From an optimization exercise on the open Yosys and OpenROAD flow, aimed at small area, a short achievable clock period and few clock cycles; shortcuts taken in it are not production practice.
In this exercise RTL edits were held to simulation tests only and were not proved equivalent to the original.
Not every run is shown, and edits may drop behaviour that the tests do not exercise.

**flow/run.sh**
```bash
#!/bin/bash
# synth_recipe.tcl (not shown) runs the flow's synth.tcl, then flattens the netlist and writes it again
# the make line also repeats each setting of config.mk as NAME=value (left out here)
make -C /OpenROAD-flow-scripts/flow DESIGN_CONFIG=/design/flow/config.mk WORK_HOME=/design/flow/orfs CLKGATE_MAP_FILE= SYNTH_SCRIPT=/design/flow/synth_recipe.tcl finish
```
**flow/config.mk**
```make
export PLATFORM = sky130hd
export DESIGN_NAME = core_top
export DESIGN_NICKNAME = core_top
export VERILOG_FILES = /design/flow/design.v
export SDC_FILE = /design/flow/constraint.sdc
export NUM_CORES = 4
export LEC_CHECK = 0
export CAP_MARGIN = 20
export CORE_MARGIN = 2
export CORE_UTILIZATION = 30
export PLACE_DENSITY = 0.45
export SLEW_MARGIN = 20
```
**flow/constraint.sdc**
```tcl
create_clock -name core_clock -period 15.0 [get_ports {clk_i}]
set_input_delay 3.0000 -clock core_clock [delete_from_list [all_inputs] [get_ports {clk_i}]]
set_output_delay 3.0000 -clock core_clock [all_outputs]
set_load 0.01 [all_outputs]
```
**flow/design.v**
```verilog
module core_top(
    input  wire        rst_i,
    input  wire        clk_i,
    output wire        rom_ce_o,
    output wire [31:0] rom_addr_o,
    input  wire [31:0] rom_data_i,
    output wire        ram_ce_o,
    output wire [31:0] ram_addr_o,
    output wire [31:0] ram_wdata_o,
    input  wire [31:0] ram_rdata_i,
    output wire        ram_we_o
);
    wire        ex_stall;      
    wire        mem_stall;     
    wire        id_hazard;     
    wire        id_stall = id_hazard | ex_stall;
    wire        ex_redirect;   
    wire [31:0] ex_target;
    wire        id_redirect;   
    wire [31:0] id_target;
    reg  [31:0] pc;
    reg         ce_q;
    assign rom_addr_o = pc;
    assign rom_ce_o   = ce_q;
    always @(posedge clk_i) begin
        if (rst_i)
            ce_q <= 1'b1;
        if (rst_i)
            pc <= 32'h80;
        else if (ex_redirect)
            pc <= ex_target;
        else if (id_stall)
            pc <= pc;
        else if (id_redirect)
            pc <= id_target;
        else
            pc <= pc + 32'd4;
    end
    reg         d_valid;
    reg  [31:0] d_pc;
    reg  [31:0] d_ins;
    always @(posedge clk_i) begin
        if (rst_i | ex_redirect)
            d_valid <= 1'b0;
        else if (!id_stall)
            d_valid <= ~id_redirect;
        if (!id_stall) begin
            d_pc  <= pc;
            d_ins <= rom_data_i;
        end
    end
    wire [6:0] opc = d_ins[6:0];
    wire [2:0] f3  = d_ins[14:12];
    wire [4:0] rs1 = d_ins[19:15];
    wire [4:0] rs2 = d_ins[24:20];
    wire [4:0] rd  = d_ins[11:7];
    wire i_op    = (opc == 7'b0110011);
    wire i_opimm = (opc == 7'b0010011);
    wire i_lui   = (opc == 7'b0110111);
    wire i_auipc = (opc == 7'b0010111);
    wire i_jal   = (opc == 7'b1101111);
    wire i_jalr  = (opc == 7'b1100111);
    wire i_br    = (opc == 7'b1100011);
    wire i_ld    = (opc == 7'b0000011);
    wire i_st    = (opc == 7'b0100011);
    wire i_csr   = (opc == 7'b1110011) & (f3[1:0] != 2'b00);
    wire i_m     = i_op & (d_ins[31:25] == 7'b0000001);
    wire use1 = i_op | i_opimm | i_jalr | i_br | i_ld | i_st | (i_csr & ~f3[2]);
    wire use2 = i_op | i_br | i_st;
    wire wr_rd = (i_op | i_opimm | i_lui | i_auipc | i_jal | i_jalr | i_ld | i_csr) & (rd != 5'd0);
    wire [31:0] imm_i = {{20{d_ins[31]}}, d_ins[31:20]};
    wire [31:0] imm_s = {{20{d_ins[31]}}, d_ins[31:25], d_ins[11:7]};
    wire [31:0] imm_b = {{19{d_ins[31]}}, d_ins[31], d_ins[7], d_ins[30:25], d_ins[11:8], 1'b0};
    wire [31:0] imm_u = {d_ins[31:12], 12'b0};
    wire [31:0] imm_j = {{11{d_ins[31]}}, d_ins[31], d_ins[19:12], d_ins[20], d_ins[30:21], 1'b0};
    wire [31:0] pc_imm = d_pc + (i_jal ? imm_j : i_br ? imm_b : imm_u);
    wire [31:0] pc_4   = d_pc + 32'd4;
    wire        pred   = i_jal | (i_br & d_ins[31]);
    assign id_redirect = d_valid & pred;
    assign id_target   = pc_imm;
    reg  [31:0] rf [1:31];
    wire        w_wen;
    wire [4:0]  w_rd_w;
    wire [31:0] w_res;
    always @(posedge clk_i) begin
        if (w_wen)
            rf[w_rd_w] <= w_res;
    end
    wire        e_fwd_ok;      
    wire [4:0]  e_rd_w;
    wire [31:0] ex_result;
    wire        m_fwd_ok;
    wire [4:0]  m_rd_w;
    wire [31:0] m_res_w;
    function [31:0] fwd;
        input [4:0]  r;
        input        e_ok;  input [4:0] e_r;  input [31:0] e_v;
        input        m_ok;  input [4:0] m_r;  input [31:0] m_v;
        input        w_ok;  input [4:0] w_r;  input [31:0] w_v;
        input [31:0] rf_v;
        begin
            if (r == 5'd0)                 fwd = 32'd0;
            else if (e_ok && e_r == r)     fwd = e_v;
            else if (m_ok && m_r == r)     fwd = m_v;
            else if (w_ok && w_r == r)     fwd = w_v;
            else                           fwd = rf_v;
        end
    endfunction
    wire [31:0] rf1 = rf[rs1];
    wire [31:0] rf2 = rf[rs2];
    wire [31:0] v1 = fwd(rs1, e_fwd_ok, e_rd_w, ex_result, m_fwd_ok, m_rd_w, m_res_w, w_wen, w_rd_w, w_res, rf1);
    wire [31:0] v2 = fwd(rs2, e_fwd_ok, e_rd_w, ex_result, m_fwd_ok, m_rd_w, m_res_w, w_wen, w_rd_w, w_res, rf2);
    reg         e_valid, e_ld;
    reg  [4:0]  e_rd;
    reg         e_wr;
    reg         m_valid, m_ld, m_wrd;
    reg  [4:0]  m_rd;
    wire e_ld_hit = e_valid & e_ld & e_wr;
    wire m_ld_hit = m_valid & m_ld & m_wrd;
    assign id_hazard = d_valid & (
        (use1 & ((e_ld_hit & (e_rd == rs1)) | (m_ld_hit & (m_rd == rs1)))) |
        (use2 & ((e_ld_hit & (e_rd == rs2)) | (m_ld_hit & (m_rd == rs2)))));
    wire [11:0] csra = d_ins[31:20];
    wire [8:0] csel = {
        csra == 12'hF12,    
        csra == 12'h301,    
        csra == 12'h304,    
        csra == 12'h300,    
        csra == 12'h343,    
        csra == 12'h342,    
        csra == 12'h341,    
        csra == 12'h305,    
        csra == 12'h340};   
    reg  [31:0] e_op1, e_op2, e_aux;
    reg  [2:0]  e_f3;
    reg         e_alt;      
    reg         e_sub;      
    reg         e_alu, e_br, e_pred, e_jalr, e_st, e_csr, e_mul, e_div, e_auxres;
    reg  [8:0]  e_csel;
    always @(posedge clk_i) begin
        if (rst_i | ex_redirect)
            e_valid <= 1'b0;
        else if (!ex_stall)
            e_valid <= d_valid & ~id_hazard;
        if (!ex_stall) begin
            e_rd    <= rd;
            e_wr    <= wr_rd;
            e_ld    <= i_ld;
            e_op1   <= (i_csr & f3[2]) ? {27'd0, rs1} : v1;
            e_op2   <= (i_op | i_br) ? v2 : (i_st ? imm_s : imm_i);
            e_aux   <= i_st ? v2 : (i_lui ? imm_u : ((i_auipc | (i_br & ~pred)) ? pc_imm : pc_4));
            e_f3    <= (i_op | i_opimm | i_br | i_ld | i_st | i_csr) ? f3 : 3'b000;
            e_alt   <= (i_op & d_ins[30]) | (i_opimm & (f3 == 3'b101) & d_ins[30]);
            e_sub   <= (i_op & d_ins[30]) | ((i_op | i_opimm) & (f3[2:1] == 2'b01)) | i_br;
            e_alu   <= (i_op & ~i_m) | i_opimm | i_ld | i_st | i_jalr;
            e_br    <= i_br;
            e_pred  <= pred;
            e_jalr  <= i_jalr;
            e_st    <= i_st;
            e_csr   <= i_csr;
            e_mul   <= i_m & ~f3[2];
            e_div   <= i_m & f3[2];
            e_auxres<= i_lui | i_auipc | i_jal | i_jalr;
            e_csel  <= csel;
        end
    end
    wire [31:0] a = e_op1;
    wire [31:0] b = e_op2;
    wire [31:0] b_x = b ^ {32{e_sub}};
    wire [32:0] sum = {1'b0, a} + {1'b0, b_x} + {32'd0, e_sub};
    wire        lt_u = ~sum[32];
    wire        lt_s = (a[31] ^ b[31]) ? a[31] : sum[31];
    wire        eq   = (a == b);
    function [31:0] rev32;
        input [31:0] x;
        integer k;
        begin
            for (k = 0; k < 32; k = k + 1) rev32[k] = x[31-k];
        end
    endfunction
    wire        shl   = (e_f3 == 3'b001);
    wire [31:0] sh_in = shl ? rev32(a) : a;
    wire [32:0] sh_x  = {e_alt & a[31], sh_in};
    wire [32:0] sh_r  = $signed(sh_x) >>> b[4:0];
    wire [31:0] sh_o  = shl ? rev32(sh_r[31:0]) : sh_r[31:0];
    reg [31:0] alu_o;
    always @(*) begin
        case (e_f3)
            3'b000: alu_o = sum[31:0];
            3'b001: alu_o = sh_o;
            3'b010: alu_o = {31'd0, lt_s};
            3'b011: alu_o = {31'd0, lt_u};
            3'b100: alu_o = a ^ b;
            3'b101: alu_o = sh_o;
            3'b110: alu_o = a | b;
            default: alu_o = a & b;
        endcase
    end
    reg taken;
    always @(*) begin
        case (e_f3)
            3'b000: taken = eq;
            3'b001: taken = ~eq;
            3'b100: taken = lt_s;
            3'b101: taken = ~lt_s;
            3'b110: taken = lt_u;
            default: taken = ~lt_u;
        endcase
    end
    assign ex_redirect = e_valid & ~ex_stall & ((e_br & (taken ^ e_pred)) | e_jalr);
    assign ex_target   = e_jalr ? {sum[31:1], 1'b0} : e_aux;
    reg [31:0] mscratch, mtvec, mepc, mcause, mtval;
    reg        mst_mie, mst_mpie, mie_s, mie_t, mie_e;
    wire [31:0] csr_old =
        ({32{e_csel[0]}} & mscratch) |
        ({32{e_csel[1]}} & mtvec) |
        ({32{e_csel[2]}} & mepc) |
        ({32{e_csel[3]}} & mcause) |
        ({32{e_csel[4]}} & mtval) |
        ({32{e_csel[5]}} & {19'd0, 2'b11, 3'd0, mst_mpie, 3'd0, mst_mie, 3'd0}) |
        ({32{e_csel[6]}} & {20'd0, mie_e, 3'd0, mie_t, 3'd0, mie_s, 3'd0}) |
        ({32{e_csel[7]}} & 32'h4000_1100) |
        ({32{e_csel[8]}} & 32'd22);
    wire [31:0] csr_new = (e_f3[1:0] == 2'b01) ? a :
                          (e_f3[1:0] == 2'b10) ? (csr_old | a) : (csr_old & ~a);
    wire csr_we = e_valid & e_csr & ~ex_stall;
    always @(posedge clk_i) begin
        if (rst_i) begin
            mscratch <= 32'd0; mtvec <= 32'd0; mepc <= 32'd0; mcause <= 32'd0; mtval <= 32'd0;
            mst_mie <= 1'b0; mst_mpie <= 1'b1; mie_s <= 1'b0; mie_t <= 1'b0; mie_e <= 1'b0;
        end else if (csr_we) begin
            if (e_csel[0]) mscratch <= csr_new;
            if (e_csel[1]) mtvec <= csr_new;
            if (e_csel[2]) mepc <= csr_new;
            if (e_csel[3]) mcause <= csr_new;
            if (e_csel[4]) mtval <= csr_new;
            if (e_csel[5]) begin mst_mie <= csr_new[3]; mst_mpie <= csr_new[7]; end
            if (e_csel[6]) begin mie_s <= csr_new[3]; mie_t <= csr_new[7]; mie_e <= csr_new[11]; end
        end
    end
    reg  [1:0]  mcnt;
    reg  [33:0] macc;      
    reg  [32:0] mlo;       
    wire        m_asgn = (e_f3[1:0] == 2'b01) | (e_f3[1:0] == 2'b10);    
    wire        m_bsgn = (e_f3[1:0] == 2'b01);                           
    wire [32:0] ma = {m_asgn & a[31], a};
    wire [32:0] mb = {m_bsgn & b[31], b};
    wire        a_zero = (a == 32'd0);
    wire        b_zero = (b == 32'd0);
    reg  [11:0] mchunk;
    always @(*) begin
        case (mcnt)
            2'd0: mchunk = {1'b0, mb[10:0]};
            2'd1: mchunk = {1'b0, mb[21:11]};
            default: mchunk = {mb[32], mb[32:22]};
        endcase
    end
    wire [44:0] mpp  = $signed(ma) * $signed(mchunk);
    wire [44:0] msum = $signed(mpp) + $signed({{11{macc[33]}}, macc});
    wire        mul_done = (mcnt == 2'd3) | a_zero | b_zero;
    wire [31:0] mul_res  = (a_zero | b_zero) ? 32'd0 :
                           (e_f3[1:0] == 2'b00) ? mlo[31:0] : {macc[30:0], mlo[32]};
    always @(posedge clk_i) begin
        if (rst_i | ~ex_stall) begin
            mcnt <= 2'd0;
            macc <= 34'd0;
        end else if (e_valid & e_mul & ~mul_done) begin
            mcnt <= mcnt + 2'd1;
            macc <= msum[44:11];
            mlo  <= {msum[10:0], mlo[32:11]};
        end
    end
    function [4:0] clz32;
        input [31:0] x;
        reg [31:0] y;
        begin
            y = x;
            clz32[4] = (y[31:16] == 16'd0); y = clz32[4] ? {y[15:0], 16'd0} : y;
            clz32[3] = (y[31:24] == 8'd0);  y = clz32[3] ? {y[23:0], 8'd0}  : y;
            clz32[2] = (y[31:28] == 4'd0);  y = clz32[2] ? {y[27:0], 4'd0}  : y;
            clz32[1] = (y[31:30] == 2'd0);  y = clz32[1] ? {y[29:0], 2'd0}  : y;
            clz32[0] = ~y[31];
        end
    endfunction
    reg  [1:0]  dst;        
    reg  [31:0] drem, ddvs, dq;
    reg  [5:0]  dd;         
    reg  [4:0]  dcnt;       
    reg         dqneg, drneg;
    wire        d_sgn = ~e_f3[0];
    wire        d_isrem = e_f3[1];
    wire        d_aneg = d_sgn & a[31];
    wire        d_bneg = d_sgn & b[31];
    wire [31:0] d_aabs = d_aneg ? (32'd0 - a) : a;
    wire [31:0] d_babs = d_bneg ? (32'd0 - b) : b;
    wire [5:0]  d_diff = {1'b0, clz32(d_babs)} - {1'b0, clz32(d_aabs)};
    wire [31:0] d_dvs  = (dst == 2'd1) ? (ddvs << dd[4:0]) : ddvs;
    wire [32:0] d_sub  = {1'b0, drem} - {1'b0, d_dvs};
    wire        d_ge   = ~d_sub[32];
    wire        d_special = (dst == 2'd0) & (b_zero | a_zero);
    wire        d_small   = (dst == 2'd1) & dd[5];
    wire        div_done  = d_special | d_small | (dst == 2'd3);
    wire [31:0] d_q = dqneg ? (32'd0 - dq) : dq;
    wire [31:0] d_r = drneg ? (32'd0 - drem) : drem;
    reg  [31:0] div_res;
    always @(*) begin
        if (dst == 2'd0)
            div_res = b_zero ? (d_isrem ? a : 32'hFFFF_FFFF) : 32'd0;
        else if (dst == 2'd1)
            div_res = d_isrem ? a : 32'd0;
        else
            div_res = d_isrem ? d_r : d_q;
    end
    always @(posedge clk_i) begin
        if (rst_i | ~ex_stall)
            dst <= 2'd0;
        else if (e_valid & e_div & ~div_done) begin
            case (dst)
                2'd0: begin
                    drem  <= d_aabs;
                    ddvs  <= d_babs;
                    dq    <= 32'd0;
                    dd    <= d_diff;
                    dqneg <= d_aneg ^ d_bneg;
                    drneg <= d_aneg;
                    dst   <= 2'd1;
                end
                default: begin
                    if (d_ge) drem <= d_sub[31:0];
                    dq   <= {dq[30:0], d_ge};
                    ddvs <= {1'b0, d_dvs[31:1]};
                    if (dst == 2'd1) begin
                        dcnt <= dd[4:0];
                        dst  <= (dd[4:0] == 5'd0) ? 2'd3 : 2'd2;
                    end else begin
                        dcnt <= dcnt - 5'd1;
                        if (dcnt == 5'd1) dst <= 2'd3;
                    end
                end
            endcase
        end
    end
    wire ex_busy = e_valid & ((e_mul & ~mul_done) | (e_div & ~div_done));
    assign ex_stall = ex_busy | mem_stall;
    assign ex_result = e_auxres ? e_aux :
                       e_csr    ? csr_old :
                       e_mul    ? mul_res :
                       e_div    ? div_res : alu_o;
    assign e_fwd_ok = e_valid & e_wr & ~e_ld;
    assign e_rd_w   = e_rd;
    reg  [31:0] m_res;      
    reg  [31:0] m_wdata;
    reg  [3:0]  m_mask;
    reg  [2:0]  m_f3;
    reg         m_st, m_ce, m_wr, m_ph;
    wire        e_mem = e_ld | e_st;
    wire [1:0]  e_alo = sum[1:0];
    always @(posedge clk_i) begin
        if (rst_i) begin
            m_valid <= 1'b0;
            m_ce <= 1'b0;
            m_wr <= 1'b0;
            m_ph <= 1'b0;
        end else if (mem_stall) begin
            m_wr <= 1'b1;
            m_ph <= 1'b1;
        end else begin
            m_valid <= e_valid & ~ex_busy;
            m_ce    <= e_valid & ~ex_busy & e_mem;
            m_wr    <= e_valid & ~ex_busy & e_st & (e_f3[1:0] == 2'b10);
            m_ph    <= 1'b0;
        end
        if (mem_stall) begin
            m_wdata <= (ram_rdata_i & ~{{8{m_mask[3]}}, {8{m_mask[2]}}, {8{m_mask[1]}}, {8{m_mask[0]}}}) |
                       (m_wdata & {{8{m_mask[3]}}, {8{m_mask[2]}}, {8{m_mask[1]}}, {8{m_mask[0]}}});
        end else begin
            m_rd    <= e_rd;
            m_wrd   <= e_wr;
            m_ld    <= e_ld;
            m_st    <= e_st;
            m_f3    <= e_f3;
            m_res   <= e_mem ? sum[31:0] : ex_result;
            m_wdata <= (e_f3[1:0] == 2'b00) ? {4{e_aux[7:0]}} :
                       (e_f3[1:0] == 2'b01) ? {2{e_aux[15:0]}} : e_aux;
            m_mask  <= (e_f3[1:0] == 2'b00) ? (4'b0001 << e_alo) :
                       (e_f3[1:0] == 2'b01) ? (e_alo[1] ? 4'b1100 : 4'b0011) : 4'b1111;
        end
    end
    assign mem_stall = m_valid & m_st & (m_f3[1:0] != 2'b10) & ~m_ph;
    assign m_fwd_ok = m_valid & m_wrd & ~m_ld;
    assign m_rd_w   = m_rd;
    assign m_res_w  = m_res;
    assign ram_ce_o    = m_ce;
    assign ram_we_o    = m_wr;
    assign ram_addr_o  = m_res;
    assign ram_wdata_o = m_wdata;
    reg         w_valid, w_wrd, w_ld;
    reg  [4:0]  w_rd;
    reg  [2:0]  w_f3;
    reg  [1:0]  w_alo;
    reg  [31:0] w_data;
    always @(posedge clk_i) begin
        if (rst_i)
            w_valid <= 1'b0;
        else
            w_valid <= m_valid & ~mem_stall;
        w_rd   <= m_rd;
        w_wrd  <= m_wrd;
        w_ld   <= m_ld;
        w_f3   <= m_f3;
        w_alo  <= m_res[1:0];
        w_data <= m_ld ? ram_rdata_i : m_res;
    end
    wire [31:0] w_sh = w_data >> {w_alo, 3'b000};
    wire [31:0] w_ldv = (w_f3[1:0] == 2'b00) ? {{24{~w_f3[2] & w_sh[7]}}, w_sh[7:0]} :
                        (w_f3[1:0] == 2'b01) ? {{16{~w_f3[2] & w_sh[15]}}, w_sh[15:0]} : w_data;
    assign w_res  = w_ld ? w_ldv : w_data;
    assign w_wen  = w_valid & w_wrd;
    assign w_rd_w = w_rd;
endmodule
```
**Run 1: sequential cells coloured by netlist name**

Scale: 1 px per um. Other sequential cells in the stronger grey, the rest of the logic in the fainter grey.
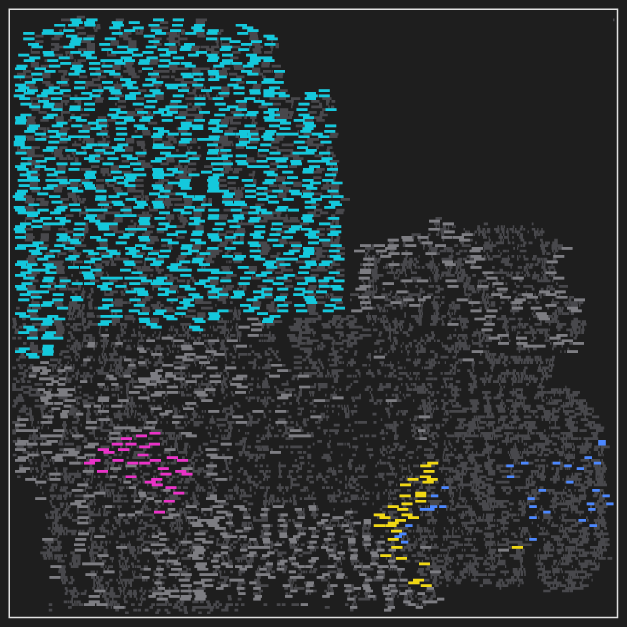
legend:
  mlo:
    colour: yellow
    flops: 33
  rf:
    colour: cyan
    flops: 992
  e_aux:
    colour: magenta
    flops: 32
    where: bottom left
  macc:
    colour: blue
    flops: 34
    where: bottom right
not coloured: 607
Core Util, Final: 0.342
Register Area: 48100 um^2

**Run 1: signal metal coverage by tile**

Scale: 0.5 px per um. 30 x 30 tiles, from black (low) to pale yellow (high), scaled to the fullest tile. Values are wire area over tile area, all layers added.
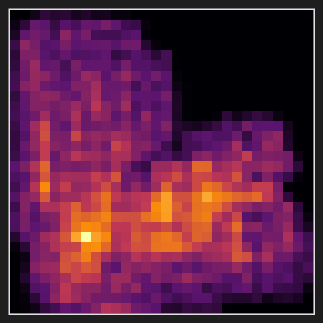
mean over tiles: 0.23
nearly empty tiles: 21%
emptiest ninth of the die: top right
fullest tile: 0.83
tiles over half the peak: 14%
Routed wire per std cell: 34.8 um
GRT Total Usage: 0.266
total wire length: 501000 um
via count: 84700

**Run 1: routed clock nets over the placement**

Scale: 1 px per um.
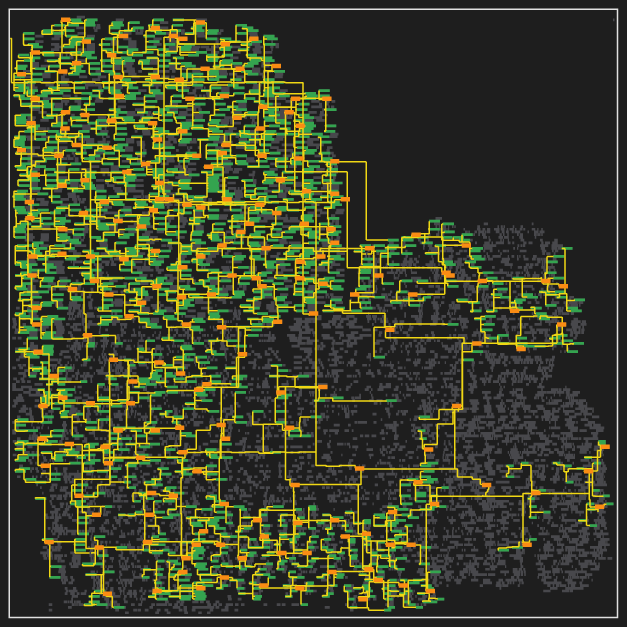
legend:
  clock wires:
    colour: yellow
    length: 26.7 mm
  flip-flops:
    colour: green
    count: 1698
  cells driving clock nets:
    colour: orange
    count: 207
routed clock nets: 208
Clock Latency Late Sink: 1.00 ns
Final Skew: 0.137 ns

==> results.py, run 1 <==
metrics = {
    "clocking": {
        "cts_buffer_depth": 4,
        "clkTransAtPathRegs_ns": 0.06,
        "cts_hold_buf": 0,
        "cts_tree": "done",
        "cts-resized-gates": 0,
        "htree_levels": 4,
    },
    "job": {
        "maxCapViolations": 0,
    },
    "status": {
        "status": "no timing/DRC/antenna violations",
    },
    "logic_synthesis": {
        "yosys.area_share.simple": 0.0986,
        "yosysMostFrequentCell": "edfxtp_1",
        "synth_top_cell_by_area": "edfxtp_1",
        "synth_xor_area_frac": 0.0268,
        "synth.area.top_cells": "edfxtp_1 (39%), mux4_2 (13%), fa_1 (7.1%)",
        "synth_seq_cells": 1698,
        "ys_seq_area_frac": 0.441,
        "muxShareOfSynthArea": 0.166,
        "async_flop_share": 0,
        "yosysTopAreaCellShare": 0.386,
        "yosys_warnings": 1,
    },
    "placed_design": {
        "pre_cts_slack_ns": 5.81,
    },
    "sta": {
        "worst_slack_ns": 5.77,
        "post-route-period-util": 0.615,
        "worst_slew_pin_slew_ns": 1.36,
        "finalHoldViolCount": 0,
        "setup-tns-final_ns": 0,
        "fin_crit_ns": 9.23,
        "max_freq_mhz": 108,
        "max_slew_margin": 0.0909,
    },
    "worst_hold_path": {
        "min_to": "w_f3[2]",
        "hp-start": "m_f3[2]",
        "hold_path_class": "reg -> reg",
    },
    "drt": {
        "drcViolationCount": 0,
        "wirelength_met1_um": 208000,
        "viasPerCell": 5.89,
        "first_iter_violations": 10700,
    },
    "floorplan": {
        "start_util": 0.301,
        "rows": 221,
        "io_pins": 165,
        "die-area_um2": 368000,
        "fp.dieW_um": 607,
    },
    "critical_path": {
        "critPathTopFamily": "adder cells",
        "endpoint": "macc[33]",
        "r2r-start": "mcnt[0]",
        "cp.depth": 27,
        "worstPathArrival_ns": 9.97,
        "crit_path_start": "mcnt[0]",
        "cp_max_fo": 33,
        "r2r_cells": 27,
        "cp_slowest_cell": "a221oi_1",
        "r2r_end": "macc[33]",
        "max_stage_delay_ns": 0.59,
    },
    "grt": {
        "gr-total-overflow": 0,
        "gr-usage-met2": 0.412,
        "grt_pass1_vias": 83200,
        "grt_pass1_wl_um": 686000,
        "antenna_found_initial": 37,
    },
    "final_layout": {
        "final_cell_mix": "edfxtp_1 (1402), nand2_1 (873), nor2_1 (819), mux4_2 (625), a21oi_1 (526)",
    },
}
Testbench counts for the RTL of run 1, summed over its fixed seeds: cycles 109,824.
## run 1: cell type report
| cell class | instances | area [um^2] |
|---|---|---|
| inverter | 514 | 1940 |
| tap | 4794 | 6000 |
| sequential | 1698 | 48100 |
| multi-input combinational | 6495 | 57000 |
| antenna | 24 | 60.1 |
| clock inverter | 133 | 1380 |
| timing repair buffer | 474 | 4050 |
| clock buffer | 247 | 5450 |
| fill | 35700 | 238000 |
## run 1: state kept, by name (all words and copies together) (netlist names), 6 cells and up, named ones only
name / flops
d_pc: 32
e_aux: 32
rf: 992
pc: 32
e_op1: 32
ddvs: 32
dd: 6
mepc: 32
drem: 32
m_res: 32
mtvec: 32
e_csel: 9
macc: 34
e_op2: 32
mlo: 33
mcause: 32
dq: 32
w_data: 32
d_ins: 32
mtval: 32
mscratch: 32
## run 1: stage by stage
step / hold WS (ns) / instance area [um^2] / instances
6_report: 0.361 / 124000 / 14400
5_1_grt: 0.372 / 124000 / 14400
4_1_cts: 0.360 / 124000 / 14400
3_5_place_dp: 0.337 / 117000 / 14000
3_3_place_gp: 0.335 / 117000 / 14000
2_1_floorplan: 0.323 / 109000 / 9390
**Run 1: signal wires on met2**

Scale: 1 px per um.
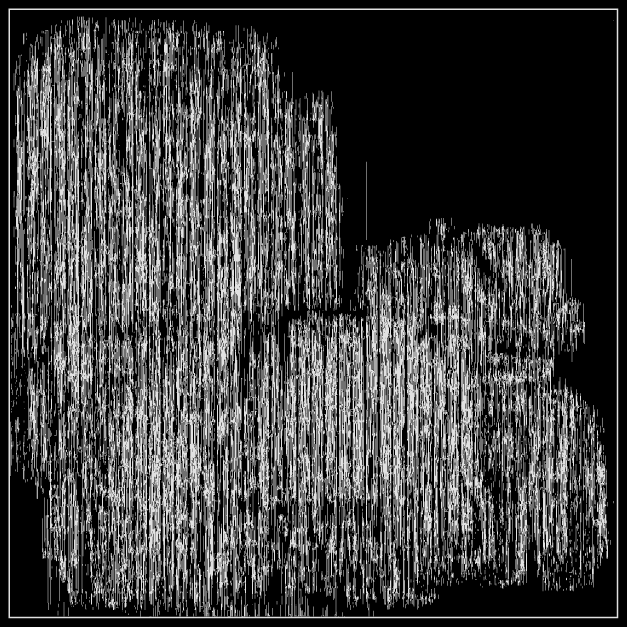

==> run 2: a larger rewrite; changed files in full <==
removed: flow/run.sh
==> flow/design.v <==
module core_top(
    input  wire        rst_i,
    input  wire        clk_i,
    output wire        rom_ce_o,
    output wire [31:0] rom_addr_o,
    input  wire [31:0] rom_data_i,
    output wire        ram_ce_o,
    output wire [31:0] ram_addr_o,
    output wire [31:0] ram_wdata_o,
    input  wire [31:0] ram_rdata_i,
    output wire        ram_we_o
);
    wire        ex_stall;      
    wire        mem_stall;     
    wire        id_hazard;     
    wire        id_stall = id_hazard | ex_stall;
    wire        ex_redirect;   
    wire [31:0] ex_target;
    wire        id_redirect;   
    wire [31:0] id_target;
    reg  [31:0] pc;
    reg         ce_q;
    assign rom_addr_o = pc;
    assign rom_ce_o   = ce_q;
    always @(posedge clk_i) begin
        if (rst_i)
            ce_q <= 1'b1;
        if (rst_i)
            pc <= 32'h80;
        else if (ex_redirect)
            pc <= ex_target;
        else if (id_stall)
            pc <= pc;
        else if (id_redirect)
            pc <= id_target;
        else
            pc <= pc + 32'd4;
    end
    reg         d_valid;
    reg  [31:0] d_pc;
    reg  [31:0] d_ins;
    always @(posedge clk_i) begin
        if (rst_i | ex_redirect)
            d_valid <= 1'b0;
        else if (!id_stall)
            d_valid <= ~id_redirect;
        if (!id_stall) begin
            d_pc  <= pc;
            d_ins <= rom_data_i;
        end
    end
    wire [6:0] opc = d_ins[6:0];
    wire [2:0] f3  = d_ins[14:12];
    wire [4:0] rs1 = d_ins[19:15];
    wire [4:0] rs2 = d_ins[24:20];
    wire [4:0] rd  = d_ins[11:7];
    wire i_op    = (opc == 7'b0110011);
    wire i_opimm = (opc == 7'b0010011);
    wire i_lui   = (opc == 7'b0110111);
    wire i_auipc = (opc == 7'b0010111);
    wire i_jal   = (opc == 7'b1101111);
    wire i_jalr  = (opc == 7'b1100111);
    wire i_br    = (opc == 7'b1100011);
    wire i_ld    = (opc == 7'b0000011);
    wire i_st    = (opc == 7'b0100011);
    wire i_csr   = (opc == 7'b1110011) & (f3[1:0] != 2'b00);
    wire i_m     = i_op & (d_ins[31:25] == 7'b0000001);
    wire i_alu   = (i_op & ~i_m) | i_opimm;
    wire use1 = i_op | i_opimm | i_jalr | i_br | i_ld | i_st | (i_csr & ~f3[2]);
    wire use2 = i_op | i_br | i_st;
    wire wr_rd = (i_op | i_opimm | i_lui | i_auipc | i_jal | i_jalr | i_ld | i_csr) & (rd != 5'd0);
    wire [31:0] imm_i = {{20{d_ins[31]}}, d_ins[31:20]};
    wire [31:0] imm_s = {{20{d_ins[31]}}, d_ins[31:25], d_ins[11:7]};
    wire [31:0] imm_b = {{19{d_ins[31]}}, d_ins[31], d_ins[7], d_ins[30:25], d_ins[11:8], 1'b0};
    wire [31:0] imm_u = {d_ins[31:12], 12'b0};
    wire [31:0] imm_j = {{11{d_ins[31]}}, d_ins[31], d_ins[19:12], d_ins[20], d_ins[30:21], 1'b0};
    wire [31:0] pc_imm = d_pc + (i_jal ? imm_j : i_br ? imm_b : imm_u);
    wire [31:0] pc_4   = d_pc + 32'd4;
    wire        pred   = i_jal | (i_br & d_ins[31]);
    assign id_redirect = d_valid & pred;
    assign id_target   = pc_imm;
    reg  [31:0] rf [1:31];
    wire        w_wen;
    wire [4:0]  w_rd_w;
    wire [31:0] w_res;
    always @(posedge clk_i) begin
        if (w_wen)
            rf[w_rd_w] <= w_res;
    end
    wire        e_fwd_ok;      
    wire [4:0]  e_rd_w;
    wire [31:0] ex_result;
    wire        m_fwd_ok;
    wire [4:0]  m_rd_w;
    wire [31:0] m_res_w;
    wire [31:0] rf1 = rf[rs1];
    wire [31:0] rf2 = rf[rs2];
    wire hitE1 = e_fwd_ok & (e_rd_w == rs1);
    wire hitE2 = e_fwd_ok & (e_rd_w == rs2);
    wire hitM1 = m_fwd_ok & (m_rd_w == rs1);
    wire hitM2 = m_fwd_ok & (m_rd_w == rs2);
    wire hitW1 = w_wen & (w_rd_w == rs1);
    wire hitW2 = w_wen & (w_rd_w == rs2);
    wire [31:0] o1 = hitM1 ? m_res_w : hitW1 ? w_res : (rs1 == 5'd0) ? 32'd0 : rf1;
    wire [31:0] o2 = hitM2 ? m_res_w : hitW2 ? w_res : (rs2 == 5'd0) ? 32'd0 : rf2;
    reg         e_valid, e_ld, e_mul;
    reg  [4:0]  e_rd;
    reg         e_wr;
    reg         m_valid, m_ld, m_wrd;
    reg  [4:0]  m_rd;
    wire e_ld_hit = e_valid & (e_ld | e_mul) & e_wr;
    wire m_ld_hit = m_valid & m_ld & m_wrd;
    assign id_hazard = d_valid & (
        (use1 & ((e_ld_hit & (e_rd == rs1)) | (m_ld_hit & (m_rd == rs1)))) |
        (use2 & ((e_ld_hit & (e_rd == rs2)) | (m_ld_hit & (m_rd == rs2)))));
    wire [11:0] csra = d_ins[31:20];
    wire [8:0] csel = {
        csra == 12'hF12,    
        csra == 12'h301,    
        csra == 12'h304,    
        csra == 12'h300,    
        csra == 12'h343,    
        csra == 12'h342,    
        csra == 12'h341,    
        csra == 12'h305,    
        csra == 12'h340};   
    wire        op1_imm = i_csr & f3[2];
    wire [31:0] o1x = op1_imm ? {27'd0, rs1} : o1;
    wire        sel1E = hitE1 & ~op1_imm;
    wire        op2_reg = i_op | i_br;
    wire [31:0] o2x = op2_reg ? o2 : (i_st ? imm_s : imm_i);
    wire        sel2E = hitE2 & op2_reg;
    wire [31:0] ax  = i_st ? o2 : (i_lui ? imm_u : ((i_auipc | (i_br & ~pred)) ? pc_imm : pc_4));
    wire        selAE = hitE2 & i_st;
    reg  [31:0] e_op1, e_op2, e_aux;
    reg  [2:0]  e_f3;
    reg         e_alt;      
    reg         e_sub;      
    reg         e_br, e_pred, e_jalr, e_st, e_csr, e_div;
    reg  [8:0]  e_csel;
    reg         r_add, r_sh, r_slt, r_sltu, r_xor, r_or, r_and, r_aux, r_csr, r_md;
    always @(posedge clk_i) begin
        if (rst_i | ex_redirect)
            e_valid <= 1'b0;
        else if (!ex_stall)
            e_valid <= d_valid & ~id_hazard;
        if (!ex_stall) begin
            e_rd    <= rd;
            e_wr    <= wr_rd;
            e_ld    <= i_ld;
            e_op1   <= sel1E ? ex_result : o1x;
            e_op2   <= sel2E ? ex_result : o2x;
            e_aux   <= selAE ? ex_result : ax;
            e_f3    <= f3;
            e_alt   <= d_ins[30];
            e_sub   <= (i_op & ~i_m & d_ins[30]) | (i_alu & (f3[2:1] == 2'b01)) | i_br;
            e_br    <= i_br;
            e_pred  <= pred;
            e_jalr  <= i_jalr;
            e_st    <= i_st;
            e_csr   <= i_csr;
            e_mul   <= i_m & ~f3[2];
            e_div   <= i_m & f3[2];
            e_csel  <= csel;
            r_add   <= i_alu & (f3 == 3'b000);
            r_sh    <= i_alu & (f3[1:0] == 2'b01);
            r_slt   <= i_alu & (f3 == 3'b010);
            r_sltu  <= i_alu & (f3 == 3'b011);
            r_xor   <= i_alu & (f3 == 3'b100);
            r_or    <= i_alu & (f3 == 3'b110);
            r_and   <= i_alu & (f3 == 3'b111);
            r_aux   <= i_lui | i_auipc | i_jal | i_jalr;
            r_csr   <= i_csr;
            r_md    <= i_m;
        end
    end
    wire [31:0] a = e_op1;
    wire [31:0] b = e_op2;
    wire [31:0] b_x = b ^ {32{e_sub}};
    wire [32:0] sum = {1'b0, a} + {1'b0, b_x} + {32'd0, e_sub};
    wire        lt_u = ~sum[32];
    wire        lt_s = (a[31] ^ b[31]) ? a[31] : sum[31];
    wire        eq   = (a == b);
    function [31:0] rev32;
        input [31:0] x;
        integer k;
        begin
            for (k = 0; k < 32; k = k + 1) rev32[k] = x[31-k];
        end
    endfunction
    wire        shl   = ~e_f3[2];
    wire [31:0] sh_in = shl ? rev32(a) : a;
    wire [32:0] sh_x  = {e_f3[2] & e_alt & a[31], sh_in};
    wire [32:0] sh_r  = $signed(sh_x) >>> b[4:0];
    wire [31:0] sh_o  = shl ? rev32(sh_r[31:0]) : sh_r[31:0];
    reg taken;
    always @(*) begin
        case (e_f3)
            3'b000: taken = eq;
            3'b001: taken = ~eq;
            3'b100: taken = lt_s;
            3'b101: taken = ~lt_s;
            3'b110: taken = lt_u;
            default: taken = ~lt_u;
        endcase
    end
    assign ex_redirect = e_valid & ~mem_stall & ((e_br & (taken ^ e_pred)) | e_jalr);
    assign ex_target   = e_jalr ? {sum[31:1], 1'b0} : e_aux;
    reg [31:0] mscratch, mtvec, mepc, mcause, mtval;
    reg        mst_mie, mst_mpie, mie_s, mie_t, mie_e;
    wire [31:0] csr_old =
        ({32{e_csel[0]}} & mscratch) |
        ({32{e_csel[1]}} & mtvec) |
        ({32{e_csel[2]}} & mepc) |
        ({32{e_csel[3]}} & mcause) |
        ({32{e_csel[4]}} & mtval) |
        ({32{e_csel[5]}} & {19'd0, 2'b11, 3'd0, mst_mpie, 3'd0, mst_mie, 3'd0}) |
        ({32{e_csel[6]}} & {20'd0, mie_e, 3'd0, mie_t, 3'd0, mie_s, 3'd0}) |
        ({32{e_csel[7]}} & 32'h4000_1100) |
        ({32{e_csel[8]}} & 32'd22);
    wire [31:0] csr_new = (e_f3[1:0] == 2'b01) ? a :
                          (e_f3[1:0] == 2'b10) ? (csr_old | a) : (csr_old & ~a);
    wire csr_we = e_valid & e_csr & ~mem_stall;
    always @(posedge clk_i) begin
        if (rst_i) begin
            mscratch <= 32'd0; mtvec <= 32'd0; mepc <= 32'd0; mcause <= 32'd0; mtval <= 32'd0;
            mst_mie <= 1'b0; mst_mpie <= 1'b1; mie_s <= 1'b0; mie_t <= 1'b0; mie_e <= 1'b0;
        end else if (csr_we) begin
            if (e_csel[0]) mscratch <= csr_new;
            if (e_csel[1]) mtvec <= csr_new;
            if (e_csel[2]) mepc <= csr_new;
            if (e_csel[3]) mcause <= csr_new;
            if (e_csel[4]) mtval <= csr_new;
            if (e_csel[5]) begin mst_mie <= csr_new[3]; mst_mpie <= csr_new[7]; end
            if (e_csel[6]) begin mie_s <= csr_new[3]; mie_t <= csr_new[7]; mie_e <= csr_new[11]; end
        end
    end
    function [4:0] clz32;
        input [31:0] x;
        reg [31:0] y;
        begin
            y = x;
            clz32[4] = (y[31:16] == 16'd0); y = clz32[4] ? {y[15:0], 16'd0} : y;
            clz32[3] = (y[31:24] == 8'd0);  y = clz32[3] ? {y[23:0], 8'd0}  : y;
            clz32[2] = (y[31:28] == 4'd0);  y = clz32[2] ? {y[27:0], 4'd0}  : y;
            clz32[1] = (y[31:30] == 2'd0);  y = clz32[1] ? {y[29:0], 2'd0}  : y;
            clz32[0] = ~y[31];
        end
    endfunction
    reg  [2:0]  st;         
    reg  [31:0] drem;       
    reg  [32:0] ddvs;       
    reg  [31:0] dq;         
    reg  [5:0]  dd;         
    reg  [4:0]  dcnt;
    reg         dqneg, drneg;
    reg  [32:0] mS, mC;     
    reg         mcin;
    wire        a_zero = (a == 32'd0);
    wire        b_zero = (b == 32'd0);
    wire        is_md  = e_mul | e_div;
    wire        asgn   = e_div ? ~e_f3[0] : (e_f3[1] ^ e_f3[0]);
    wire        bsgn   = e_div ? ~e_f3[0] : (e_f3[1:0] == 2'b01);
    wire        aneg   = asgn & a[31];
    wire        bneg   = bsgn & b[31];
    wire [31:0] a_abs  = aneg ? (32'd0 - a) : a;
    wire [31:0] b_abs  = bneg ? (32'd0 - b) : b;
    wire [4:0]  clz_a  = clz32(a ^ {32{aneg}});
    wire [4:0]  clz_b  = clz32(b ^ {32{bneg}});
    wire [5:0]  d_diff = {1'b0, clz_b} - {1'b0, clz_a} + {5'd0, aneg};
    wire [31:0] ma  = drem;
    wire [15:0] mch = ddvs[15:0];
    wire [48:0] pp0 = {17'd0, ma & {32{mch[0]}}};
    wire [48:0] pp1 = {16'd0, ma & {32{mch[1]}}, mcin};
    wire [48:0] pp2 = {15'd0, ma & {32{mch[2]}}, 2'd0};
    wire [48:0] pp3 = {14'd0, ma & {32{mch[3]}}, 3'd0};
    wire [48:0] pp4 = {13'd0, ma & {32{mch[4]}}, 4'd0};
    wire [48:0] pp5 = {12'd0, ma & {32{mch[5]}}, 5'd0};
    wire [48:0] pp6 = {11'd0, ma & {32{mch[6]}}, 6'd0};
    wire [48:0] pp7 = {10'd0, ma & {32{mch[7]}}, 7'd0};
    wire [48:0] pp8 = {9'd0, ma & {32{mch[8]}}, 8'd0};
    wire [48:0] pp9 = {8'd0, ma & {32{mch[9]}}, 9'd0};
    wire [48:0] pp10 = {7'd0, ma & {32{mch[10]}}, 10'd0};
    wire [48:0] pp11 = {6'd0, ma & {32{mch[11]}}, 11'd0};
    wire [48:0] pp12 = {5'd0, ma & {32{mch[12]}}, 12'd0};
    wire [48:0] pp13 = {4'd0, ma & {32{mch[13]}}, 13'd0};
    wire [48:0] pp14 = {3'd0, ma & {32{mch[14]}}, 14'd0};
    wire [48:0] pp15 = {2'd0, ma & {32{mch[15]}}, 15'd0};
    wire [48:0] ppS = {16'd0, mS};
    wire [48:0] ppC = {16'd0, mC};
    wire [48:0] cs0_0s = pp0 ^ pp1 ^ pp2;
    wire [48:0] cs0_0c = {((pp0 & pp1) | (pp0 & pp2) | (pp1 & pp2))} << 1;
    wire [48:0] cs0_1s = pp3 ^ pp4 ^ pp5;
    wire [48:0] cs0_1c = {((pp3 & pp4) | (pp3 & pp5) | (pp4 & pp5))} << 1;
    wire [48:0] cs0_2s = pp6 ^ pp7 ^ pp8;
    wire [48:0] cs0_2c = {((pp6 & pp7) | (pp6 & pp8) | (pp7 & pp8))} << 1;
    wire [48:0] cs0_3s = pp9 ^ pp10 ^ pp11;
    wire [48:0] cs0_3c = {((pp9 & pp10) | (pp9 & pp11) | (pp10 & pp11))} << 1;
    wire [48:0] cs0_4s = pp12 ^ pp13 ^ pp14;
    wire [48:0] cs0_4c = {((pp12 & pp13) | (pp12 & pp14) | (pp13 & pp14))} << 1;
    wire [48:0] cs0_5s = pp15 ^ ppS ^ ppC;
    wire [48:0] cs0_5c = {((pp15 & ppS) | (pp15 & ppC) | (ppS & ppC))} << 1;
    wire [48:0] cs1_0s = cs0_0s ^ cs0_0c ^ cs0_1s;
    wire [48:0] cs1_0c = {((cs0_0s & cs0_0c) | (cs0_0s & cs0_1s) | (cs0_0c & cs0_1s))} << 1;
    wire [48:0] cs1_1s = cs0_1c ^ cs0_2s ^ cs0_2c;
    wire [48:0] cs1_1c = {((cs0_1c & cs0_2s) | (cs0_1c & cs0_2c) | (cs0_2s & cs0_2c))} << 1;
    wire [48:0] cs1_2s = cs0_3s ^ cs0_3c ^ cs0_4s;
    wire [48:0] cs1_2c = {((cs0_3s & cs0_3c) | (cs0_3s & cs0_4s) | (cs0_3c & cs0_4s))} << 1;
    wire [48:0] cs1_3s = cs0_4c ^ cs0_5s ^ cs0_5c;
    wire [48:0] cs1_3c = {((cs0_4c & cs0_5s) | (cs0_4c & cs0_5c) | (cs0_5s & cs0_5c))} << 1;
    wire [48:0] cs2_0s = cs1_0s ^ cs1_0c ^ cs1_1s;
    wire [48:0] cs2_0c = {((cs1_0s & cs1_0c) | (cs1_0s & cs1_1s) | (cs1_0c & cs1_1s))} << 1;
    wire [48:0] cs2_1s = cs1_1c ^ cs1_2s ^ cs1_2c;
    wire [48:0] cs2_1c = {((cs1_1c & cs1_2s) | (cs1_1c & cs1_2c) | (cs1_2s & cs1_2c))} << 1;
    wire [48:0] cs3_0s = cs2_0s ^ cs2_0c ^ cs2_1s;
    wire [48:0] cs3_0c = {((cs2_0s & cs2_0c) | (cs2_0s & cs2_1s) | (cs2_0c & cs2_1s))} << 1;
    wire [48:0] cs3_1s = cs2_1c ^ cs1_3s ^ cs1_3c;
    wire [48:0] cs3_1c = {((cs2_1c & cs1_3s) | (cs2_1c & cs1_3c) | (cs1_3s & cs1_3c))} << 1;
    wire [48:0] cs4_0s = cs3_0s ^ cs3_0c ^ cs3_1s;
    wire [48:0] cs4_0c = {((cs3_0s & cs3_0c) | (cs3_0s & cs3_1s) | (cs3_0c & cs3_1s))} << 1;
    wire [48:0] cs5_0s = cs4_0s ^ cs4_0c ^ cs3_1c;
    wire [48:0] cs5_0c = {((cs4_0s & cs4_0c) | (cs4_0s & cs3_1c) | (cs4_0c & cs3_1c))} << 1;
    wire [48:0] msum_s = cs5_0s;
    wire [48:0] msum_c = cs5_0c;
    wire [16:0] mlow = {1'b0, msum_s[15:0]} + {1'b0, msum_c[15:0]};
    reg         mz;
    wire [31:0] hx1   = mS[31:0] ^ {32{dqneg}};
    wire [31:0] hx2   = mC[31:0] ^ {32{dqneg}};
    wire [1:0]  hk    = dqneg ? ({1'b0, ~mcin} + {1'b0, mz}) : {1'b0, mcin};
    wire [31:0] hx3   = {30'd0, hk};
    wire [31:0] hs    = hx1 ^ hx2 ^ hx3;
    wire [31:0] hc    = {((hx1 & hx2) | (hx1 & hx3) | (hx2 & hx3)), 1'b0};
    wire [31:0] mhi   = hs + hc;
    wire [33:0] d_sub = {2'b0, drem} - {1'b0, ddvs};
    wire        d_ge  = ~d_sub[33];
    wire [31:0] d_q   = dqneg ? (32'd0 - dq) : dq;
    wire [31:0] d_r   = drneg ? (32'd0 - drem) : drem;
    wire        md_special = (st == 3'd0) & (a_zero | b_zero);
    wire        d_small    = (st == 3'd1) & dd[5];
    wire        m_lowres = (e_f3[1:0] == 2'b00) | ~dqneg;
    wire        md_done = md_special | (e_div & d_small) | (st == 3'd5) |
                          ((st == 3'd4) & (e_div | m_lowres));
    reg  [31:0] md_res;
    always @(*) begin
        if (st == 3'd0)
            md_res = (e_div & b_zero) ? (e_f3[1] ? a : 32'hFFFF_FFFF) : 32'd0;
        else if (e_mul)
            md_res = (e_f3[1:0] == 2'b00) ? dq : mhi;
        else if (st == 3'd1)
            md_res = e_f3[1] ? a : 32'd0;
        else
            md_res = e_f3[1] ? d_r : d_q;
    end
    always @(posedge clk_i) begin
        if (rst_i | ~ex_stall) begin
            st <= 3'd0;
        end else if (e_valid & is_md & ~md_done) begin
            case (st)
                3'd0: begin
                    drem  <= a_abs;
                    ddvs  <= {1'b0, b_abs};
                    dq    <= 32'd0;
                    dd    <= d_diff;
                    dqneg <= aneg ^ bneg;
                    drneg <= aneg;
                    mS    <= 33'd0;
                    mC    <= 33'd0;
                    mcin  <= 1'b0;
                    st    <= 3'd1;
                end
                3'd1, 3'd2: begin
                    if (e_mul) begin
                        mS   <= msum_s[48:16];
                        mC   <= msum_c[48:16];
                        mcin <= mlow[16];
                        dq   <= {mlow[15:0], dq[31:16]};
                        ddvs <= {16'd0, ddvs[32:16]};
                        st   <= (st == 3'd1) ? 3'd2 : 3'd4;
                    end else if (st == 3'd1) begin
                        ddvs <= ddvs << dd[4:0];
                        dcnt <= dd[4:0];
                        st   <= 3'd3;
                    end
                end
                3'd4: begin       
                    mz <= (dq == 32'd0);
                    st <= 3'd5;
                end
                default: begin    
                    if (d_ge) drem <= d_sub[31:0];
                    dq   <= {dq[30:0], d_ge};
                    ddvs <= {1'b0, ddvs[32:1]};
                    dcnt <= dcnt - 5'd1;
                    if (dcnt == 5'd0) st <= 3'd4;
                end
            endcase
        end
    end
    wire ex_busy = e_valid & is_md & ~md_done;
    assign ex_stall = ex_busy | mem_stall;
    assign ex_result =
        ({32{r_add}}  & sum[31:0]) |
        ({32{r_sh}}   & sh_o) |
        ({32{r_slt}}  & {31'd0, lt_s}) |
        ({32{r_sltu}} & {31'd0, lt_u}) |
        ({32{r_xor}}  & (a ^ b)) |
        ({32{r_or}}   & (a | b)) |
        ({32{r_and}}  & (a & b)) |
        ({32{r_aux}}  & e_aux) |
        ({32{r_csr}}  & csr_old) |
        ({32{r_md & ~e_mul}} & md_res);
    assign e_fwd_ok = e_valid & e_wr & ~e_ld & ~e_mul;
    assign e_rd_w   = e_rd;
    reg  [31:0] m_res;      
    reg  [31:0] m_wdata;
    reg  [3:0]  m_mask;
    reg  [2:0]  m_f3;
    reg         m_st, m_ce, m_wr, m_ph;
    wire        e_mem = e_ld | e_st;
    wire [1:0]  e_alo = sum[1:0];
    always @(posedge clk_i) begin
        if (rst_i) begin
            m_valid <= 1'b0;
            m_ce <= 1'b0;
            m_wr <= 1'b0;
            m_ph <= 1'b0;
        end else if (mem_stall) begin
            m_wr <= 1'b1;
            m_ph <= 1'b1;
        end else begin
            m_valid <= e_valid & ~ex_busy;
            m_ce    <= e_valid & ~ex_busy & e_mem;
            m_wr    <= e_valid & ~ex_busy & e_st & (e_f3[1:0] == 2'b10);
            m_ph    <= 1'b0;
        end
        if (mem_stall) begin
            m_wdata <= (ram_rdata_i & ~{{8{m_mask[3]}}, {8{m_mask[2]}}, {8{m_mask[1]}}, {8{m_mask[0]}}}) |
                       (m_wdata & {{8{m_mask[3]}}, {8{m_mask[2]}}, {8{m_mask[1]}}, {8{m_mask[0]}}});
        end else begin
            m_rd    <= e_rd;
            m_wrd   <= e_wr;
            m_ld    <= e_ld;
            m_st    <= e_st;
            m_f3    <= e_f3;
            m_res   <= e_mem ? sum[31:0] : e_mul ? md_res : ex_result;
            m_wdata <= (e_f3[1:0] == 2'b00) ? {4{e_aux[7:0]}} :
                       (e_f3[1:0] == 2'b01) ? {2{e_aux[15:0]}} : e_aux;
            m_mask  <= (e_f3[1:0] == 2'b00) ? (4'b0001 << e_alo) :
                       (e_f3[1:0] == 2'b01) ? (e_alo[1] ? 4'b1100 : 4'b0011) : 4'b1111;
        end
    end
    assign mem_stall = m_valid & m_st & (m_f3[1:0] != 2'b10) & ~m_ph;
    assign m_fwd_ok = m_valid & m_wrd & ~m_ld;
    assign m_rd_w   = m_rd;
    assign m_res_w  = m_res;
    assign ram_ce_o    = m_ce;
    assign ram_we_o    = m_wr;
    assign ram_addr_o  = m_res;
    assign ram_wdata_o = m_wdata;
    reg         w_valid, w_wrd, w_ld;
    reg  [4:0]  w_rd;
    reg  [2:0]  w_f3;
    reg  [1:0]  w_alo;
    reg  [31:0] w_data;
    always @(posedge clk_i) begin
        if (rst_i)
            w_valid <= 1'b0;
        else
            w_valid <= m_valid & ~mem_stall;
        w_rd   <= m_rd;
        w_wrd  <= m_wrd;
        w_ld   <= m_ld;
        w_f3   <= m_f3;
        w_alo  <= m_res[1:0];
        w_data <= m_ld ? ram_rdata_i : m_res;
    end
    wire [31:0] w_sh = w_data >> {w_alo, 3'b000};
    wire [31:0] w_ldv = (w_f3[1:0] == 2'b00) ? {{24{~w_f3[2] & w_sh[7]}}, w_sh[7:0]} :
                        (w_f3[1:0] == 2'b01) ? {{16{~w_f3[2] & w_sh[15]}}, w_sh[15:0]} : w_data;
    assign w_res  = w_ld ? w_ldv : w_data;
    assign w_wen  = w_valid & w_wrd;
    assign w_rd_w = w_rd;
endmodule
==> flow/flow/run.sh <==
#!/bin/bash
# The standard ORFS layout (standard.sh), unchanged except that the
# timing repair steps (floorplan, CTS, global route) aim 10 ns below the
# clock period instead of at it, so that they keep shortening the critical
# paths. All of make's output goes to flow_orfs.log; each ORFS step also
# keeps its own log under orfs/logs/.
set -euo pipefail
bash standard.sh SETUP_SLACK_MARGIN=10 finish > flow_orfs.log 2>&1
==> flow/standard.sh <==
#!/bin/bash
# synth_recipe.tcl (not shown) runs the flow's synth.tcl, then flattens the netlist and writes it again
# the make line also repeats each setting of config.mk as NAME=value (left out here)
make -C /OpenROAD-flow-scripts/flow DESIGN_CONFIG=/design/flow/config.mk WORK_HOME=/design/flow/orfs CLKGATE_MAP_FILE= SYNTH_SCRIPT=/design/flow/synth_recipe.tcl "${@:-finish}"
**Run 2: signal wires on met2**

Scale: 1 px per um.
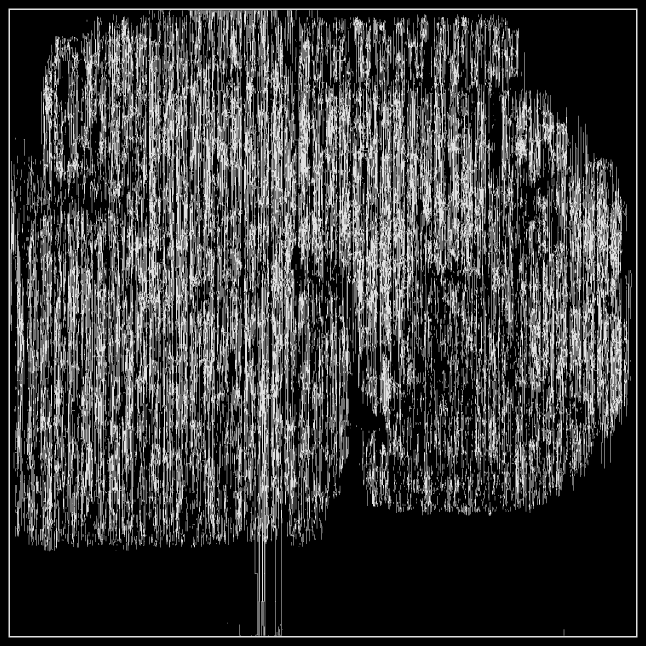
longest straight run: 328 um
main direction: vertical
nets with wire on the layer: 9451
total wire length: 532000 um
global-route met2 utilization: 0.400

==> run 2 against run 1 <==
- still clean on timing, DRC and antenna
- critical path type unchanged
- largest cell class unchanged
- via count up 6.9%
- first-iteration DRC count up 5.8%
- cell area up 8.2%
- register-to-register slack better by 3.6 ns
- count of clock-buffer cells in the layout up 4
- routed wire length up 6.3%
==> results.py, run 2 <==
metrics = {
    "critical_path": {
        "cp_slowest_cell": "edfxtp_1",
        "path_common_cell": "fa_1",
        "worstPathArrival_ns": 6.20,
        "max_stage_delay_ns": 0.68,
        "critPathTopFamily": "adder cells",
        "cp_max_fo": 16,
        "worstSetupEndpointType": "flop",
    },
    "logic_synthesis": {
        "async_flop_share": 0,
        "yosys.area_share.simple": 0.105,
        "yosysTopAreaCellShare": 0.374,
        "yosys_warnings": 1,
        "synth.area.top_cells": "edfxtp_1 (37%), mux4_2 (12%), fa_1 (8.5%)",
        "yosysMostFrequentCell": "edfxtp_1",
        "synth_top_cell_by_area": "edfxtp_1",
        "synth_seq_cells": 1705,
        "synth_xor_area_frac": 0.0300,
        "muxShareOfSynthArea": 0.150,
        "ys_seq_area_frac": 0.419,
        "synth_edf_count": 1444,
        "avgSynthCellArea_um2": 11.5,
    },
    "clocking": {
        "cts_hold_buf": 0,
        "clkTransAtPathRegs_ns": 0.06,
        "cts_buffer_depth": 4,
        "cts_tree": "done",
        "htree_levels": 4,
        "cts-resized-gates": 322,
    },
    "final_layout": {
        "buffers": 655,
        "num-nets-final": 11100,
        "nFillCells": 38100,
        "finish.instance_area_um2": 134000,
        "clk_share": 0.0480,
        "n_all_inverters": 769,
        "multi_input_area_um2": 63100,
        "reg_top3": "rf: 992 flops, ddvs: 33 flops",
        "multi_input_area_share": 0.470,
        "regArea_um2": 48700,
        "final_cell_mix": "edfxtp_1 (1444), inv_1 (730), nand2_1 (692), nor2_1 (687), mux4_2 (617)",
        "n_antenna_cell": 8,
        "sh_seq_area": 0.363,
        "multi_input_cells": 6886,
        "seq_cells": 1705,
        "clock_buffer_count": 251,
        "buf_share": 0.0482,
        "largest-register": "rf",
        "dominant_cells": "multi-input gates",
        "largest_reg_flops": 992,
    },
    "floorplan": {
        "io_pins": 165,
        "rows": 228,
        "start_util": 0.301,
        "fp.dieW_um": 626,
        "die-area_um2": 392000,
        "num_tap_cells": 5175,
    },
    "grt": {
        "antenna_found_initial": 36,
        "grt_use_total": 0.265,
        "gr-total-overflow": 0,
        "grt_pass1_vias": 90000,
        "grt_pass1_wl_um": 733000,
    },
    "sta": {
        "worst_slew_pin_slew_ns": 1.21,
        "maxSlewViolCount": 0,
        "max_freq_mhz": 178,
        "post-route-period-util": 0.374,
        "setup-tns-final_ns": 0,
        "finalHoldWorstSlack_ns": 0.369,
        "fin_crit_ns": 5.60,
        "finalHoldViolCount": 0,
        "max_slew_margin": 0.193,
    },
    "drt": {
        "wirelength_met1_um": 226000,
        "viasPerCell": 5.82,
        "drcViolationCount": 0,
        "wl_per_cell_um": 34.2,
        "first_iter_violations": 11300,
        "vias": 90500,
    },
    "placed_design": {
        "place_area_um2": 124000,
    },
    "job": {
        "maxCapViolations": 0,
    },
    "status": {
        "status": "no timing/DRC/antenna violations",
    },
    "worst_hold_path": {
        "hold_path_class": "reg -> reg",
    },
}
Testbench counts for the RTL of run 2, summed over its fixed seeds: cycles 110,901.
**Run 2: routed clock nets over the placement**

Scale: 1 px per um.
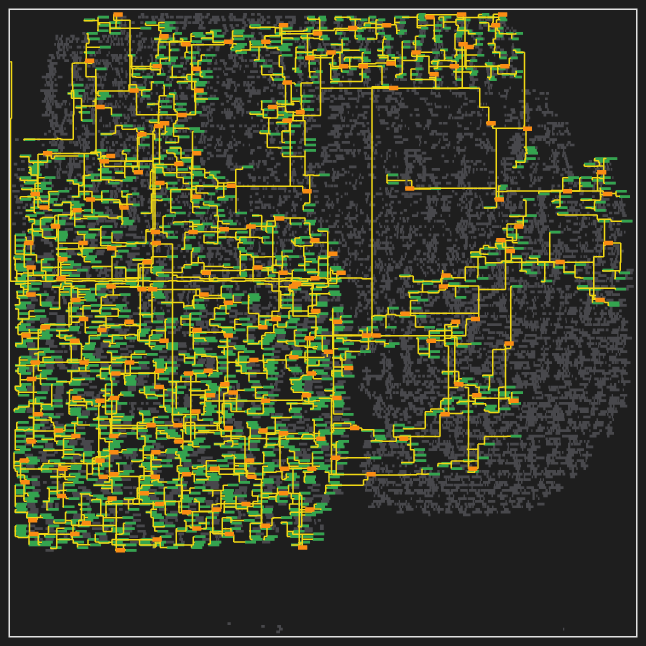
legend:
  clock wires:
    colour: yellow
    length: 26.2 mm
  flip-flops:
    colour: green
    count: 1705
  cells driving clock nets:
    colour: orange
    count: 199
flops lie: all over the die
Final Skew: 0.0930 ns
Clock Latency Late Sink: 0.94 ns

==> run 2: cell count changes after synthesis, moves of 78 or more <==
cell | previous run | this run
fa_1 | 386 | 491
nand2_1 | 882 | 698
nor2_1 | 854 | 729
inv_1 | 483 | 752
and2_1 | 84 | 481
a22oi_1 | 69 | 147
ha_1 | 284 | 366
==> run 2: final timing paths <==
kind,startpoint,endpoint,slack (ns),cells after the start
max reg2reg,drem[14],dq[31],9.40,15
max,drem[14],dq[31],9.40,15
min reg2reg,m_f3[2],w_f3[2],0.37,0
min,m_f3[2],w_f3[2],0.37,0
==> run 2: metrics by stage <==
step | utilization | std cells | setup slack (ns)
finish | 0.348 | 15600 | 9.40
global route | 0.348 | 15600 | 9.28
CTS | 0.345 | 15500 | 9.41
detailed placement | 0.322 | 15000 | 8.03
global placement | 0.322 | 15000 | 7.92
floorplan | - | 10100 | 9.74
==> run 2: logic make-up after synthesis <==
logic type | Yosys count
other | 1
and+or+nand+nor | 2536
DFF | 1705
AOI/OAI and AO/OA | 2140
xor gates and xnor gates | 397
buffers and inverters | 1540
muxes | 954
adders and majority gates | 857
**Run 2: clock routing**

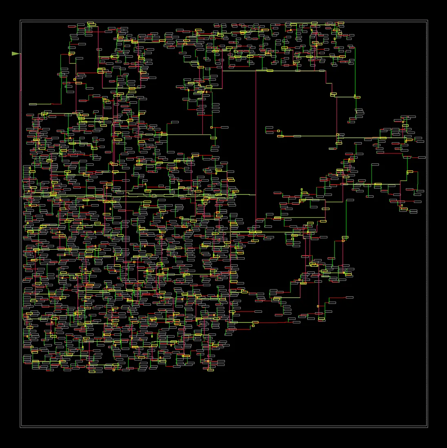

--- run 3 (changed files replaced; the others as in run 2) ---
==> flow/design.v <==
module core_top(
    input  wire        rst_i,
    input  wire        clk_i,
    output wire        rom_ce_o,
    output wire [31:0] rom_addr_o,
    input  wire [31:0] rom_data_i,
    output wire        ram_ce_o,
    output wire [31:0] ram_addr_o,
    output wire [31:0] ram_wdata_o,
    input  wire [31:0] ram_rdata_i,
    output wire        ram_we_o
);
    wire        ex_stall;      
    wire        mem_stall;     
    wire        id_hazard;     
    wire        id_stall = id_hazard | ex_stall;
    wire        ex_redirect;   
    wire [31:0] ex_target;
    wire        id_redirect;   
    wire [31:0] id_target;
    reg  [31:0] pc;
    reg         ce_q;
    assign rom_addr_o = pc;
    assign rom_ce_o   = ce_q;
    reg         btb_v;
    reg  [29:0] btb_pc, btb_tgt;
    wire        btb_hit = btb_v & (pc[31:2] == btb_pc);
    always @(posedge clk_i) begin
        if (rst_i)
            ce_q <= 1'b1;
        if (rst_i)
            pc <= 32'h80;
        else if (ex_redirect)
            pc <= ex_target;
        else if (id_stall)
            pc <= pc;
        else if (id_redirect)
            pc <= id_target;
        else if (btb_hit)
            pc <= {btb_tgt, 2'b00};
        else
            pc <= pc + 32'd4;
    end
    reg         d_valid;
    reg  [31:0] d_pc;
    reg  [31:0] d_ins;
    reg         d_btb;      
    always @(posedge clk_i) begin
        if (rst_i | ex_redirect)
            d_valid <= 1'b0;
        else if (!id_stall)
            d_valid <= ~id_redirect;
        if (!id_stall) begin
            d_pc  <= pc;
            d_ins <= rom_data_i;
            d_btb <= btb_hit;
        end
    end
    wire [6:0] opc = d_ins[6:0];
    wire [2:0] f3  = d_ins[14:12];
    wire [4:0] rs1 = d_ins[19:15];
    wire [4:0] rs2 = d_ins[24:20];
    wire [4:0] rd  = d_ins[11:7];
    wire i_op    = (opc == 7'b0110011);
    wire i_opimm = (opc == 7'b0010011);
    wire i_lui   = (opc == 7'b0110111);
    wire i_auipc = (opc == 7'b0010111);
    wire i_jal   = (opc == 7'b1101111);
    wire i_jalr  = (opc == 7'b1100111);
    wire i_br    = (opc == 7'b1100011);
    wire i_ld    = (opc == 7'b0000011);
    wire i_st    = (opc == 7'b0100011);
    wire i_csr   = (opc == 7'b1110011) & (f3[1:0] != 2'b00);
    wire i_m     = i_op & (d_ins[31:25] == 7'b0000001);
    wire i_alu   = (i_op & ~i_m) | i_opimm;
    wire use1 = i_op | i_opimm | i_jalr | i_br | i_ld | i_st | (i_csr & ~f3[2]);
    wire use2 = i_op | i_br | i_st;
    wire wr_rd = (i_op | i_opimm | i_lui | i_auipc | i_jal | i_jalr | i_ld | i_csr) & (rd != 5'd0);
    wire [31:0] imm_i = {{20{d_ins[31]}}, d_ins[31:20]};
    wire [31:0] imm_s = {{20{d_ins[31]}}, d_ins[31:25], d_ins[11:7]};
    wire [31:0] imm_b = {{19{d_ins[31]}}, d_ins[31], d_ins[7], d_ins[30:25], d_ins[11:8], 1'b0};
    wire [31:0] imm_u = {d_ins[31:12], 12'b0};
    wire [31:0] imm_j = {{11{d_ins[31]}}, d_ins[31], d_ins[19:12], d_ins[20], d_ins[30:21], 1'b0};
    wire [31:0] pc_imm = d_pc + (i_jal ? imm_j : i_br ? imm_b : imm_u);
    wire [31:0] pc_4   = d_pc + 32'd4;
    wire        pred   = i_jal | (i_br & d_ins[31]);
    always @(posedge clk_i) begin
        if (rst_i)
            btb_v <= 1'b0;
        else if (d_valid & pred & ~d_btb & i_br) begin
            btb_v   <= 1'b1;
            btb_pc  <= d_pc[31:2];
            btb_tgt <= pc_imm[31:2];
        end
    end
    reg  [31:0] rf [1:31];
    wire        w_wen;
    wire [4:0]  w_rd_w;
    wire [31:0] w_res;
    always @(posedge clk_i) begin
        if (w_wen)
            rf[w_rd_w] <= w_res;
    end
    wire        e_fwd_ok;      
    wire [4:0]  e_rd_w;
    wire [31:0] ex_result;
    wire        m_fwd_ok;
    wire [4:0]  m_rd_w;
    wire [31:0] m_res_w;
    wire [31:0] rf1 = rf[rs1];
    wire [31:0] rf2 = rf[rs2];
    wire hitE1 = e_fwd_ok & (e_rd_w == rs1);
    wire hitE2 = e_fwd_ok & (e_rd_w == rs2);
    wire hitM1 = m_fwd_ok & (m_rd_w == rs1);
    wire hitM2 = m_fwd_ok & (m_rd_w == rs2);
    wire hitW1 = w_wen & (w_rd_w == rs1);
    wire hitW2 = w_wen & (w_rd_w == rs2);
    wire [31:0] o1 = hitM1 ? m_res_w : hitW1 ? w_res : (rs1 == 5'd0) ? 32'd0 : rf1;
    wire [31:0] o2 = hitM2 ? m_res_w : hitW2 ? w_res : (rs2 == 5'd0) ? 32'd0 : rf2;
    reg         e_valid, e_ld, e_mul;
    reg  [4:0]  e_rd;
    reg         e_wr;
    reg         m_valid, m_ld, m_wrd;
    reg  [4:0]  m_rd;
    wire e_ld_hit = e_valid & (e_ld | e_mul) & e_wr;
    assign id_hazard = d_valid & (
        (use1 & e_ld_hit & (e_rd == rs1)) |
        (use2 & e_ld_hit & (e_rd == rs2)));
    wire [11:0] csra = d_ins[31:20];
    wire [8:0] csel = {
        csra == 12'hF12,    
        csra == 12'h301,    
        csra == 12'h304,    
        csra == 12'h300,    
        csra == 12'h343,    
        csra == 12'h342,    
        csra == 12'h341,    
        csra == 12'h305,    
        csra == 12'h340};   
    wire        op1_imm = i_csr & f3[2];
    wire [31:0] o1x = op1_imm ? {27'd0, rs1} : o1;
    wire        sel1E = hitE1 & ~op1_imm;
    wire        op2_reg = i_op | i_br;
    wire [31:0] o2x = op2_reg ? o2 : (i_st ? imm_s : imm_i);
    wire        sel2E = hitE2 & op2_reg;
    wire [31:0] ax  = i_st ? o2 : (i_lui ? imm_u : ((i_auipc | (i_br & ~pred)) ? pc_imm : pc_4));
    wire        selAE = hitE2 & i_st;
    reg  [31:0] e_op1, e_op2, e_aux;
    reg  [2:0]  e_f3;
    reg         e_alt;      
    reg         e_sub;      
    reg         e_jalr, e_st, e_csr, e_div;
    reg         c_eq, c_ne, c_lt, c_ge, c_ltu, c_geu, c_jr;
    reg  [8:0]  e_csel;
    reg         r_add, r_sh, r_slt, r_sltu, r_xor, r_or, r_and, r_aux, r_csr, r_md;
    wire [31:0] jr_sum  = e_aux + imm_i;
    wire        jr_fast = i_jalr & e_valid & e_wr & r_aux & (e_rd == rs1);
    assign id_redirect = d_valid & ((pred & ~d_btb) | jr_fast);
    assign id_target   = jr_fast ? {jr_sum[31:1], 1'b0} : pc_imm;
    wire id_go = d_valid & ~id_hazard;
    wire bp_pos  = i_br & ~pred;    
    wire bp_neg = i_br & pred;     
    always @(posedge clk_i) begin
        if (rst_i | ex_redirect) begin
            e_valid <= 1'b0;
            c_eq <= 1'b0; c_ne <= 1'b0; c_lt <= 1'b0; c_ge <= 1'b0;
            c_ltu <= 1'b0; c_geu <= 1'b0; c_jr <= 1'b0;
        end else if (!ex_stall) begin
            e_valid <= id_go;
            c_eq  <= id_go & ((bp_pos & (f3 == 3'b000)) | (bp_neg & (f3 == 3'b001)));
            c_ne  <= id_go & ((bp_pos & (f3 == 3'b001)) | (bp_neg & (f3 == 3'b000)));
            c_lt  <= id_go & ((bp_pos & (f3 == 3'b100)) | (bp_neg & (f3 == 3'b101)));
            c_ge  <= id_go & ((bp_pos & (f3 == 3'b101)) | (bp_neg & (f3 == 3'b100)));
            c_ltu <= id_go & ((bp_pos & (f3 == 3'b110)) | (bp_neg & (f3 == 3'b111)));
            c_geu <= id_go & ((bp_pos & (f3 == 3'b111)) | (bp_neg & (f3 == 3'b110)));
            c_jr  <= id_go & i_jalr & ~jr_fast;
        end
        if (!ex_stall) begin
            e_rd    <= rd;
            e_wr    <= wr_rd;
            e_ld    <= i_ld;
            e_op1   <= sel1E ? ex_result : o1x;
            e_op2   <= sel2E ? ex_result : o2x;
            e_aux   <= selAE ? ex_result : ax;
            e_f3    <= f3;
            e_alt   <= d_ins[30];
            e_sub   <= (i_op & ~i_m & d_ins[30]) | (i_alu & (f3[2:1] == 2'b01)) | i_br;
            e_jalr  <= i_jalr;
            e_st    <= i_st;
            e_csr   <= i_csr;
            e_mul   <= i_m & ~f3[2];
            e_div   <= i_m & f3[2];
            e_csel  <= csel;
            r_add   <= i_alu & (f3 == 3'b000);
            r_sh    <= i_alu & (f3[1:0] == 2'b01);
            r_slt   <= i_alu & (f3 == 3'b010);
            r_sltu  <= i_alu & (f3 == 3'b011);
            r_xor   <= i_alu & (f3 == 3'b100);
            r_or    <= i_alu & (f3 == 3'b110);
            r_and   <= i_alu & (f3 == 3'b111);
            r_aux   <= i_lui | i_auipc | i_jal | i_jalr;
            r_csr   <= i_csr;
            r_md    <= i_m;
        end
    end
    wire [31:0] a = e_op1;
    wire [31:0] b = e_op2;
    wire [31:0] b_x = b ^ {32{e_sub}};
    wire [32:0] sum = {1'b0, a} + {1'b0, b_x} + {32'd0, e_sub};
    wire        lt_u = ~sum[32];
    wire        lt_s = (a[31] ^ b[31]) ? a[31] : sum[31];
    function [31:0] rev32;
        input [31:0] x;
        integer k;
        begin
            for (k = 0; k < 32; k = k + 1) rev32[k] = x[31-k];
        end
    endfunction
    wire        shl   = ~e_f3[2];
    wire [31:0] sh_in = shl ? rev32(a) : a;
    wire [32:0] sh_x  = {e_f3[2] & e_alt & a[31], sh_in};
    wire [32:0] sh_r  = $signed(sh_x) >>> b[4:0];
    wire [31:0] sh_o  = shl ? rev32(sh_r[31:0]) : sh_r[31:0];
    reg  [31:0] cl0, ce0;
    reg  [15:0] cl1, ce1;
    reg  [7:0]  cl2, ce2;
    reg  [3:0]  cl3, ce3;
    reg  [1:0]  cl4, ce4;
    integer ci;
    always @(*) begin
        cl0 = ~a & b;
        ce0 = ~(a ^ b);
        for (ci = 0; ci < 16; ci = ci + 1) begin
            cl1[ci] = cl0[2*ci+1] | (ce0[2*ci+1] & cl0[2*ci]);
            ce1[ci] = ce0[2*ci+1] & ce0[2*ci];
        end
        for (ci = 0; ci < 8; ci = ci + 1) begin
            cl2[ci] = cl1[2*ci+1] | (ce1[2*ci+1] & cl1[2*ci]);
            ce2[ci] = ce1[2*ci+1] & ce1[2*ci];
        end
        for (ci = 0; ci < 4; ci = ci + 1) begin
            cl3[ci] = cl2[2*ci+1] | (ce2[2*ci+1] & cl2[2*ci]);
            ce3[ci] = ce2[2*ci+1] & ce2[2*ci];
        end
        for (ci = 0; ci < 2; ci = ci + 1) begin
            cl4[ci] = cl3[2*ci+1] | (ce3[2*ci+1] & cl3[2*ci]);
            ce4[ci] = ce3[2*ci+1] & ce3[2*ci];
        end
    end
    wire        c_lu = cl4[1] | (ce4[1] & cl4[0]);
    wire        c_eqv = ce4[1] & ce4[0];
    wire        c_ls = (a[31] ^ b[31]) ? a[31] : c_lu;
    assign ex_redirect = ~mem_stall & (
        (c_eq & c_eqv) | (c_ne & ~c_eqv) | (c_lt & c_ls) | (c_ge & ~c_ls) |
        (c_ltu & c_lu) | (c_geu & ~c_lu) | c_jr);
    assign ex_target   = e_jalr ? {sum[31:1], 1'b0} : e_aux;
    reg [31:0] mscratch, mtvec, mepc, mcause, mtval;
    reg        mst_mie, mst_mpie, mie_s, mie_t, mie_e;
    wire [31:0] csr_old =
        ({32{e_csel[0]}} & mscratch) |
        ({32{e_csel[1]}} & mtvec) |
        ({32{e_csel[2]}} & mepc) |
        ({32{e_csel[3]}} & mcause) |
        ({32{e_csel[4]}} & mtval) |
        ({32{e_csel[5]}} & {19'd0, 2'b11, 3'd0, mst_mpie, 3'd0, mst_mie, 3'd0}) |
        ({32{e_csel[6]}} & {20'd0, mie_e, 3'd0, mie_t, 3'd0, mie_s, 3'd0}) |
        ({32{e_csel[7]}} & 32'h4000_1100) |
        ({32{e_csel[8]}} & 32'd22);
    wire [31:0] csr_new = (e_f3[1:0] == 2'b01) ? a :
                          (e_f3[1:0] == 2'b10) ? (csr_old | a) : (csr_old & ~a);
    wire csr_we = e_valid & e_csr & ~mem_stall;
    always @(posedge clk_i) begin
        if (rst_i) begin
            mscratch <= 32'd0; mtvec <= 32'd0; mepc <= 32'd0; mcause <= 32'd0; mtval <= 32'd0;
            mst_mie <= 1'b0; mst_mpie <= 1'b1; mie_s <= 1'b0; mie_t <= 1'b0; mie_e <= 1'b0;
        end else if (csr_we) begin
            if (e_csel[0]) mscratch <= csr_new;
            if (e_csel[1]) mtvec <= csr_new;
            if (e_csel[2]) mepc <= csr_new;
            if (e_csel[3]) mcause <= csr_new;
            if (e_csel[4]) mtval <= csr_new;
            if (e_csel[5]) begin mst_mie <= csr_new[3]; mst_mpie <= csr_new[7]; end
            if (e_csel[6]) begin mie_s <= csr_new[3]; mie_t <= csr_new[7]; mie_e <= csr_new[11]; end
        end
    end
    function [4:0] clz32;
        input [31:0] x;
        reg [31:0] y;
        begin
            y = x;
            clz32[4] = (y[31:16] == 16'd0); y = clz32[4] ? {y[15:0], 16'd0} : y;
            clz32[3] = (y[31:24] == 8'd0);  y = clz32[3] ? {y[23:0], 8'd0}  : y;
            clz32[2] = (y[31:28] == 4'd0);  y = clz32[2] ? {y[27:0], 4'd0}  : y;
            clz32[1] = (y[31:30] == 2'd0);  y = clz32[1] ? {y[29:0], 2'd0}  : y;
            clz32[0] = ~y[31];
        end
    endfunction
    reg  [2:0]  st;         
    reg  [31:0] drem;       
    reg  [32:0] ddvs;       
    reg  [31:0] dq;         
    reg  [5:0]  dd;         
    reg  [4:0]  dcnt;
    reg         dqneg, drneg;
    reg  [32:0] mS, mC;     
    reg         mcin;
    wire        a_zero = (a == 32'd0);
    wire        b_zero = (b == 32'd0);
    wire        is_md  = e_mul | e_div;
    wire        asgn   = e_div ? ~e_f3[0] : (e_f3[1] ^ e_f3[0]);
    wire        bsgn   = e_div ? ~e_f3[0] : (e_f3[1:0] == 2'b01);
    wire        aneg   = asgn & a[31];
    wire        bneg   = bsgn & b[31];
    wire [31:0] a_abs  = aneg ? (32'd0 - a) : a;
    wire [31:0] b_abs  = bneg ? (32'd0 - b) : b;
    wire [4:0]  clz_a  = clz32(a ^ {32{aneg}});
    wire [4:0]  clz_b  = clz32(b ^ {32{bneg}});
    wire [5:0]  d_diff = {1'b0, clz_b} - {1'b0, clz_a} + {5'd0, aneg};
    wire [31:0] ma  = drem;
    wire [7:0]  mch = ddvs[7:0];
    wire [40:0] pp0 = {9'd0, ma & {32{mch[0]}}};
    wire [40:0] pp1 = {8'd0, ma & {32{mch[1]}}, mcin};
    wire [40:0] pp2 = {7'd0, ma & {32{mch[2]}}, 2'd0};
    wire [40:0] pp3 = {6'd0, ma & {32{mch[3]}}, 3'd0};
    wire [40:0] pp4 = {5'd0, ma & {32{mch[4]}}, 4'd0};
    wire [40:0] pp5 = {4'd0, ma & {32{mch[5]}}, 5'd0};
    wire [40:0] pp6 = {3'd0, ma & {32{mch[6]}}, 6'd0};
    wire [40:0] pp7 = {2'd0, ma & {32{mch[7]}}, 7'd0};
    wire [40:0] ppS = {8'd0, mS};
    wire [40:0] ppC = {8'd0, mC};
    wire [40:0] cs0_0s = pp0 ^ pp1 ^ pp2;
    wire [40:0] cs0_0c = {((pp0 & pp1) | (pp0 & pp2) | (pp1 & pp2))} << 1;
    wire [40:0] cs0_1s = pp3 ^ pp4 ^ pp5;
    wire [40:0] cs0_1c = {((pp3 & pp4) | (pp3 & pp5) | (pp4 & pp5))} << 1;
    wire [40:0] cs0_2s = pp6 ^ pp7 ^ ppS;
    wire [40:0] cs0_2c = {((pp6 & pp7) | (pp6 & ppS) | (pp7 & ppS))} << 1;
    wire [40:0] cs1_0s = cs0_0s ^ cs0_0c ^ cs0_1s;
    wire [40:0] cs1_0c = {((cs0_0s & cs0_0c) | (cs0_0s & cs0_1s) | (cs0_0c & cs0_1s))} << 1;
    wire [40:0] cs1_1s = cs0_1c ^ cs0_2s ^ cs0_2c;
    wire [40:0] cs1_1c = {((cs0_1c & cs0_2s) | (cs0_1c & cs0_2c) | (cs0_2s & cs0_2c))} << 1;
    wire [40:0] cs2_0s = cs1_0s ^ cs1_0c ^ cs1_1s;
    wire [40:0] cs2_0c = {((cs1_0s & cs1_0c) | (cs1_0s & cs1_1s) | (cs1_0c & cs1_1s))} << 1;
    wire [40:0] cs3_0s = cs2_0s ^ cs2_0c ^ cs1_1c;
    wire [40:0] cs3_0c = {((cs2_0s & cs2_0c) | (cs2_0s & cs1_1c) | (cs2_0c & cs1_1c))} << 1;
    wire [40:0] cs4_0s = cs3_0s ^ cs3_0c ^ ppC;
    wire [40:0] cs4_0c = {((cs3_0s & cs3_0c) | (cs3_0s & ppC) | (cs3_0c & ppC))} << 1;
    wire [40:0] msum_s = cs4_0s;
    wire [40:0] msum_c = cs4_0c;
    wire [8:0]  mlow = {1'b0, msum_s[7:0]} + {1'b0, msum_c[7:0]};
    wire        mz    = (dq == 32'd0);
    wire [31:0] hx1   = mS[31:0] ^ {32{dqneg}};
    wire [31:0] hx2   = mC[31:0] ^ {32{dqneg}};
    wire [1:0]  hk    = dqneg ? ({1'b0, ~mcin} + {1'b0, mz}) : {1'b0, mcin};
    wire [31:0] hx3   = {30'd0, hk};
    wire [31:0] hs    = hx1 ^ hx2 ^ hx3;
    wire [31:0] hc    = {((hx1 & hx2) | (hx1 & hx3) | (hx2 & hx3)), 1'b0};
    wire [31:0] mhi   = mS[31:0] + mC[31:0] + {31'd0, mcin};
    wire [33:0] d_sub = {2'b0, drem} - {1'b0, ddvs};
    wire        d_ge  = ~d_sub[33];
    wire [31:0] d_q   = dqneg ? (32'd0 - dq) : dq;
    wire [31:0] d_r   = drneg ? (32'd0 - drem) : drem;
    wire        md_special = (st == 3'd0) & (a_zero | b_zero);
    wire        d_small    = (st == 3'd1) & dd[5];
    wire        m_lowres = (e_f3[1:0] == 2'b00) | ~dqneg;
    wire        md_done = md_special | (e_div & d_small) | (st == 3'd5) |
                          ((st == 3'd4) & (e_div | m_lowres));
    reg  [31:0] md_res;
    always @(*) begin
        if (st == 3'd0)
            md_res = (e_div & b_zero) ? (e_f3[1] ? a : 32'hFFFF_FFFF) : 32'd0;
        else if (e_mul)
            md_res = (e_f3[1:0] == 2'b00) ? dq : mhi;
        else if (st == 3'd1)
            md_res = e_f3[1] ? a : 32'd0;
        else
            md_res = e_f3[1] ? d_r : d_q;
    end
    always @(posedge clk_i) begin
        if (rst_i | ~ex_stall) begin
            st <= 3'd0;
        end else if (e_valid & is_md & ~md_done) begin
            case (st)
                3'd0: begin
                    drem  <= a_abs;
                    ddvs  <= {1'b0, b_abs};
                    dq    <= 32'd0;
                    dd    <= d_diff;
                    dqneg <= aneg ^ bneg;
                    drneg <= aneg;
                    mS    <= 33'd0;
                    mC    <= 33'd0;
                    mcin  <= 1'b0;
                    dcnt  <= 5'd3;
                    st    <= 3'd1;
                end
                3'd1: begin
                    if (e_mul) begin
                        mS   <= msum_s[40:8];
                        mC   <= msum_c[40:8];
                        mcin <= mlow[8];
                        dq   <= {mlow[7:0], dq[31:8]};
                        ddvs <= {8'd0, ddvs[32:8]};
                        dcnt <= dcnt - 5'd1;
                        if (dcnt[1:0] == 2'd0) st <= 3'd4;
                    end else begin
                        ddvs <= ddvs << dd[4:0];
                        dcnt <= dd[4:0];
                        st   <= 3'd3;
                    end
                end
                3'd4: begin       
                    mS[31:0] <= hs;
                    mC[31:0] <= hc;
                    mcin     <= 1'b0;
                    st       <= 3'd5;
                end
                default: begin    
                    if (d_ge) drem <= d_sub[31:0];
                    dq   <= {dq[30:0], d_ge};
                    ddvs <= {1'b0, ddvs[32:1]};
                    dcnt <= dcnt - 5'd1;
                    if (dcnt == 5'd0) st <= 3'd4;
                end
            endcase
        end
    end
    wire ex_busy = e_valid & is_md & ~md_done;
    assign ex_stall = ex_busy | mem_stall;
    assign ex_result =
        ({32{r_add}}  & sum[31:0]) |
        ({32{r_sh}}   & sh_o) |
        ({32{r_slt}}  & {31'd0, lt_s}) |
        ({32{r_sltu}} & {31'd0, lt_u}) |
        ({32{r_xor}}  & (a ^ b)) |
        ({32{r_or}}   & (a | b)) |
        ({32{r_and}}  & (a & b)) |
        ({32{r_aux}}  & e_aux) |
        ({32{r_csr}}  & csr_old) |
        ({32{r_md & ~e_mul}} & md_res);
    assign e_fwd_ok = e_valid & e_wr & ~e_ld & ~e_mul;
    assign e_rd_w   = e_rd;
    reg  [31:0] m_res;      
    reg  [31:0] p_addr, p_wdata;
    reg  [3:0]  m_mask;
    reg  [2:0]  m_f3;
    reg         m_st, m_ph, p_ce, p_we;
    wire        e_mem = e_ld | e_st;
    wire [1:0]  e_alo = sum[1:0];
    wire        e_go  = e_valid & ~ex_busy;
    wire        m_sub1 = m_valid & m_st & (m_f3[1:0] != 2'b10) & ~m_ph;
    wire [31:0] m_bmask = {{8{m_mask[3]}}, {8{m_mask[2]}}, {8{m_mask[1]}}, {8{m_mask[0]}}};
    wire [31:0] m_merged = (ram_rdata_i & ~m_bmask) | (p_wdata & m_bmask);
    assign mem_stall = m_sub1 & e_go & e_mem;
    always @(posedge clk_i) begin
        if (rst_i) begin
            m_valid <= 1'b0;
            m_ph <= 1'b0;
            p_ce <= 1'b0;
            p_we <= 1'b0;
        end else if (mem_stall) begin
            m_ph <= 1'b1;
            p_we <= 1'b1;
        end else begin
            m_valid <= e_go;
            m_ph    <= 1'b0;
            if (m_sub1) begin
                p_ce <= 1'b1;
                p_we <= 1'b1;
            end else begin
                p_ce <= e_go & e_mem;
                p_we <= e_go & e_st & (e_f3[1:0] == 2'b10);
            end
        end
        if (m_sub1) begin
            p_wdata <= m_merged;
        end else begin
            p_addr  <= sum[31:0];
            p_wdata <= (e_f3[1:0] == 2'b00) ? {4{e_aux[7:0]}} :
                       (e_f3[1:0] == 2'b01) ? {2{e_aux[15:0]}} : e_aux;
        end
        if (!mem_stall) begin
            m_rd    <= e_rd;
            m_wrd   <= e_wr;
            m_ld    <= e_ld;
            m_st    <= e_st;
            m_f3    <= e_f3;
            m_res   <= e_mul ? md_res : ex_result;
            m_mask  <= (e_f3[1:0] == 2'b00) ? (4'b0001 << e_alo) :
                       (e_f3[1:0] == 2'b01) ? (e_alo[1] ? 4'b1100 : 4'b0011) : 4'b1111;
        end
    end
    wire [31:0] m_sh  = ram_rdata_i >> {p_addr[1:0], 3'b000};
    wire [31:0] m_ldv = (m_f3[1:0] == 2'b00) ? {{24{~m_f3[2] & m_sh[7]}}, m_sh[7:0]} :
                        (m_f3[1:0] == 2'b01) ? {{16{~m_f3[2] & m_sh[15]}}, m_sh[15:0]} : ram_rdata_i;
    assign m_fwd_ok = m_valid & m_wrd;
    assign m_rd_w   = m_rd;
    assign m_res_w  = m_ld ? m_ldv : m_res;
    assign ram_ce_o    = p_ce;
    assign ram_we_o    = p_we;
    assign ram_addr_o  = p_addr;
    assign ram_wdata_o = p_wdata;
    reg         w_valid, w_wrd;
    reg  [4:0]  w_rd;
    reg  [31:0] w_data;
    always @(posedge clk_i) begin
        if (rst_i)
            w_valid <= 1'b0;
        else
            w_valid <= m_valid & ~mem_stall;
        w_rd   <= m_rd;
        w_wrd  <= m_wrd;
        w_data <= m_res_w;
    end
    assign w_res  = w_data;
    assign w_wen  = w_valid & w_wrd;
    assign w_rd_w = w_rd;
endmodule
==> flow/flow/run.sh <==
#!/bin/bash
# The standard ORFS layout (standard.sh), unchanged except that the
# timing repair steps (floorplan, CTS, global route) aim 10.6 ns below the
# clock period instead of at it, so that they keep shortening the critical
# paths. All of make's output goes to flow_orfs.log; each ORFS step also
# keeps its own log under orfs/logs/.
set -euo pipefail
bash standard.sh SETUP_SLACK_MARGIN=10.6 finish > flow_orfs.log 2>&1
==> flow/config.mk <==
export PLATFORM = sky130hd
export DESIGN_NAME = core_top
export DESIGN_NICKNAME = core_top
export VERILOG_FILES = /design/flow/design.v
export SDC_FILE = /design/flow/constraint.sdc
export NUM_CORES = 4
export LEC_CHECK = 0
export CAP_MARGIN = 20
export CORE_MARGIN = 2
export CORE_UTILIZATION = 50
export PLACE_DENSITY = 0.65
export SLEW_MARGIN = 20
**Run 3: clock routing**

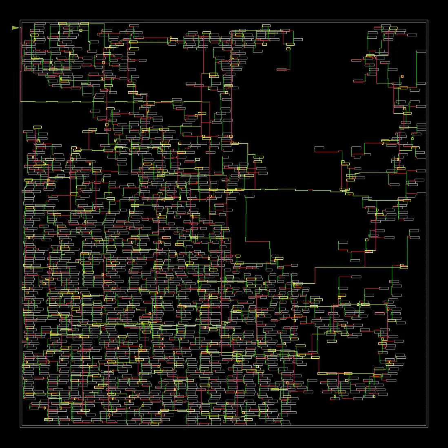
total CTS buffers: 193
clock sink total: 1798
CLK BUF: 232
Final Skew: 0.0800 ns

==> run 3 against run 2 <==
- still clean on timing, DRC and antenna
- cell area is 1.7% lower
- sequential cell count rose by 93
- non-clock buffer count rose by 132
- core utilization up 23 points
- synthesized area decreased by 1.8%
- critical path type unchanged
- critical endpoint is now dd[4]
==> results.py, run 3 <==
metrics = {
    "sta": {
        "fin_crit_ns": 4.85,
        "finalHoldWorstSlack_ns": 0.437,
        "post-route-period-util": 0.323,
        "max_slew_margin": 0.196,
        "worst_slew_pin_slew_ns": 1.19,
        "setup-tns-final_ns": 0,
        "worst_slack_ns": 10.15,
    },
    "drt": {
        "viasPerCell": 6.98,
        "vias": 93600,
        "wl_per_cell_um": 37.4,
        "wirelength_met1_um": 183000,
        "drcViolationCount": 0,
    },
    "logic_synthesis": {
        "muxShareOfSynthArea": 0.144,
        "yosys_warnings": 1,
        "synth.area.top_cells": "edfxtp_1 (40%), mux4_2 (12%), dfxtp_1 (4.6%)",
        "yosysTopAreaCellShare": 0.404,
        "yosysMostFrequentCell": "edfxtp_1",
        "avgSynthCellArea_um2": 11.4,
        "ys_seq_area_frac": 0.450,
        "yosys.area_share.simple": 0.100,
        "synth_seq_cells": 1798,
    },
    "clocking": {
        "clk_latency_ns": 0.89,
    },
    "final_layout": {
        "reg_top3": "rf: 992 flops, ddvs: 33 flops, mC: 33 flops",
        "dominant_cells": "multi-input gates",
        "largest_reg_flops": 992,
        "clk_share": 0.0493,
        "buf_share": 0.0546,
        "nFillCells": 18600,
    },
    "floorplan": {
        "rows": 175,
        "fp.dieW_um": 482,
        "num_tap_cells": 3009,
        "die-area_um2": 232000,
    },
    "worst_hold_path": {
        "hold_path_class": "reg -> reg",
    },
    "grt": {
        "gr-usage-met2": 0.641,
        "grt_pass1_wl_um": 690000,
        "grt_use_total": 0.423,
        "antenna_found_initial": 19,
        "grt_pass1_vias": 89500,
    },
    "placed_design": {
        "numPlacedInstances": 12700,
        "pre_cts_slack_ns": 8.21,
        "place_area_um2": 119000,
    },
    "critical_path": {
        "cp_max_fo": 7,
    },
    "status": {
        "status": "no timing/DRC/antenna violations",
    },
    "job": {
        "maxCapViolations": 0,
    },
}
Testbench counts for the RTL of run 3, summed over its fixed seeds: cycles 102,724.
**Run 3: sequential cells coloured by netlist name**

Scale: 1 px per um. Other sequential cells in the stronger grey, the rest of the logic in the fainter grey.
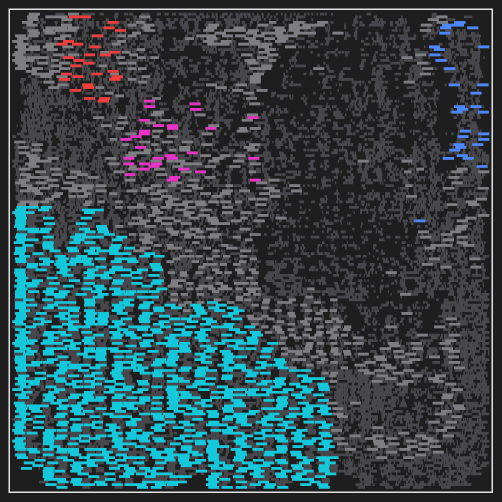
legend:
  btb_tgt:
    colour: red
    flops: 30
    where: top left
  rf:
    colour: cyan
    flops: 992
  ddvs:
    colour: blue
    flops: 33
    where: top right
  e_aux:
    colour: magenta
    flops: 32
Seq/total area: 0.391
Register Area: 51500 um^2

==> run 3: path summary, 6_finish.rpt <==
kind / start / endpoint / slack (ns) / depth (start not counted)
worst max register to register: e_op2[16] / dd[4] / 10.15 / 17
worst min-delay path: m_wrd / w_wrd / 0.44 / 0
worst max-delay path: e_op2[16] / dd[4] / 10.15 / 17
worst min register to register: m_wrd / w_wrd / 0.44 / 0
==> run 3: worst max-delay path, stage by stage (launching register included) <==
cell	delay, ns
edfxtp_1	0.72
nor2_1	0.22
nand2_1	0.34
a2111oi_2	0.13
or3_4	0.41
or4_4	0.52
inv_4	0.07
a32o_1	0.16
and3b_2	0.25
a221oi_2	0.26
a21bo_2	0.29
ha_4	0.28
inv_4	0.04
ha_4	0.16
fa_2	0.35
a21o_1	0.19
a21oi_2	0.14
xnor2_1	0.08
==> run 3: stage by stage <==
| step | utilization |
|---|---|
| CTS | 0.570 |
| detailed placement | 0.525 |
| floorplan | - |
| finish | 0.581 |
| global route | 0.581 |
| global placement | 0.525 |
## Run 4: what changed since run 3
--- a/flow/design.v
+++ b/flow/design.v
@@ -87,7 +87,7 @@
     always @(posedge clk_i) begin
         if (rst_i)
             btb_v <= 1'b0;
-        else if (d_valid & pred & ~d_btb & i_br) begin
+        else if (d_valid & pred & ~d_btb & i_br & ~(brz & ~brz_tk)) begin
             btb_v   <= 1'b1;
             btb_pc  <= d_pc[31:2];
             btb_tgt <= pc_imm[31:2];
@@ -153,13 +153,19 @@
     reg         c_eq, c_ne, c_lt, c_ge, c_ltu, c_geu, c_jr;
     reg  [8:0]  e_csel;
     reg         r_add, r_sh, r_slt, r_sltu, r_xor, r_or, r_and, r_aux, r_csr, r_md;
+    reg         e_asgn, e_bsgn;    
     wire [31:0] jr_sum  = e_aux + imm_i;
     wire        jr_fast = i_jalr & e_valid & e_wr & r_aux & (e_rd == rs1);
-    assign id_redirect = d_valid & ((pred & ~d_btb) | jr_fast);
-    assign id_target   = jr_fast ? {jr_sum[31:1], 1'b0} : pc_imm;
+    wire        e_addz  = e_valid & e_wr & r_add & ~e_sub;
+    wire        brz     = i_br & (f3[2:1] == 2'b00) & e_addz &
+                          (((rs2 == 5'd0) & (e_rd == rs1)) | ((rs1 == 5'd0) & (e_rd == rs2)));
+    wire        zsum    = &(~(e_op1 ^ e_op2 ^ {e_op1[30:0] | e_op2[30:0], 1'b0}));
+    wire        brz_tk  = f3[0] ^ zsum;
+    assign id_redirect = d_valid & (brz ? (brz_tk ^ d_btb) : ((pred & ~d_btb) | jr_fast));
+    assign id_target   = jr_fast ? {jr_sum[31:1], 1'b0} : (brz & ~brz_tk) ? pc_4 : pc_imm;
     wire id_go = d_valid & ~id_hazard;
-    wire bp_pos  = i_br & ~pred;    
-    wire bp_neg = i_br & pred;     
+    wire bp_pos  = i_br & ~brz & ~pred;    
+    wire bp_neg = i_br & ~brz & pred;     
     always @(posedge clk_i) begin
         if (rst_i | ex_redirect) begin
             e_valid <= 1'b0;
@@ -201,6 +207,8 @@
             r_aux   <= i_lui | i_auipc | i_jal | i_jalr;
             r_csr   <= i_csr;
             r_md    <= i_m;
+            e_asgn  <= f3[2] ? ~f3[0] : (f3[1] ^ f3[0]);
+            e_bsgn  <= f3[2] ? ~f3[0] : (f3[1:0] == 2'b01);
         end
     end
     wire [31:0] a = e_op1;
@@ -307,10 +315,8 @@
     wire        a_zero = (a == 32'd0);
     wire        b_zero = (b == 32'd0);
     wire        is_md  = e_mul | e_div;
-    wire        asgn   = e_div ? ~e_f3[0] : (e_f3[1] ^ e_f3[0]);
-    wire        bsgn   = e_div ? ~e_f3[0] : (e_f3[1:0] == 2'b01);
-    wire        aneg   = asgn & a[31];
-    wire        bneg   = bsgn & b[31];
+    wire        aneg   = e_asgn & a[31];
+    wire        bneg   = e_bsgn & b[31];
     wire [31:0] a_abs  = aneg ? (32'd0 - a) : a;
     wire [31:0] b_abs  = bneg ? (32'd0 - b) : b;
     wire [4:0]  clz_a  = clz32(a ^ {32{aneg}});
--- a/flow/config.mk
+++ b/flow/config.mk
@@ -7,6 +7,6 @@
 export LEC_CHECK = 0
 export CAP_MARGIN = 20
 export CORE_MARGIN = 2
-export CORE_UTILIZATION = 50
-export PLACE_DENSITY = 0.65
+export CORE_UTILIZATION = 60
+export PLACE_DENSITY = 0.75
 export SLEW_MARGIN = 20
==> run 4 against run 3 <==
- the flow now stops in 5_1_grt
- synthesized area increased by 0.68%
- synthesized cell count increased by 1.5%
==> results.py, run 4 <==
metrics = {
    "logic_synthesis": {
        "async_flop_share": 0,
        "ys_types": 104,
        "synth_top_cell_by_area": "edfxtp_1",
        "synth_edf_count": 1537,
        "synth.area.top_cells": "edfxtp_1 (40%), mux4_2 (12%), dfxtp_1 (4.6%)",
        "synth_seq_cells": 1800,
        "yosysTopAreaCellShare": 0.402,
        "mappedNetlistArea_um2": 115000,
        "synthFlopType": "edfxtp_1",
        "yosys_warnings": 1,
        "synth_nets": 10800,
        "synthCells": 10100,
        "yosysMostFrequentCell": "edfxtp_1",
        "ys_seq_area_frac": 0.448,
        "avgSynthCellArea_um2": 11.3,
    },
    "placed_design": {
        "pre_cts_slack_ns": 8.55,
        "place_area_um2": 119000,
        "numPlacedInstances": 12300,
        "gp_congestion": 1.10,
    },
    "grt": {
        "met1_usage": 0.713,
        "gr-usage-met2": 0.840,
        "grt_util_met3": 0.452,
        "grt_max_degree": 105,
        "gr-total-overflow": 99,
        "grt_pass1_wl_um": 888000,
        "grt_pass1_vias": 110000,
        "grt_use_total": 0.659,
    },
    "floorplan": {
        "start_util": 0.604,
        "rows": 160,
        "fp.dieH_um": 441,
        "fp.dieW_um": 441,
        "io_pins": 165,
    },
    "clocking": {
        "cts_root_buf": "clkbuf_16",
        "cts_buffer_depth": 3,
        "cts_hold_buf": 0,
        "cts_sinks": 1800,
        "htree_levels": 4,
        "numCtsBuffers": 185,
    },
    "status": {
        "status": "did not finish",
        "error": "[ERROR GRT-0116] Global routing finished with congestion. Check the congestion regions in the DRC Viewer.",
        "stop_stage": "5_1_grt",
    },
}
Testbench counts for the RTL of run 4, summed over its fixed seeds: cycles 99,816.
run 4: changes by cell type after synthesis, moves of 23 or more:
cell and delta:
nor2_1 +97, a21oi_1 +95, and3_1 +50, inv_1 -44, o21ai_0 -32, a211oi_1 -29, xnor2_1 +28, a22oi_1 -23
nor4_1 +23
run 4: kinds of logic after synthesis:
kind of cell | count (synthesis) | synth area share
mux | 888 | 0.142
xor+xnor | 442 | 0.0337
buf+inv | 1346 | 0.0455
simple gates | 2564 | 0.103
flops | 1800 | 0.448
fa+ha+maj | 578 | 0.0794
compound gates | 2524 | 0.148
other cells | 1 | 0.0000327
run 4: what timing repair did:
action | 4_1_cts
buffers inserted | 232
pin swaps | 106
cloned | 17
hold endpoints to repair | 0
setup endpoints to repair | 940
resized for setup | 945
run 4: worst max-delay path by stage:
stage                 start  slack (ns)        end
CTS                 drem[2]       10.47     dq[31]
detailed placement    rst_i        8.55    drem[5]
global placement      rst_i        8.68    drem[3]
floorplan             rst_i        9.79  btb_pc[0]
run 4: through the flow:
stage | hold WS [ns] | utilization
floorplan | 0.400 | -
global placement | 0.419 | 0.627
detailed placement | 0.437 | 0.627
CTS | 0.415 | 0.681
## Run 5: what changed since run 4
--- a/flow/design.v
+++ b/flow/design.v
@@ -307,7 +307,7 @@
     reg  [31:0] drem;       
     reg  [32:0] ddvs;       
     reg  [31:0] dq;         
-    reg  [5:0]  dd;         
+    reg  [4:0]  dza, dzb;   
     reg  [4:0]  dcnt;
     reg         dqneg, drneg;
     reg  [32:0] mS, mC;     
@@ -321,7 +321,7 @@
     wire [31:0] b_abs  = bneg ? (32'd0 - b) : b;
     wire [4:0]  clz_a  = clz32(a ^ {32{aneg}});
     wire [4:0]  clz_b  = clz32(b ^ {32{bneg}});
-    wire [5:0]  d_diff = {1'b0, clz_b} - {1'b0, clz_a} + {5'd0, aneg};
+    wire [5:0]  dd     = {1'b0, dzb} - {1'b0, dza} + {5'd0, drneg};
     wire [31:0] ma  = drem;
     wire [7:0]  mch = ddvs[7:0];
     wire [40:0] pp0 = {9'd0, ma & {32{mch[0]}}};
@@ -390,7 +390,8 @@
                     drem  <= a_abs;
                     ddvs  <= {1'b0, b_abs};
                     dq    <= 32'd0;
-                    dd    <= d_diff;
+                    dza   <= clz_a;
+                    dzb   <= clz_b;
                     dqneg <= aneg ^ bneg;
                     drneg <= aneg;
                     mS    <= 33'd0;
--- a/flow/config.mk
+++ b/flow/config.mk
@@ -7,6 +7,6 @@
 export LEC_CHECK = 0
 export CAP_MARGIN = 20
 export CORE_MARGIN = 2
-export CORE_UTILIZATION = 60
-export PLACE_DENSITY = 0.75
+export CORE_UTILIZATION = 50
+export PLACE_DENSITY = 0.65
 export SLEW_MARGIN = 20
**Run 5: signal wires on met2**

Scale: 1 px per um.
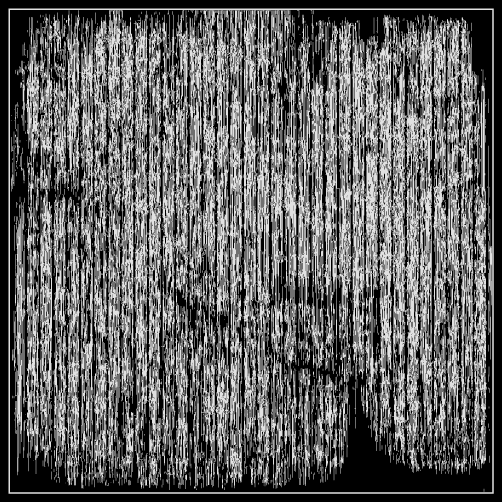
longest straight run: 184 um
main direction: vertical
share of all routed wire: 44%
global-route met2 utilization: 0.631
total wire length: 499000 um
via count: 94300

==> run 5 against run 4 <==
- now clean on timing, DRC and antenna
- synthesized cell count shrank 1.1%
- synthesized area shrank 0.42%
==> results.py, run 5 <==
metrics = {
    "final_layout": {
        "num-nets-final": 10900,
        "largest_reg_flops": 992,
        "nFillCells": 18600,
        "finish.instance_area_um2": 132000,
        "final_cells": 13400,
        "largest-register": "rf",
        "reg_top3": "rf: 992 flops, ddvs: 33 flops, mC: 33 flops",
    },
    "critical_path": {
        "worstPathArrival_ns": 1.59,
        "max_stage_delay_ns": 0.59,
        "cp_slowest_cell": "edfxtp_1",
        "worstSetupEndpointType": "output pin",
        "crit_buf_inv": 1,
        "critPathTopFamily": "flip-flops",
    },
    "logic_synthesis": {
        "yosysTopAreaCellShare": 0.405,
        "avgSynthCellArea_um2": 11.4,
        "muxShareOfSynthArea": 0.144,
        "synth.area.top_cells": "edfxtp_1 (40%), mux4_2 (12%), dfxtp_1 (4.6%)",
        "mappedNetlistArea_um2": 114000,
        "async_flop_share": 0,
        "ys_seq_area_frac": 0.451,
        "synth_top_cell_by_area": "edfxtp_1",
        "synth_xor_area_frac": 0.0343,
        "synthFlopType": "edfxtp_1",
        "synthCells": 10000,
        "yosys.area_share.simple": 0.101,
        "ys_types": 96,
        "synth_top_family_by_area": "compound AO/OA/AOI/OAI gates",
        "synth_edf_count": 1541,
        "synth_seq_cells": 1804,
        "synth_nets": 10700,
    },
    "grt": {
        "grt_pass1_vias": 89300,
        "antenna_found_initial": 27,
        "gr-total-overflow": 0,
        "grt_use_total": 0.420,
        "grt_pass1_wl_um": 688000,
    },
    "clocking": {
        "numCtsBuffers": 192,
        "cts_root_buf": "clkbuf_16",
        "clkTransAtPathRegs_ns": 0.06,
        "cts_hold_buf": 0,
        "cts_setup_buffers": 180,
        "cts_sinks": 1804,
        "clk_latency_ns": 0.87,
    },
    "placed_design": {
        "numPlacedInstances": 12700,
        "place_area_um2": 120000,
        "pre_cts_slack_ns": 8.98,
    },
    "sta": {
        "maxSlewViolCount": 0,
        "setup-tns-final_ns": 0,
        "worst_slack_ns": 10.41,
        "finalHoldWorstSlack_ns": 0.412,
        "max_freq_mhz": 218,
        "worst_slew_pin_slew_ns": 1.33,
        "post-route-period-util": 0.306,
        "finalHoldViolCount": 0,
    },
    "status": {
        "status": "no timing/DRC/antenna violations",
    },
    "floorplan": {
        "die-area_um2": 232000,
        "rows": 175,
        "fp.dieH_um": 482,
        "start_util": 0.503,
    },
    "job": {
        "maxCapViolations": 0,
    },
    "drt": {
        "viasPerCell": 7.03,
        "first_iter_violations": 14500,
    },
}
Testbench counts for the RTL of run 5, summed over its fixed seeds: cycles 99,816.
**Run 5: sequential cells coloured by netlist name**

Scale: 1 px per um. Other sequential cells in the stronger grey, the rest of the logic in the fainter grey.
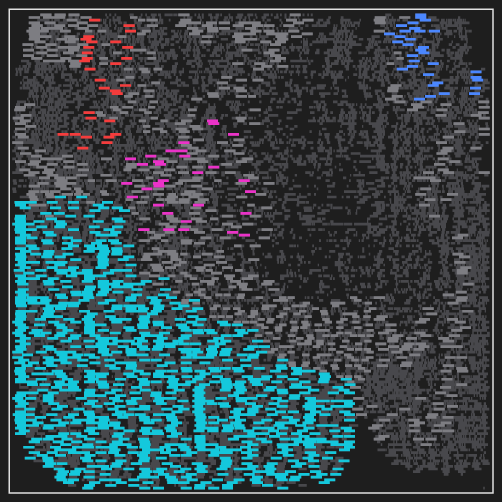
legend:
  rf:
    colour: cyan
    flops: 992
  ddvs:
    colour: blue
    flops: 33
    where: top right
  e_aux:
    colour: magenta
    flops: 32
  btb_tgt:
    colour: red
    flops: 30
    where: top left
not coloured: 717
Seq/total area: 0.393
Register Area: 51700 um^2
Core Util, Final: 0.579

## run 5: changes by cell type after synthesis, moves of 27 or more
cell,before,now
a22oi_1,89,116
nand2_1,800,863
and2_1,150,178
nor2_1,840,745
nor3_1,126,93
o21ai_0,438,471
a21oi_1,632,566
clkbuf_1,610,578
a211oi_2,32,1
xor2_1,173,203
buf_1,78,116
## run 5: path summary, 6_finish.rpt
kind                  start            end  slack (ns)  depth (start not counted)
setup / recovery  p_addr[4]  ram_addr_o[4]       10.41                          1
hold / removal        m_wrd          w_wrd        0.41                          0
setup reg to reg   e_op2[0]       e_op2[6]       10.42                         13
hold reg to reg       m_wrd          w_wrd        0.41                          0
## run 5: layout make-up
cell class / count / area, um^2 / share of cell area
diodes: 17 / 42.5 / 0.000323
clock inverters: 116 / 1470 / 0.0112
repair buffers: 750 / 6950 / 0.0528
multi-input cells: 6900 / 60300 / 0.458
well taps: 3009 / 3760 / 0.0286
clock buffers: 235 / 5110 / 0.0388
flip-flops and latches: 1804 / 51700 / 0.393
inverters: 575 / 2350 / 0.0178
**Run 5: routed clock nets over the placement**

Scale: 1 px per um.
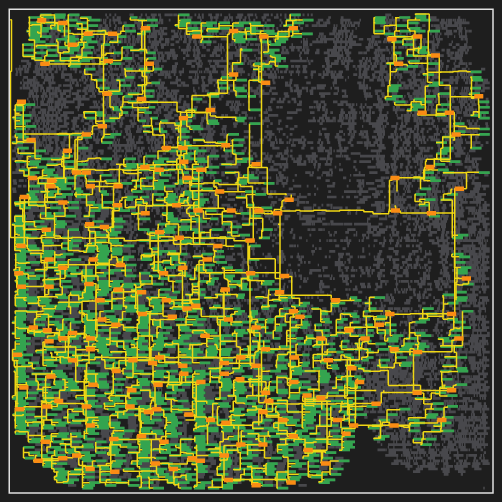

## Run 6: what changed since run 5
==> flow/flow/run.sh (replaced) <==
#!/bin/bash
# The standard ORFS layout (standard.sh), unchanged except that the
# timing repair steps (floorplan, CTS, global route) aim 10.5 ns below the
# clock period instead of at it, so that they keep shortening the critical
# paths. All of make's output goes to flow_orfs.log; each ORFS step also
# keeps its own log under orfs/logs/.
set -euo pipefail
bash standard.sh SETUP_SLACK_MARGIN=10.5 finish > flow_orfs.log 2>&1
**Run 6: routed clock nets over the placement**

Scale: 1 px per um.
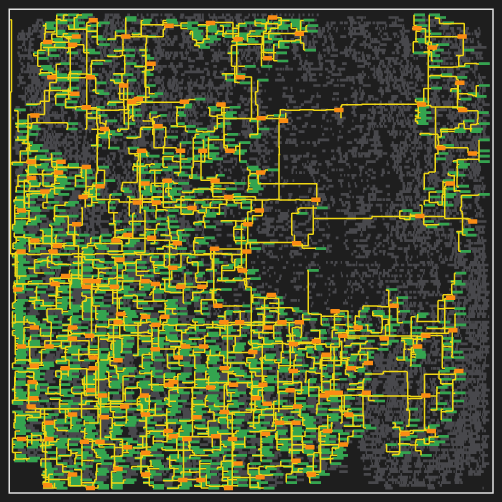
legend:
  flip-flops:
    colour: green
    count: 1804
  cells driving clock nets:
    colour: orange
    count: 193
  clock wires:
    colour: yellow
    length: 23.6 mm
flops lie: all over the die
routed clock nets: 194
Final Skew: 0.103 ns

==> run 6 against run 5 <==
- via count down 1.0%
- highest routed layer unchanged
- hold slack worse by 0.0055 ns
- critical path depth up 7
- routed wire length up 0.61%
- core utilization down 0.27 points
- worst setup slack worse by 0.12 ns
==> results.py, run 6 <==
metrics = {
    "final_layout": {
        "final_cell_mix": "edfxtp_1 (1541), nand2_1 (857), nor2_1 (693), mux4_2 (592), inv_1 (524)",
        "num-nets-final": 10800,
        "reg_top3": "rf: 992 flops, ddvs: 33 flops, mC: 33 flops",
        "nFillCells": 18800,
        "multi_input_area_um2": 60100,
        "buffers": 706,
        "multi_input_area_share": 0.458,
        "seq_cells": 1804,
        "multi_input_cells": 6898,
        "largest-register": "rf",
        "dominant_cells": "multi-input gates",
        "regArea_um2": 51700,
        "clk_share": 0.0500,
        "buf_share": 0.0501,
        "n_antenna_cell": 20,
        "largest_reg_flops": 992,
    },
    "critical_path": {
        "path_common_cell": "o21ai_2",
        "cp_slowest_cell": "clkdlybuf4s50_1",
        "max_stage_delay_ns": 0.69,
        "endpoint": "e_op2[6]",
        "worstSetupEndpointType": "flop",
        "cp_max_fo": 4,
        "r2r-start": "e_op1[2]",
        "cp.depth": 8,
        "r2r_slack_ns": 10.38,
        "worstPathArrival_ns": 5.35,
        "r2r_cells": 10,
        "crit_buf_inv": 1,
        "r2r_end": "e_op1[2]",
    },
    "grt": {
        "grt_pass1_vias": 89800,
        "grt_pass1_wl_um": 693000,
        "gr-total-overflow": 0,
        "met1_usage": 0.540,
        "antenna_found_initial": 29,
        "grt_max_degree": 106,
        "grt_use_total": 0.423,
        "grt_util_met3": 0.105,
    },
    "worst_hold_path": {
        "min_to": "w_wrd",
        "hp-start": "m_wrd",
        "hold_depth": 0,
    },
    "sta": {
        "post-route-period-util": 0.314,
        "fin_crit_ns": 4.71,
        "setup-tns-final_ns": 0,
        "worst_slew_pin_slew_ns": 1.23,
        "finalHoldWorstSlack_ns": 0.406,
        "max_freq_mhz": 212,
    },
    "logic_synthesis": {
        "synth_top_family_by_area": "compound AO/OA/AOI/OAI gates",
        "muxShareOfSynthArea": 0.144,
        "avgSynthCellArea_um2": 11.4,
        "synthFlopType": "edfxtp_1",
        "synth_compound_gate_area_share": 0.145,
        "synth_top_cell_by_area": "edfxtp_1",
        "synth_nets": 10700,
        "yosys.area_share.simple": 0.101,
        "mappedNetlistArea_um2": 114000,
        "synthAdderAreaFrac": 0.0799,
        "ys_seq_area_frac": 0.451,
        "synth.area.top_cells": "edfxtp_1 (40%), mux4_2 (12%), dfxtp_1 (4.6%)",
        "ys_types": 96,
        "yosys_warnings": 1,
        "yosysTopAreaCellShare": 0.405,
        "synth_seq_cells": 1804,
        "yosysMostFrequentCell": "edfxtp_1",
    },
    "drt": {
        "first_iter_violations": 13900,
        "drt_wl_total_um": 502000,
        "wl_per_cell_um": 37.5,
        "wirelength_met1_um": 182000,
        "drcViolationCount": 0,
        "viasPerCell": 6.97,
    },
    "clocking": {
        "cts_hold_buf": 0,
        "cts_sinks": 1804,
        "clkTransAtPathRegs_ns": 0.06,
        "cts_buffer_depth": 3,
    },
    "job": {
        "maxCapViolations": 0,
    },
    "floorplan": {
        "fp.dieH_um": 482,
        "io_pins": 165,
        "fp.dieW_um": 482,
        "start_util": 0.503,
    },
    "status": {
        "status": "no timing/DRC/antenna violations",
    },
    "placed_design": {
        "gp_congestion": 1.09,
        "numPlacedInstances": 12700,
    },
}
**Run 6: sequential cells coloured by netlist name**

Scale: 1 px per um. Other sequential cells in the stronger grey, the rest of the logic in the fainter grey.
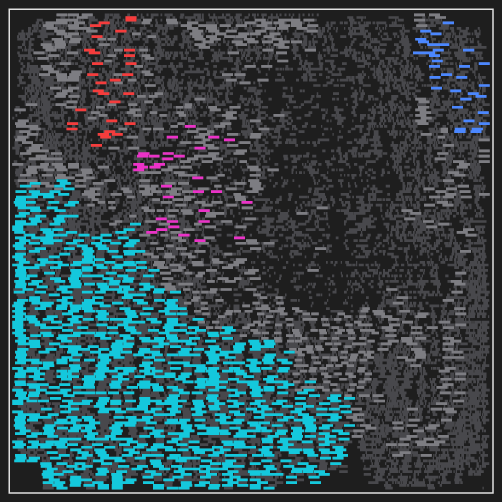
legend:
  ddvs:
    colour: blue
    flops: 33
    where: top right
  rf:
    colour: cyan
    flops: 992
  btb_tgt:
    colour: red
    flops: 30
    where: top left
  e_aux:
    colour: magenta
    flops: 32
not coloured: 717
Core Util, Final: 0.577
Seq/total area: 0.395

[run 6: cell counts after synthesis]
Identical to the previous run, type by type.
[run 6: worst register-to-register path, delay by kind of cell (launching register included)]
kind                   cells  cell delay (ns)
multiplexers               4             1.80
buffers and inverters      2             0.48
AND/OR/NAND/NOR            1             0.08
AO/OA/AOI/OAI              3             1.29
flip-flops                 1             0.59
[run 6: cells by family after synthesis]
kind of cell	count (synthesis)
adder cells (fa/ha/maj)	580
AND/OR/NAND/NOR	2492
multiplexers	901
buffers and inverters	1336
AO/OA/AOI/OAI	2474
XOR/XNOR	447
flip-flops	1804
other	1
[run 6: timing repair]
item | in CTS | in global routing
setup buffers | 187 | 49
cloned | 11 | 6
pin swaps | 41 | 61
endpoints found under the setup margin | 923 | 429
resized for setup | 764 | 227
[run 6: per-stage QoR]
stage | setup WS (ns) | util | cell area (um^2)
floorplan | 9.79 | - | 115000
finish | 10.29 | 0.577 | 131000
global placement | 8.26 | 0.527 | 120000
CTS | 10.27 | 0.569 | 129000
detailed placement | 8.63 | 0.527 | 120000
global route | 10.34 | 0.576 | 131000
**Run 6: signal wires on met2**

Scale: 1 px per um.
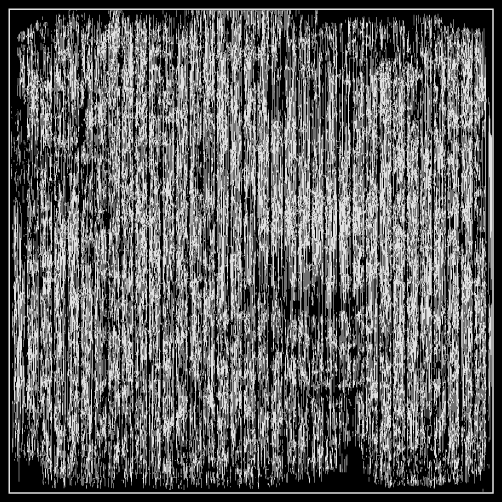

## Run 7: what changed since run 6
--- a/flow/design.v
+++ b/flow/design.v
@@ -22,9 +22,13 @@
     reg         ce_q;
     assign rom_addr_o = pc;
     assign rom_ce_o   = ce_q;
-    reg         btb_v;
-    reg  [29:0] btb_pc, btb_tgt;
-    wire        btb_hit = btb_v & (pc[31:2] == btb_pc);
+    wire [31:0] fi      = rom_data_i;
+    wire        f_pred  = (fi[6:0] == 7'b1100011) & fi[31] & fi[7] & (&fi[30:28]);
+    wire [7:0]  f_imm   = {fi[27:25], fi[11:8], 1'b0};
+    wire [8:0]  f_low   = {1'b0, pc[7:0]} + {1'b0, f_imm};
+    wire [23:0] pc_hi_m = pc[31:8] - 24'd1;
+    wire [23:0] f_hi    = f_low[8] ? pc[31:8] : pc_hi_m;
+    wire [31:0] f_target = {f_hi, f_low[7:0]};
     always @(posedge clk_i) begin
         if (rst_i)
             ce_q <= 1'b1;
@@ -36,8 +40,8 @@
             pc <= pc;
         else if (id_redirect)
             pc <= id_target;
-        else if (btb_hit)
-            pc <= {btb_tgt, 2'b00};
+        else if (f_pred)
+            pc <= f_target;
         else
             pc <= pc + 32'd4;
     end
@@ -53,7 +57,7 @@
         if (!id_stall) begin
             d_pc  <= pc;
             d_ins <= rom_data_i;
-            d_btb <= btb_hit;
+            d_btb <= f_pred;
         end
     end
     wire [6:0] opc = d_ins[6:0];
@@ -84,15 +88,6 @@
     wire [31:0] pc_imm = d_pc + (i_jal ? imm_j : i_br ? imm_b : imm_u);
     wire [31:0] pc_4   = d_pc + 32'd4;
     wire        pred   = i_jal | (i_br & d_ins[31]);
-    always @(posedge clk_i) begin
-        if (rst_i)
-            btb_v <= 1'b0;
-        else if (d_valid & pred & ~d_btb & i_br & ~(brz & ~brz_tk)) begin
-            btb_v   <= 1'b1;
-            btb_pc  <= d_pc[31:2];
-            btb_tgt <= pc_imm[31:2];
-        end
-    end
     reg  [31:0] rf [1:31];
     wire        w_wen;
     wire [4:0]  w_rd_w;
==> flow/flow/run.sh (replaced) <==
#!/bin/bash
# The standard ORFS layout (standard.sh), unchanged except that the
# timing repair steps (floorplan, CTS, global route) aim 10.6 ns below the
# clock period instead of at it, so that they keep shortening the critical
# paths. All of make's output goes to flow_orfs.log; each ORFS step also
# keeps its own log under orfs/logs/.
set -euo pipefail
bash standard.sh SETUP_SLACK_MARGIN=10.6 finish > flow_orfs.log 2>&1
**Run 7: signal wires on met2**

Scale: 1 px per um.
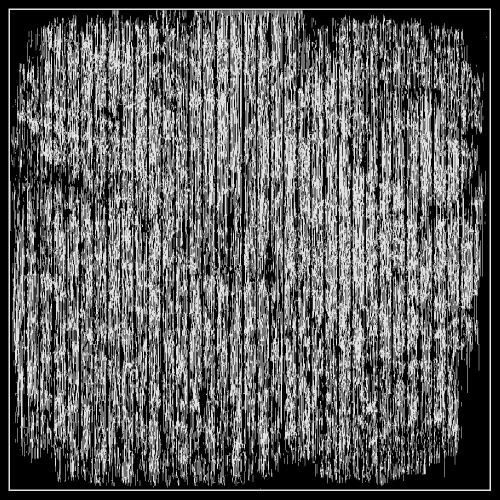
wire length on this layer: 210 mm
nets with wire on the layer: 9288
share of all routed wire: 44%
main direction: vertical
via count: 94000
total wire length: 481000 um
global-route met2 utilization: 0.607

**Run 7: routed clock nets over the placement**

Scale: 1 px per um.
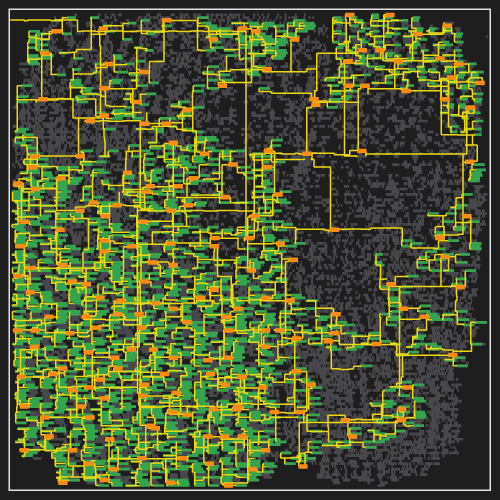
legend:
  flip-flops:
    colour: green
    count: 1743
  clock wires:
    colour: yellow
    length: 23.4 mm
  cells driving clock nets:
    colour: orange
    count: 191
flops lie: all over the die
routed clock nets: 192
Final Skew: 0.0958 ns

==> run 7 against run 6 <==
- register-to-register slack gained 0.06 ns
- fmax is essentially flat
- synthesized cell count is essentially flat
- critical endpoint is now pc[31]
- largest cell class unchanged
==> results.py, run 7 <==
metrics = {
    "status": {
        "status": "no timing/DRC/antenna violations",
    },
    "logic_synthesis": {
        "synth_seq_cells": 1743,
        "async_flop_share": 0,
        "synth_xor_area_frac": 0.0299,
        "ys_types": 100,
        "synthCells": 10000,
        "ys_seq_area_frac": 0.440,
        "yosysMostFrequentCell": "edfxtp_1",
        "synth_top_family_by_area": "compound AO/OA/AOI/OAI gates",
        "yosysTopAreaCellShare": 0.393,
        "muxShareOfSynthArea": 0.146,
        "synth_edf_count": 1481,
        "avgSynthCellArea_um2": 11.3,
        "synth.area.top_cells": "edfxtp_1 (39%), mux4_2 (12%), dfxtp_1 (4.6%)",
        "synthAdderAreaFrac": 0.0817,
        "synth_compound_gate_area_share": 0.153,
        "yosys_warnings": 1,
        "mappedNetlistArea_um2": 113000,
        "synth_top_cell_by_area": "edfxtp_1",
        "synth_nets": 10700,
        "yosys.area_share.simple": 0.103,
    },
    "grt": {
        "grt_max_degree": 170,
        "grt_use_total": 0.408,
        "gr-total-overflow": 0,
        "grt_util_met3": 0.115,
        "antenna_found_initial": 38,
        "met1_usage": 0.539,
        "grt_pass1_vias": 89400,
        "grt_pass1_wl_um": 671000,
    },
    "sta": {
        "fin_crit_ns": 4.71,
        "maxSlewViolCount": 0,
        "post-route-period-util": 0.314,
        "finalHoldViolCount": 0,
        "worst_slew_pin_slew_ns": 1.29,
        "max_freq_mhz": 212,
        "worst_slack_ns": 10.29,
        "max_slew_margin": 0.136,
        "setup-tns-final_ns": 0,
    },
    "critical_path": {
        "r2r_cells": 16,
        "endpoint": "pc[31]",
        "crit_buf_inv": 2,
        "cp_slowest_cell": "or4_4",
        "crit_path_start": "rom_data_i[2]",
        "r2r-start": "ddvs[0]",
        "cp_cell_sequence": "buf_2 > and4b_2 > nand4_1 > buf_6 > or4_4 > or3_4 > o41ai_2 > o21ai_1 > xnor2_1 > o21ai_1 > o22ai_1 > a32o_1",
        "r2r_end": "dq[31]",
        "worstSetupEndpointType": "flop",
        "worstPathArrival_ns": 5.48,
        "max_stage_delay_ns": 0.48,
        "cp_max_fo": 3,
        "cp.depth": 12,
    },
    "final_layout": {
        "nFillCells": 18500,
        "largest_reg_flops": 992,
        "final_cell_mix": "edfxtp_1 (1481), nand2_1 (771), nor2_1 (746), mux4_2 (591), inv_1 (558)",
        "num-nets-final": 10800,
        "largest-register": "rf",
        "reg_top3": "rf: 992 flops, ddvs: 33 flops, mC: 33 flops",
        "final_common_cell": "edfxtp_1",
    },
    "drt": {
        "first_iter_violations": 15800,
        "viasPerCell": 7.05,
        "drcViolationCount": 0,
        "wl_met3_um": 60300,
    },
    "clocking": {
        "cts_tree": "done",
        "cts_setup_buffers": 154,
        "cts_root_buf": "clkbuf_16",
        "clkTransAtPathRegs_ns": 0.06,
        "cts_buffer_depth": 3,
        "cts-resized-gates": 846,
        "cts_sinks": 1743,
        "clk_latency_ns": 0.94,
        "numCtsBuffers": 191,
    },
    "worst_hold_path": {
        "min_to": "w_rd[0]",
        "hold_depth": 0,
        "hp-start": "m_rd[0]",
        "hold_path_class": "reg -> reg",
    },
    "placed_design": {
        "pre_cts_slack_ns": 8.64,
        "gp_congestion": 1.05,
    },
    "floorplan": {
        "fp.dieW_um": 480,
        "start_util": 0.503,
    },
    "job": {
        "maxCapViolations": 0,
    },
}
Testbench counts for the RTL of run 7, summed over its fixed seeds: cycles 98,240.
[run 7: cell families (layout without fill, tap and decap cells)]
logic type	Yosys count	count (layout)
compound gates	2537	2537
xor+xnor	384	384
mux	906	906
simple gates	2504	2504
buf+inv	1379	1658
other cells	1	16
fa+ha+maj	588	588
flops	1743	1743
[run 7: area by class of cell]
class	count	area, um^2	share of cell area
inverter	600	2410	0.0186
tap	2992	3740	0.0290
timing repair inverter	3	21.3	0.000165
antenna	15	37.5	0.000290
multi-input combinational	6920	60400	0.467
clock inverter	127	1570	0.0121
sequential	1743	49900	0.386
timing repair buffer	697	6160	0.0477
clock buffer	231	4990	0.0386
[run 7: per-stage QoR]
step | util | cell area, um^2 | hold slack [ns] | instances
after floorplan | - | 114000 | 0.400 | 10000
after global placement | 0.526 | 118000 | 0.419 | 12700
after detailed placement | 0.527 | 118000 | 0.424 | 12700
after CTS | 0.566 | 127000 | 0.441 | 13200
after global routing | 0.574 | 129000 | 0.453 | 13300
final | 0.575 | 129000 | 0.433 | 13300

==> screenshots <==
Signal metal coverage by tile.
Plate I
24 x 24 tiles, from black (low) to pale yellow (high), scaled to the fullest tile. Values are wire area over tile area, all layers added.
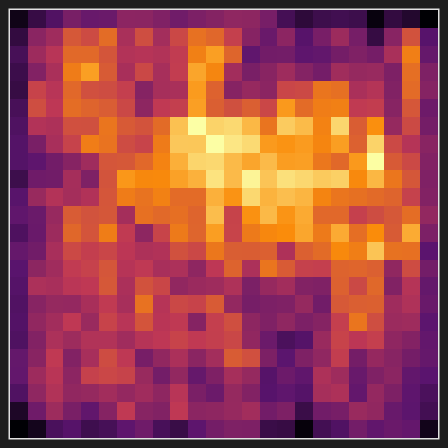
Plate II
24 x 24 tiles, from black (low) to pale yellow (high), scaled to the fullest tile. Values are wire area over tile area, all layers added.
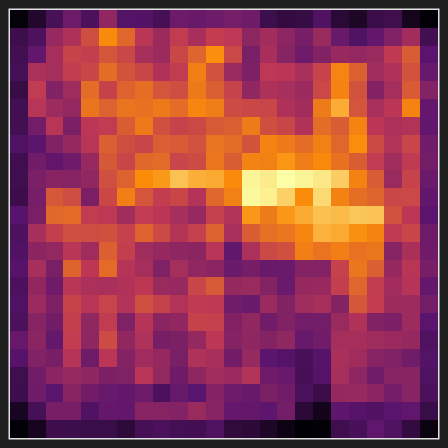
Plate III
24 x 24 tiles, from black (low) to pale yellow (high), scaled to the fullest tile. Values are wire area over tile area, all layers added.
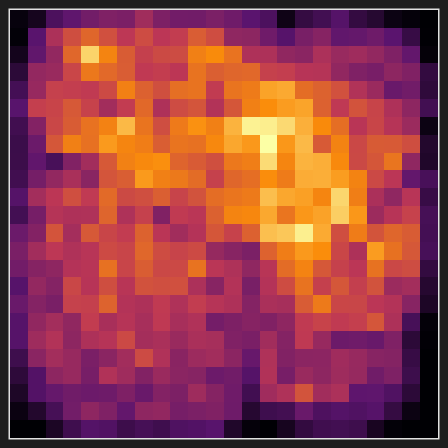
Plate IV
Scale: 0.5 px per um. 31 x 31 tiles, from black (low) to pale yellow (high), scaled to the fullest tile. Values are wire area over tile area, all layers added.
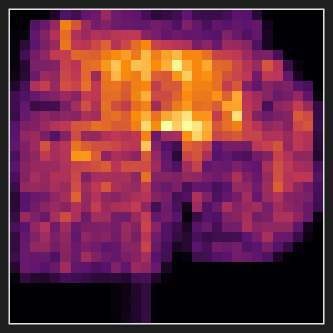
Plate IV -> run 2
Plate III -> run 7
Plate II -> run 6
Plate I -> run 3

Key to Plate II:
fullest tile: 0.87
mean over tiles: 0.38
tiles over half the peak: 36%

## port drivers added, routing unchanged
No port has a modelled driver above. Below, the same layouts with a new extraction and two added sets of constraints. Step 1, drivers: a clkbuf_16 drives clk_i and a buf_2 each remaining input, both assumed. Step 2 adds t to the input delays and takes it off the output delays; t is the mean of the earliest and latest rising clock arrival at the registers after step 1. Input paths then give back, and output paths get back, about the clock's delay inside the block. a / b / c = ideal / step 1 / step 2; a / b = the first two.
| run | t (ns) | setup WS [ns] | hold WS [ns] | worst setup path after step 2 | slew at the worst register clock pin (ns) |
|---|---|---|---|---|---|
| run 1 | 1.044 | 5.773 / 5.773 / 5.773 | 0.361 / 0.361 / 0.361 | register to register | 0.07 / 0.07 |
| run 2 | 0.987 | 9.397 / 9.397 / 9.219 | 0.369 / 0.369 / 0.369 | input to register | 0.07 / 0.07 |
| run 3 | 0.964 | 10.152 / 10.152 / 9.577 | 0.437 / 0.437 / 0.437 | input to register | 0.08 / 0.08 |
| run 5 | 0.920 | 10.414 / 10.322 / 9.695 | 0.412 / 0.412 / 0.412 | input to register | 0.07 / 0.07 |
| run 6 | 0.962 | 10.292 / 10.270 / 9.383 | 0.406 / 0.406 / 0.406 | input to register | 0.07 / 0.07 |
| run 7 | 0.999 | 10.290 / 10.309 / 9.358 | 0.433 / 0.433 / 0.433 | input to register | 0.08 / 0.08 |
After both steps every run listed still meets setup and hold. For run 7, which loses most, drivers alone change the setup slack by +0.019 ns; drivers and shift together by -0.932 ns.
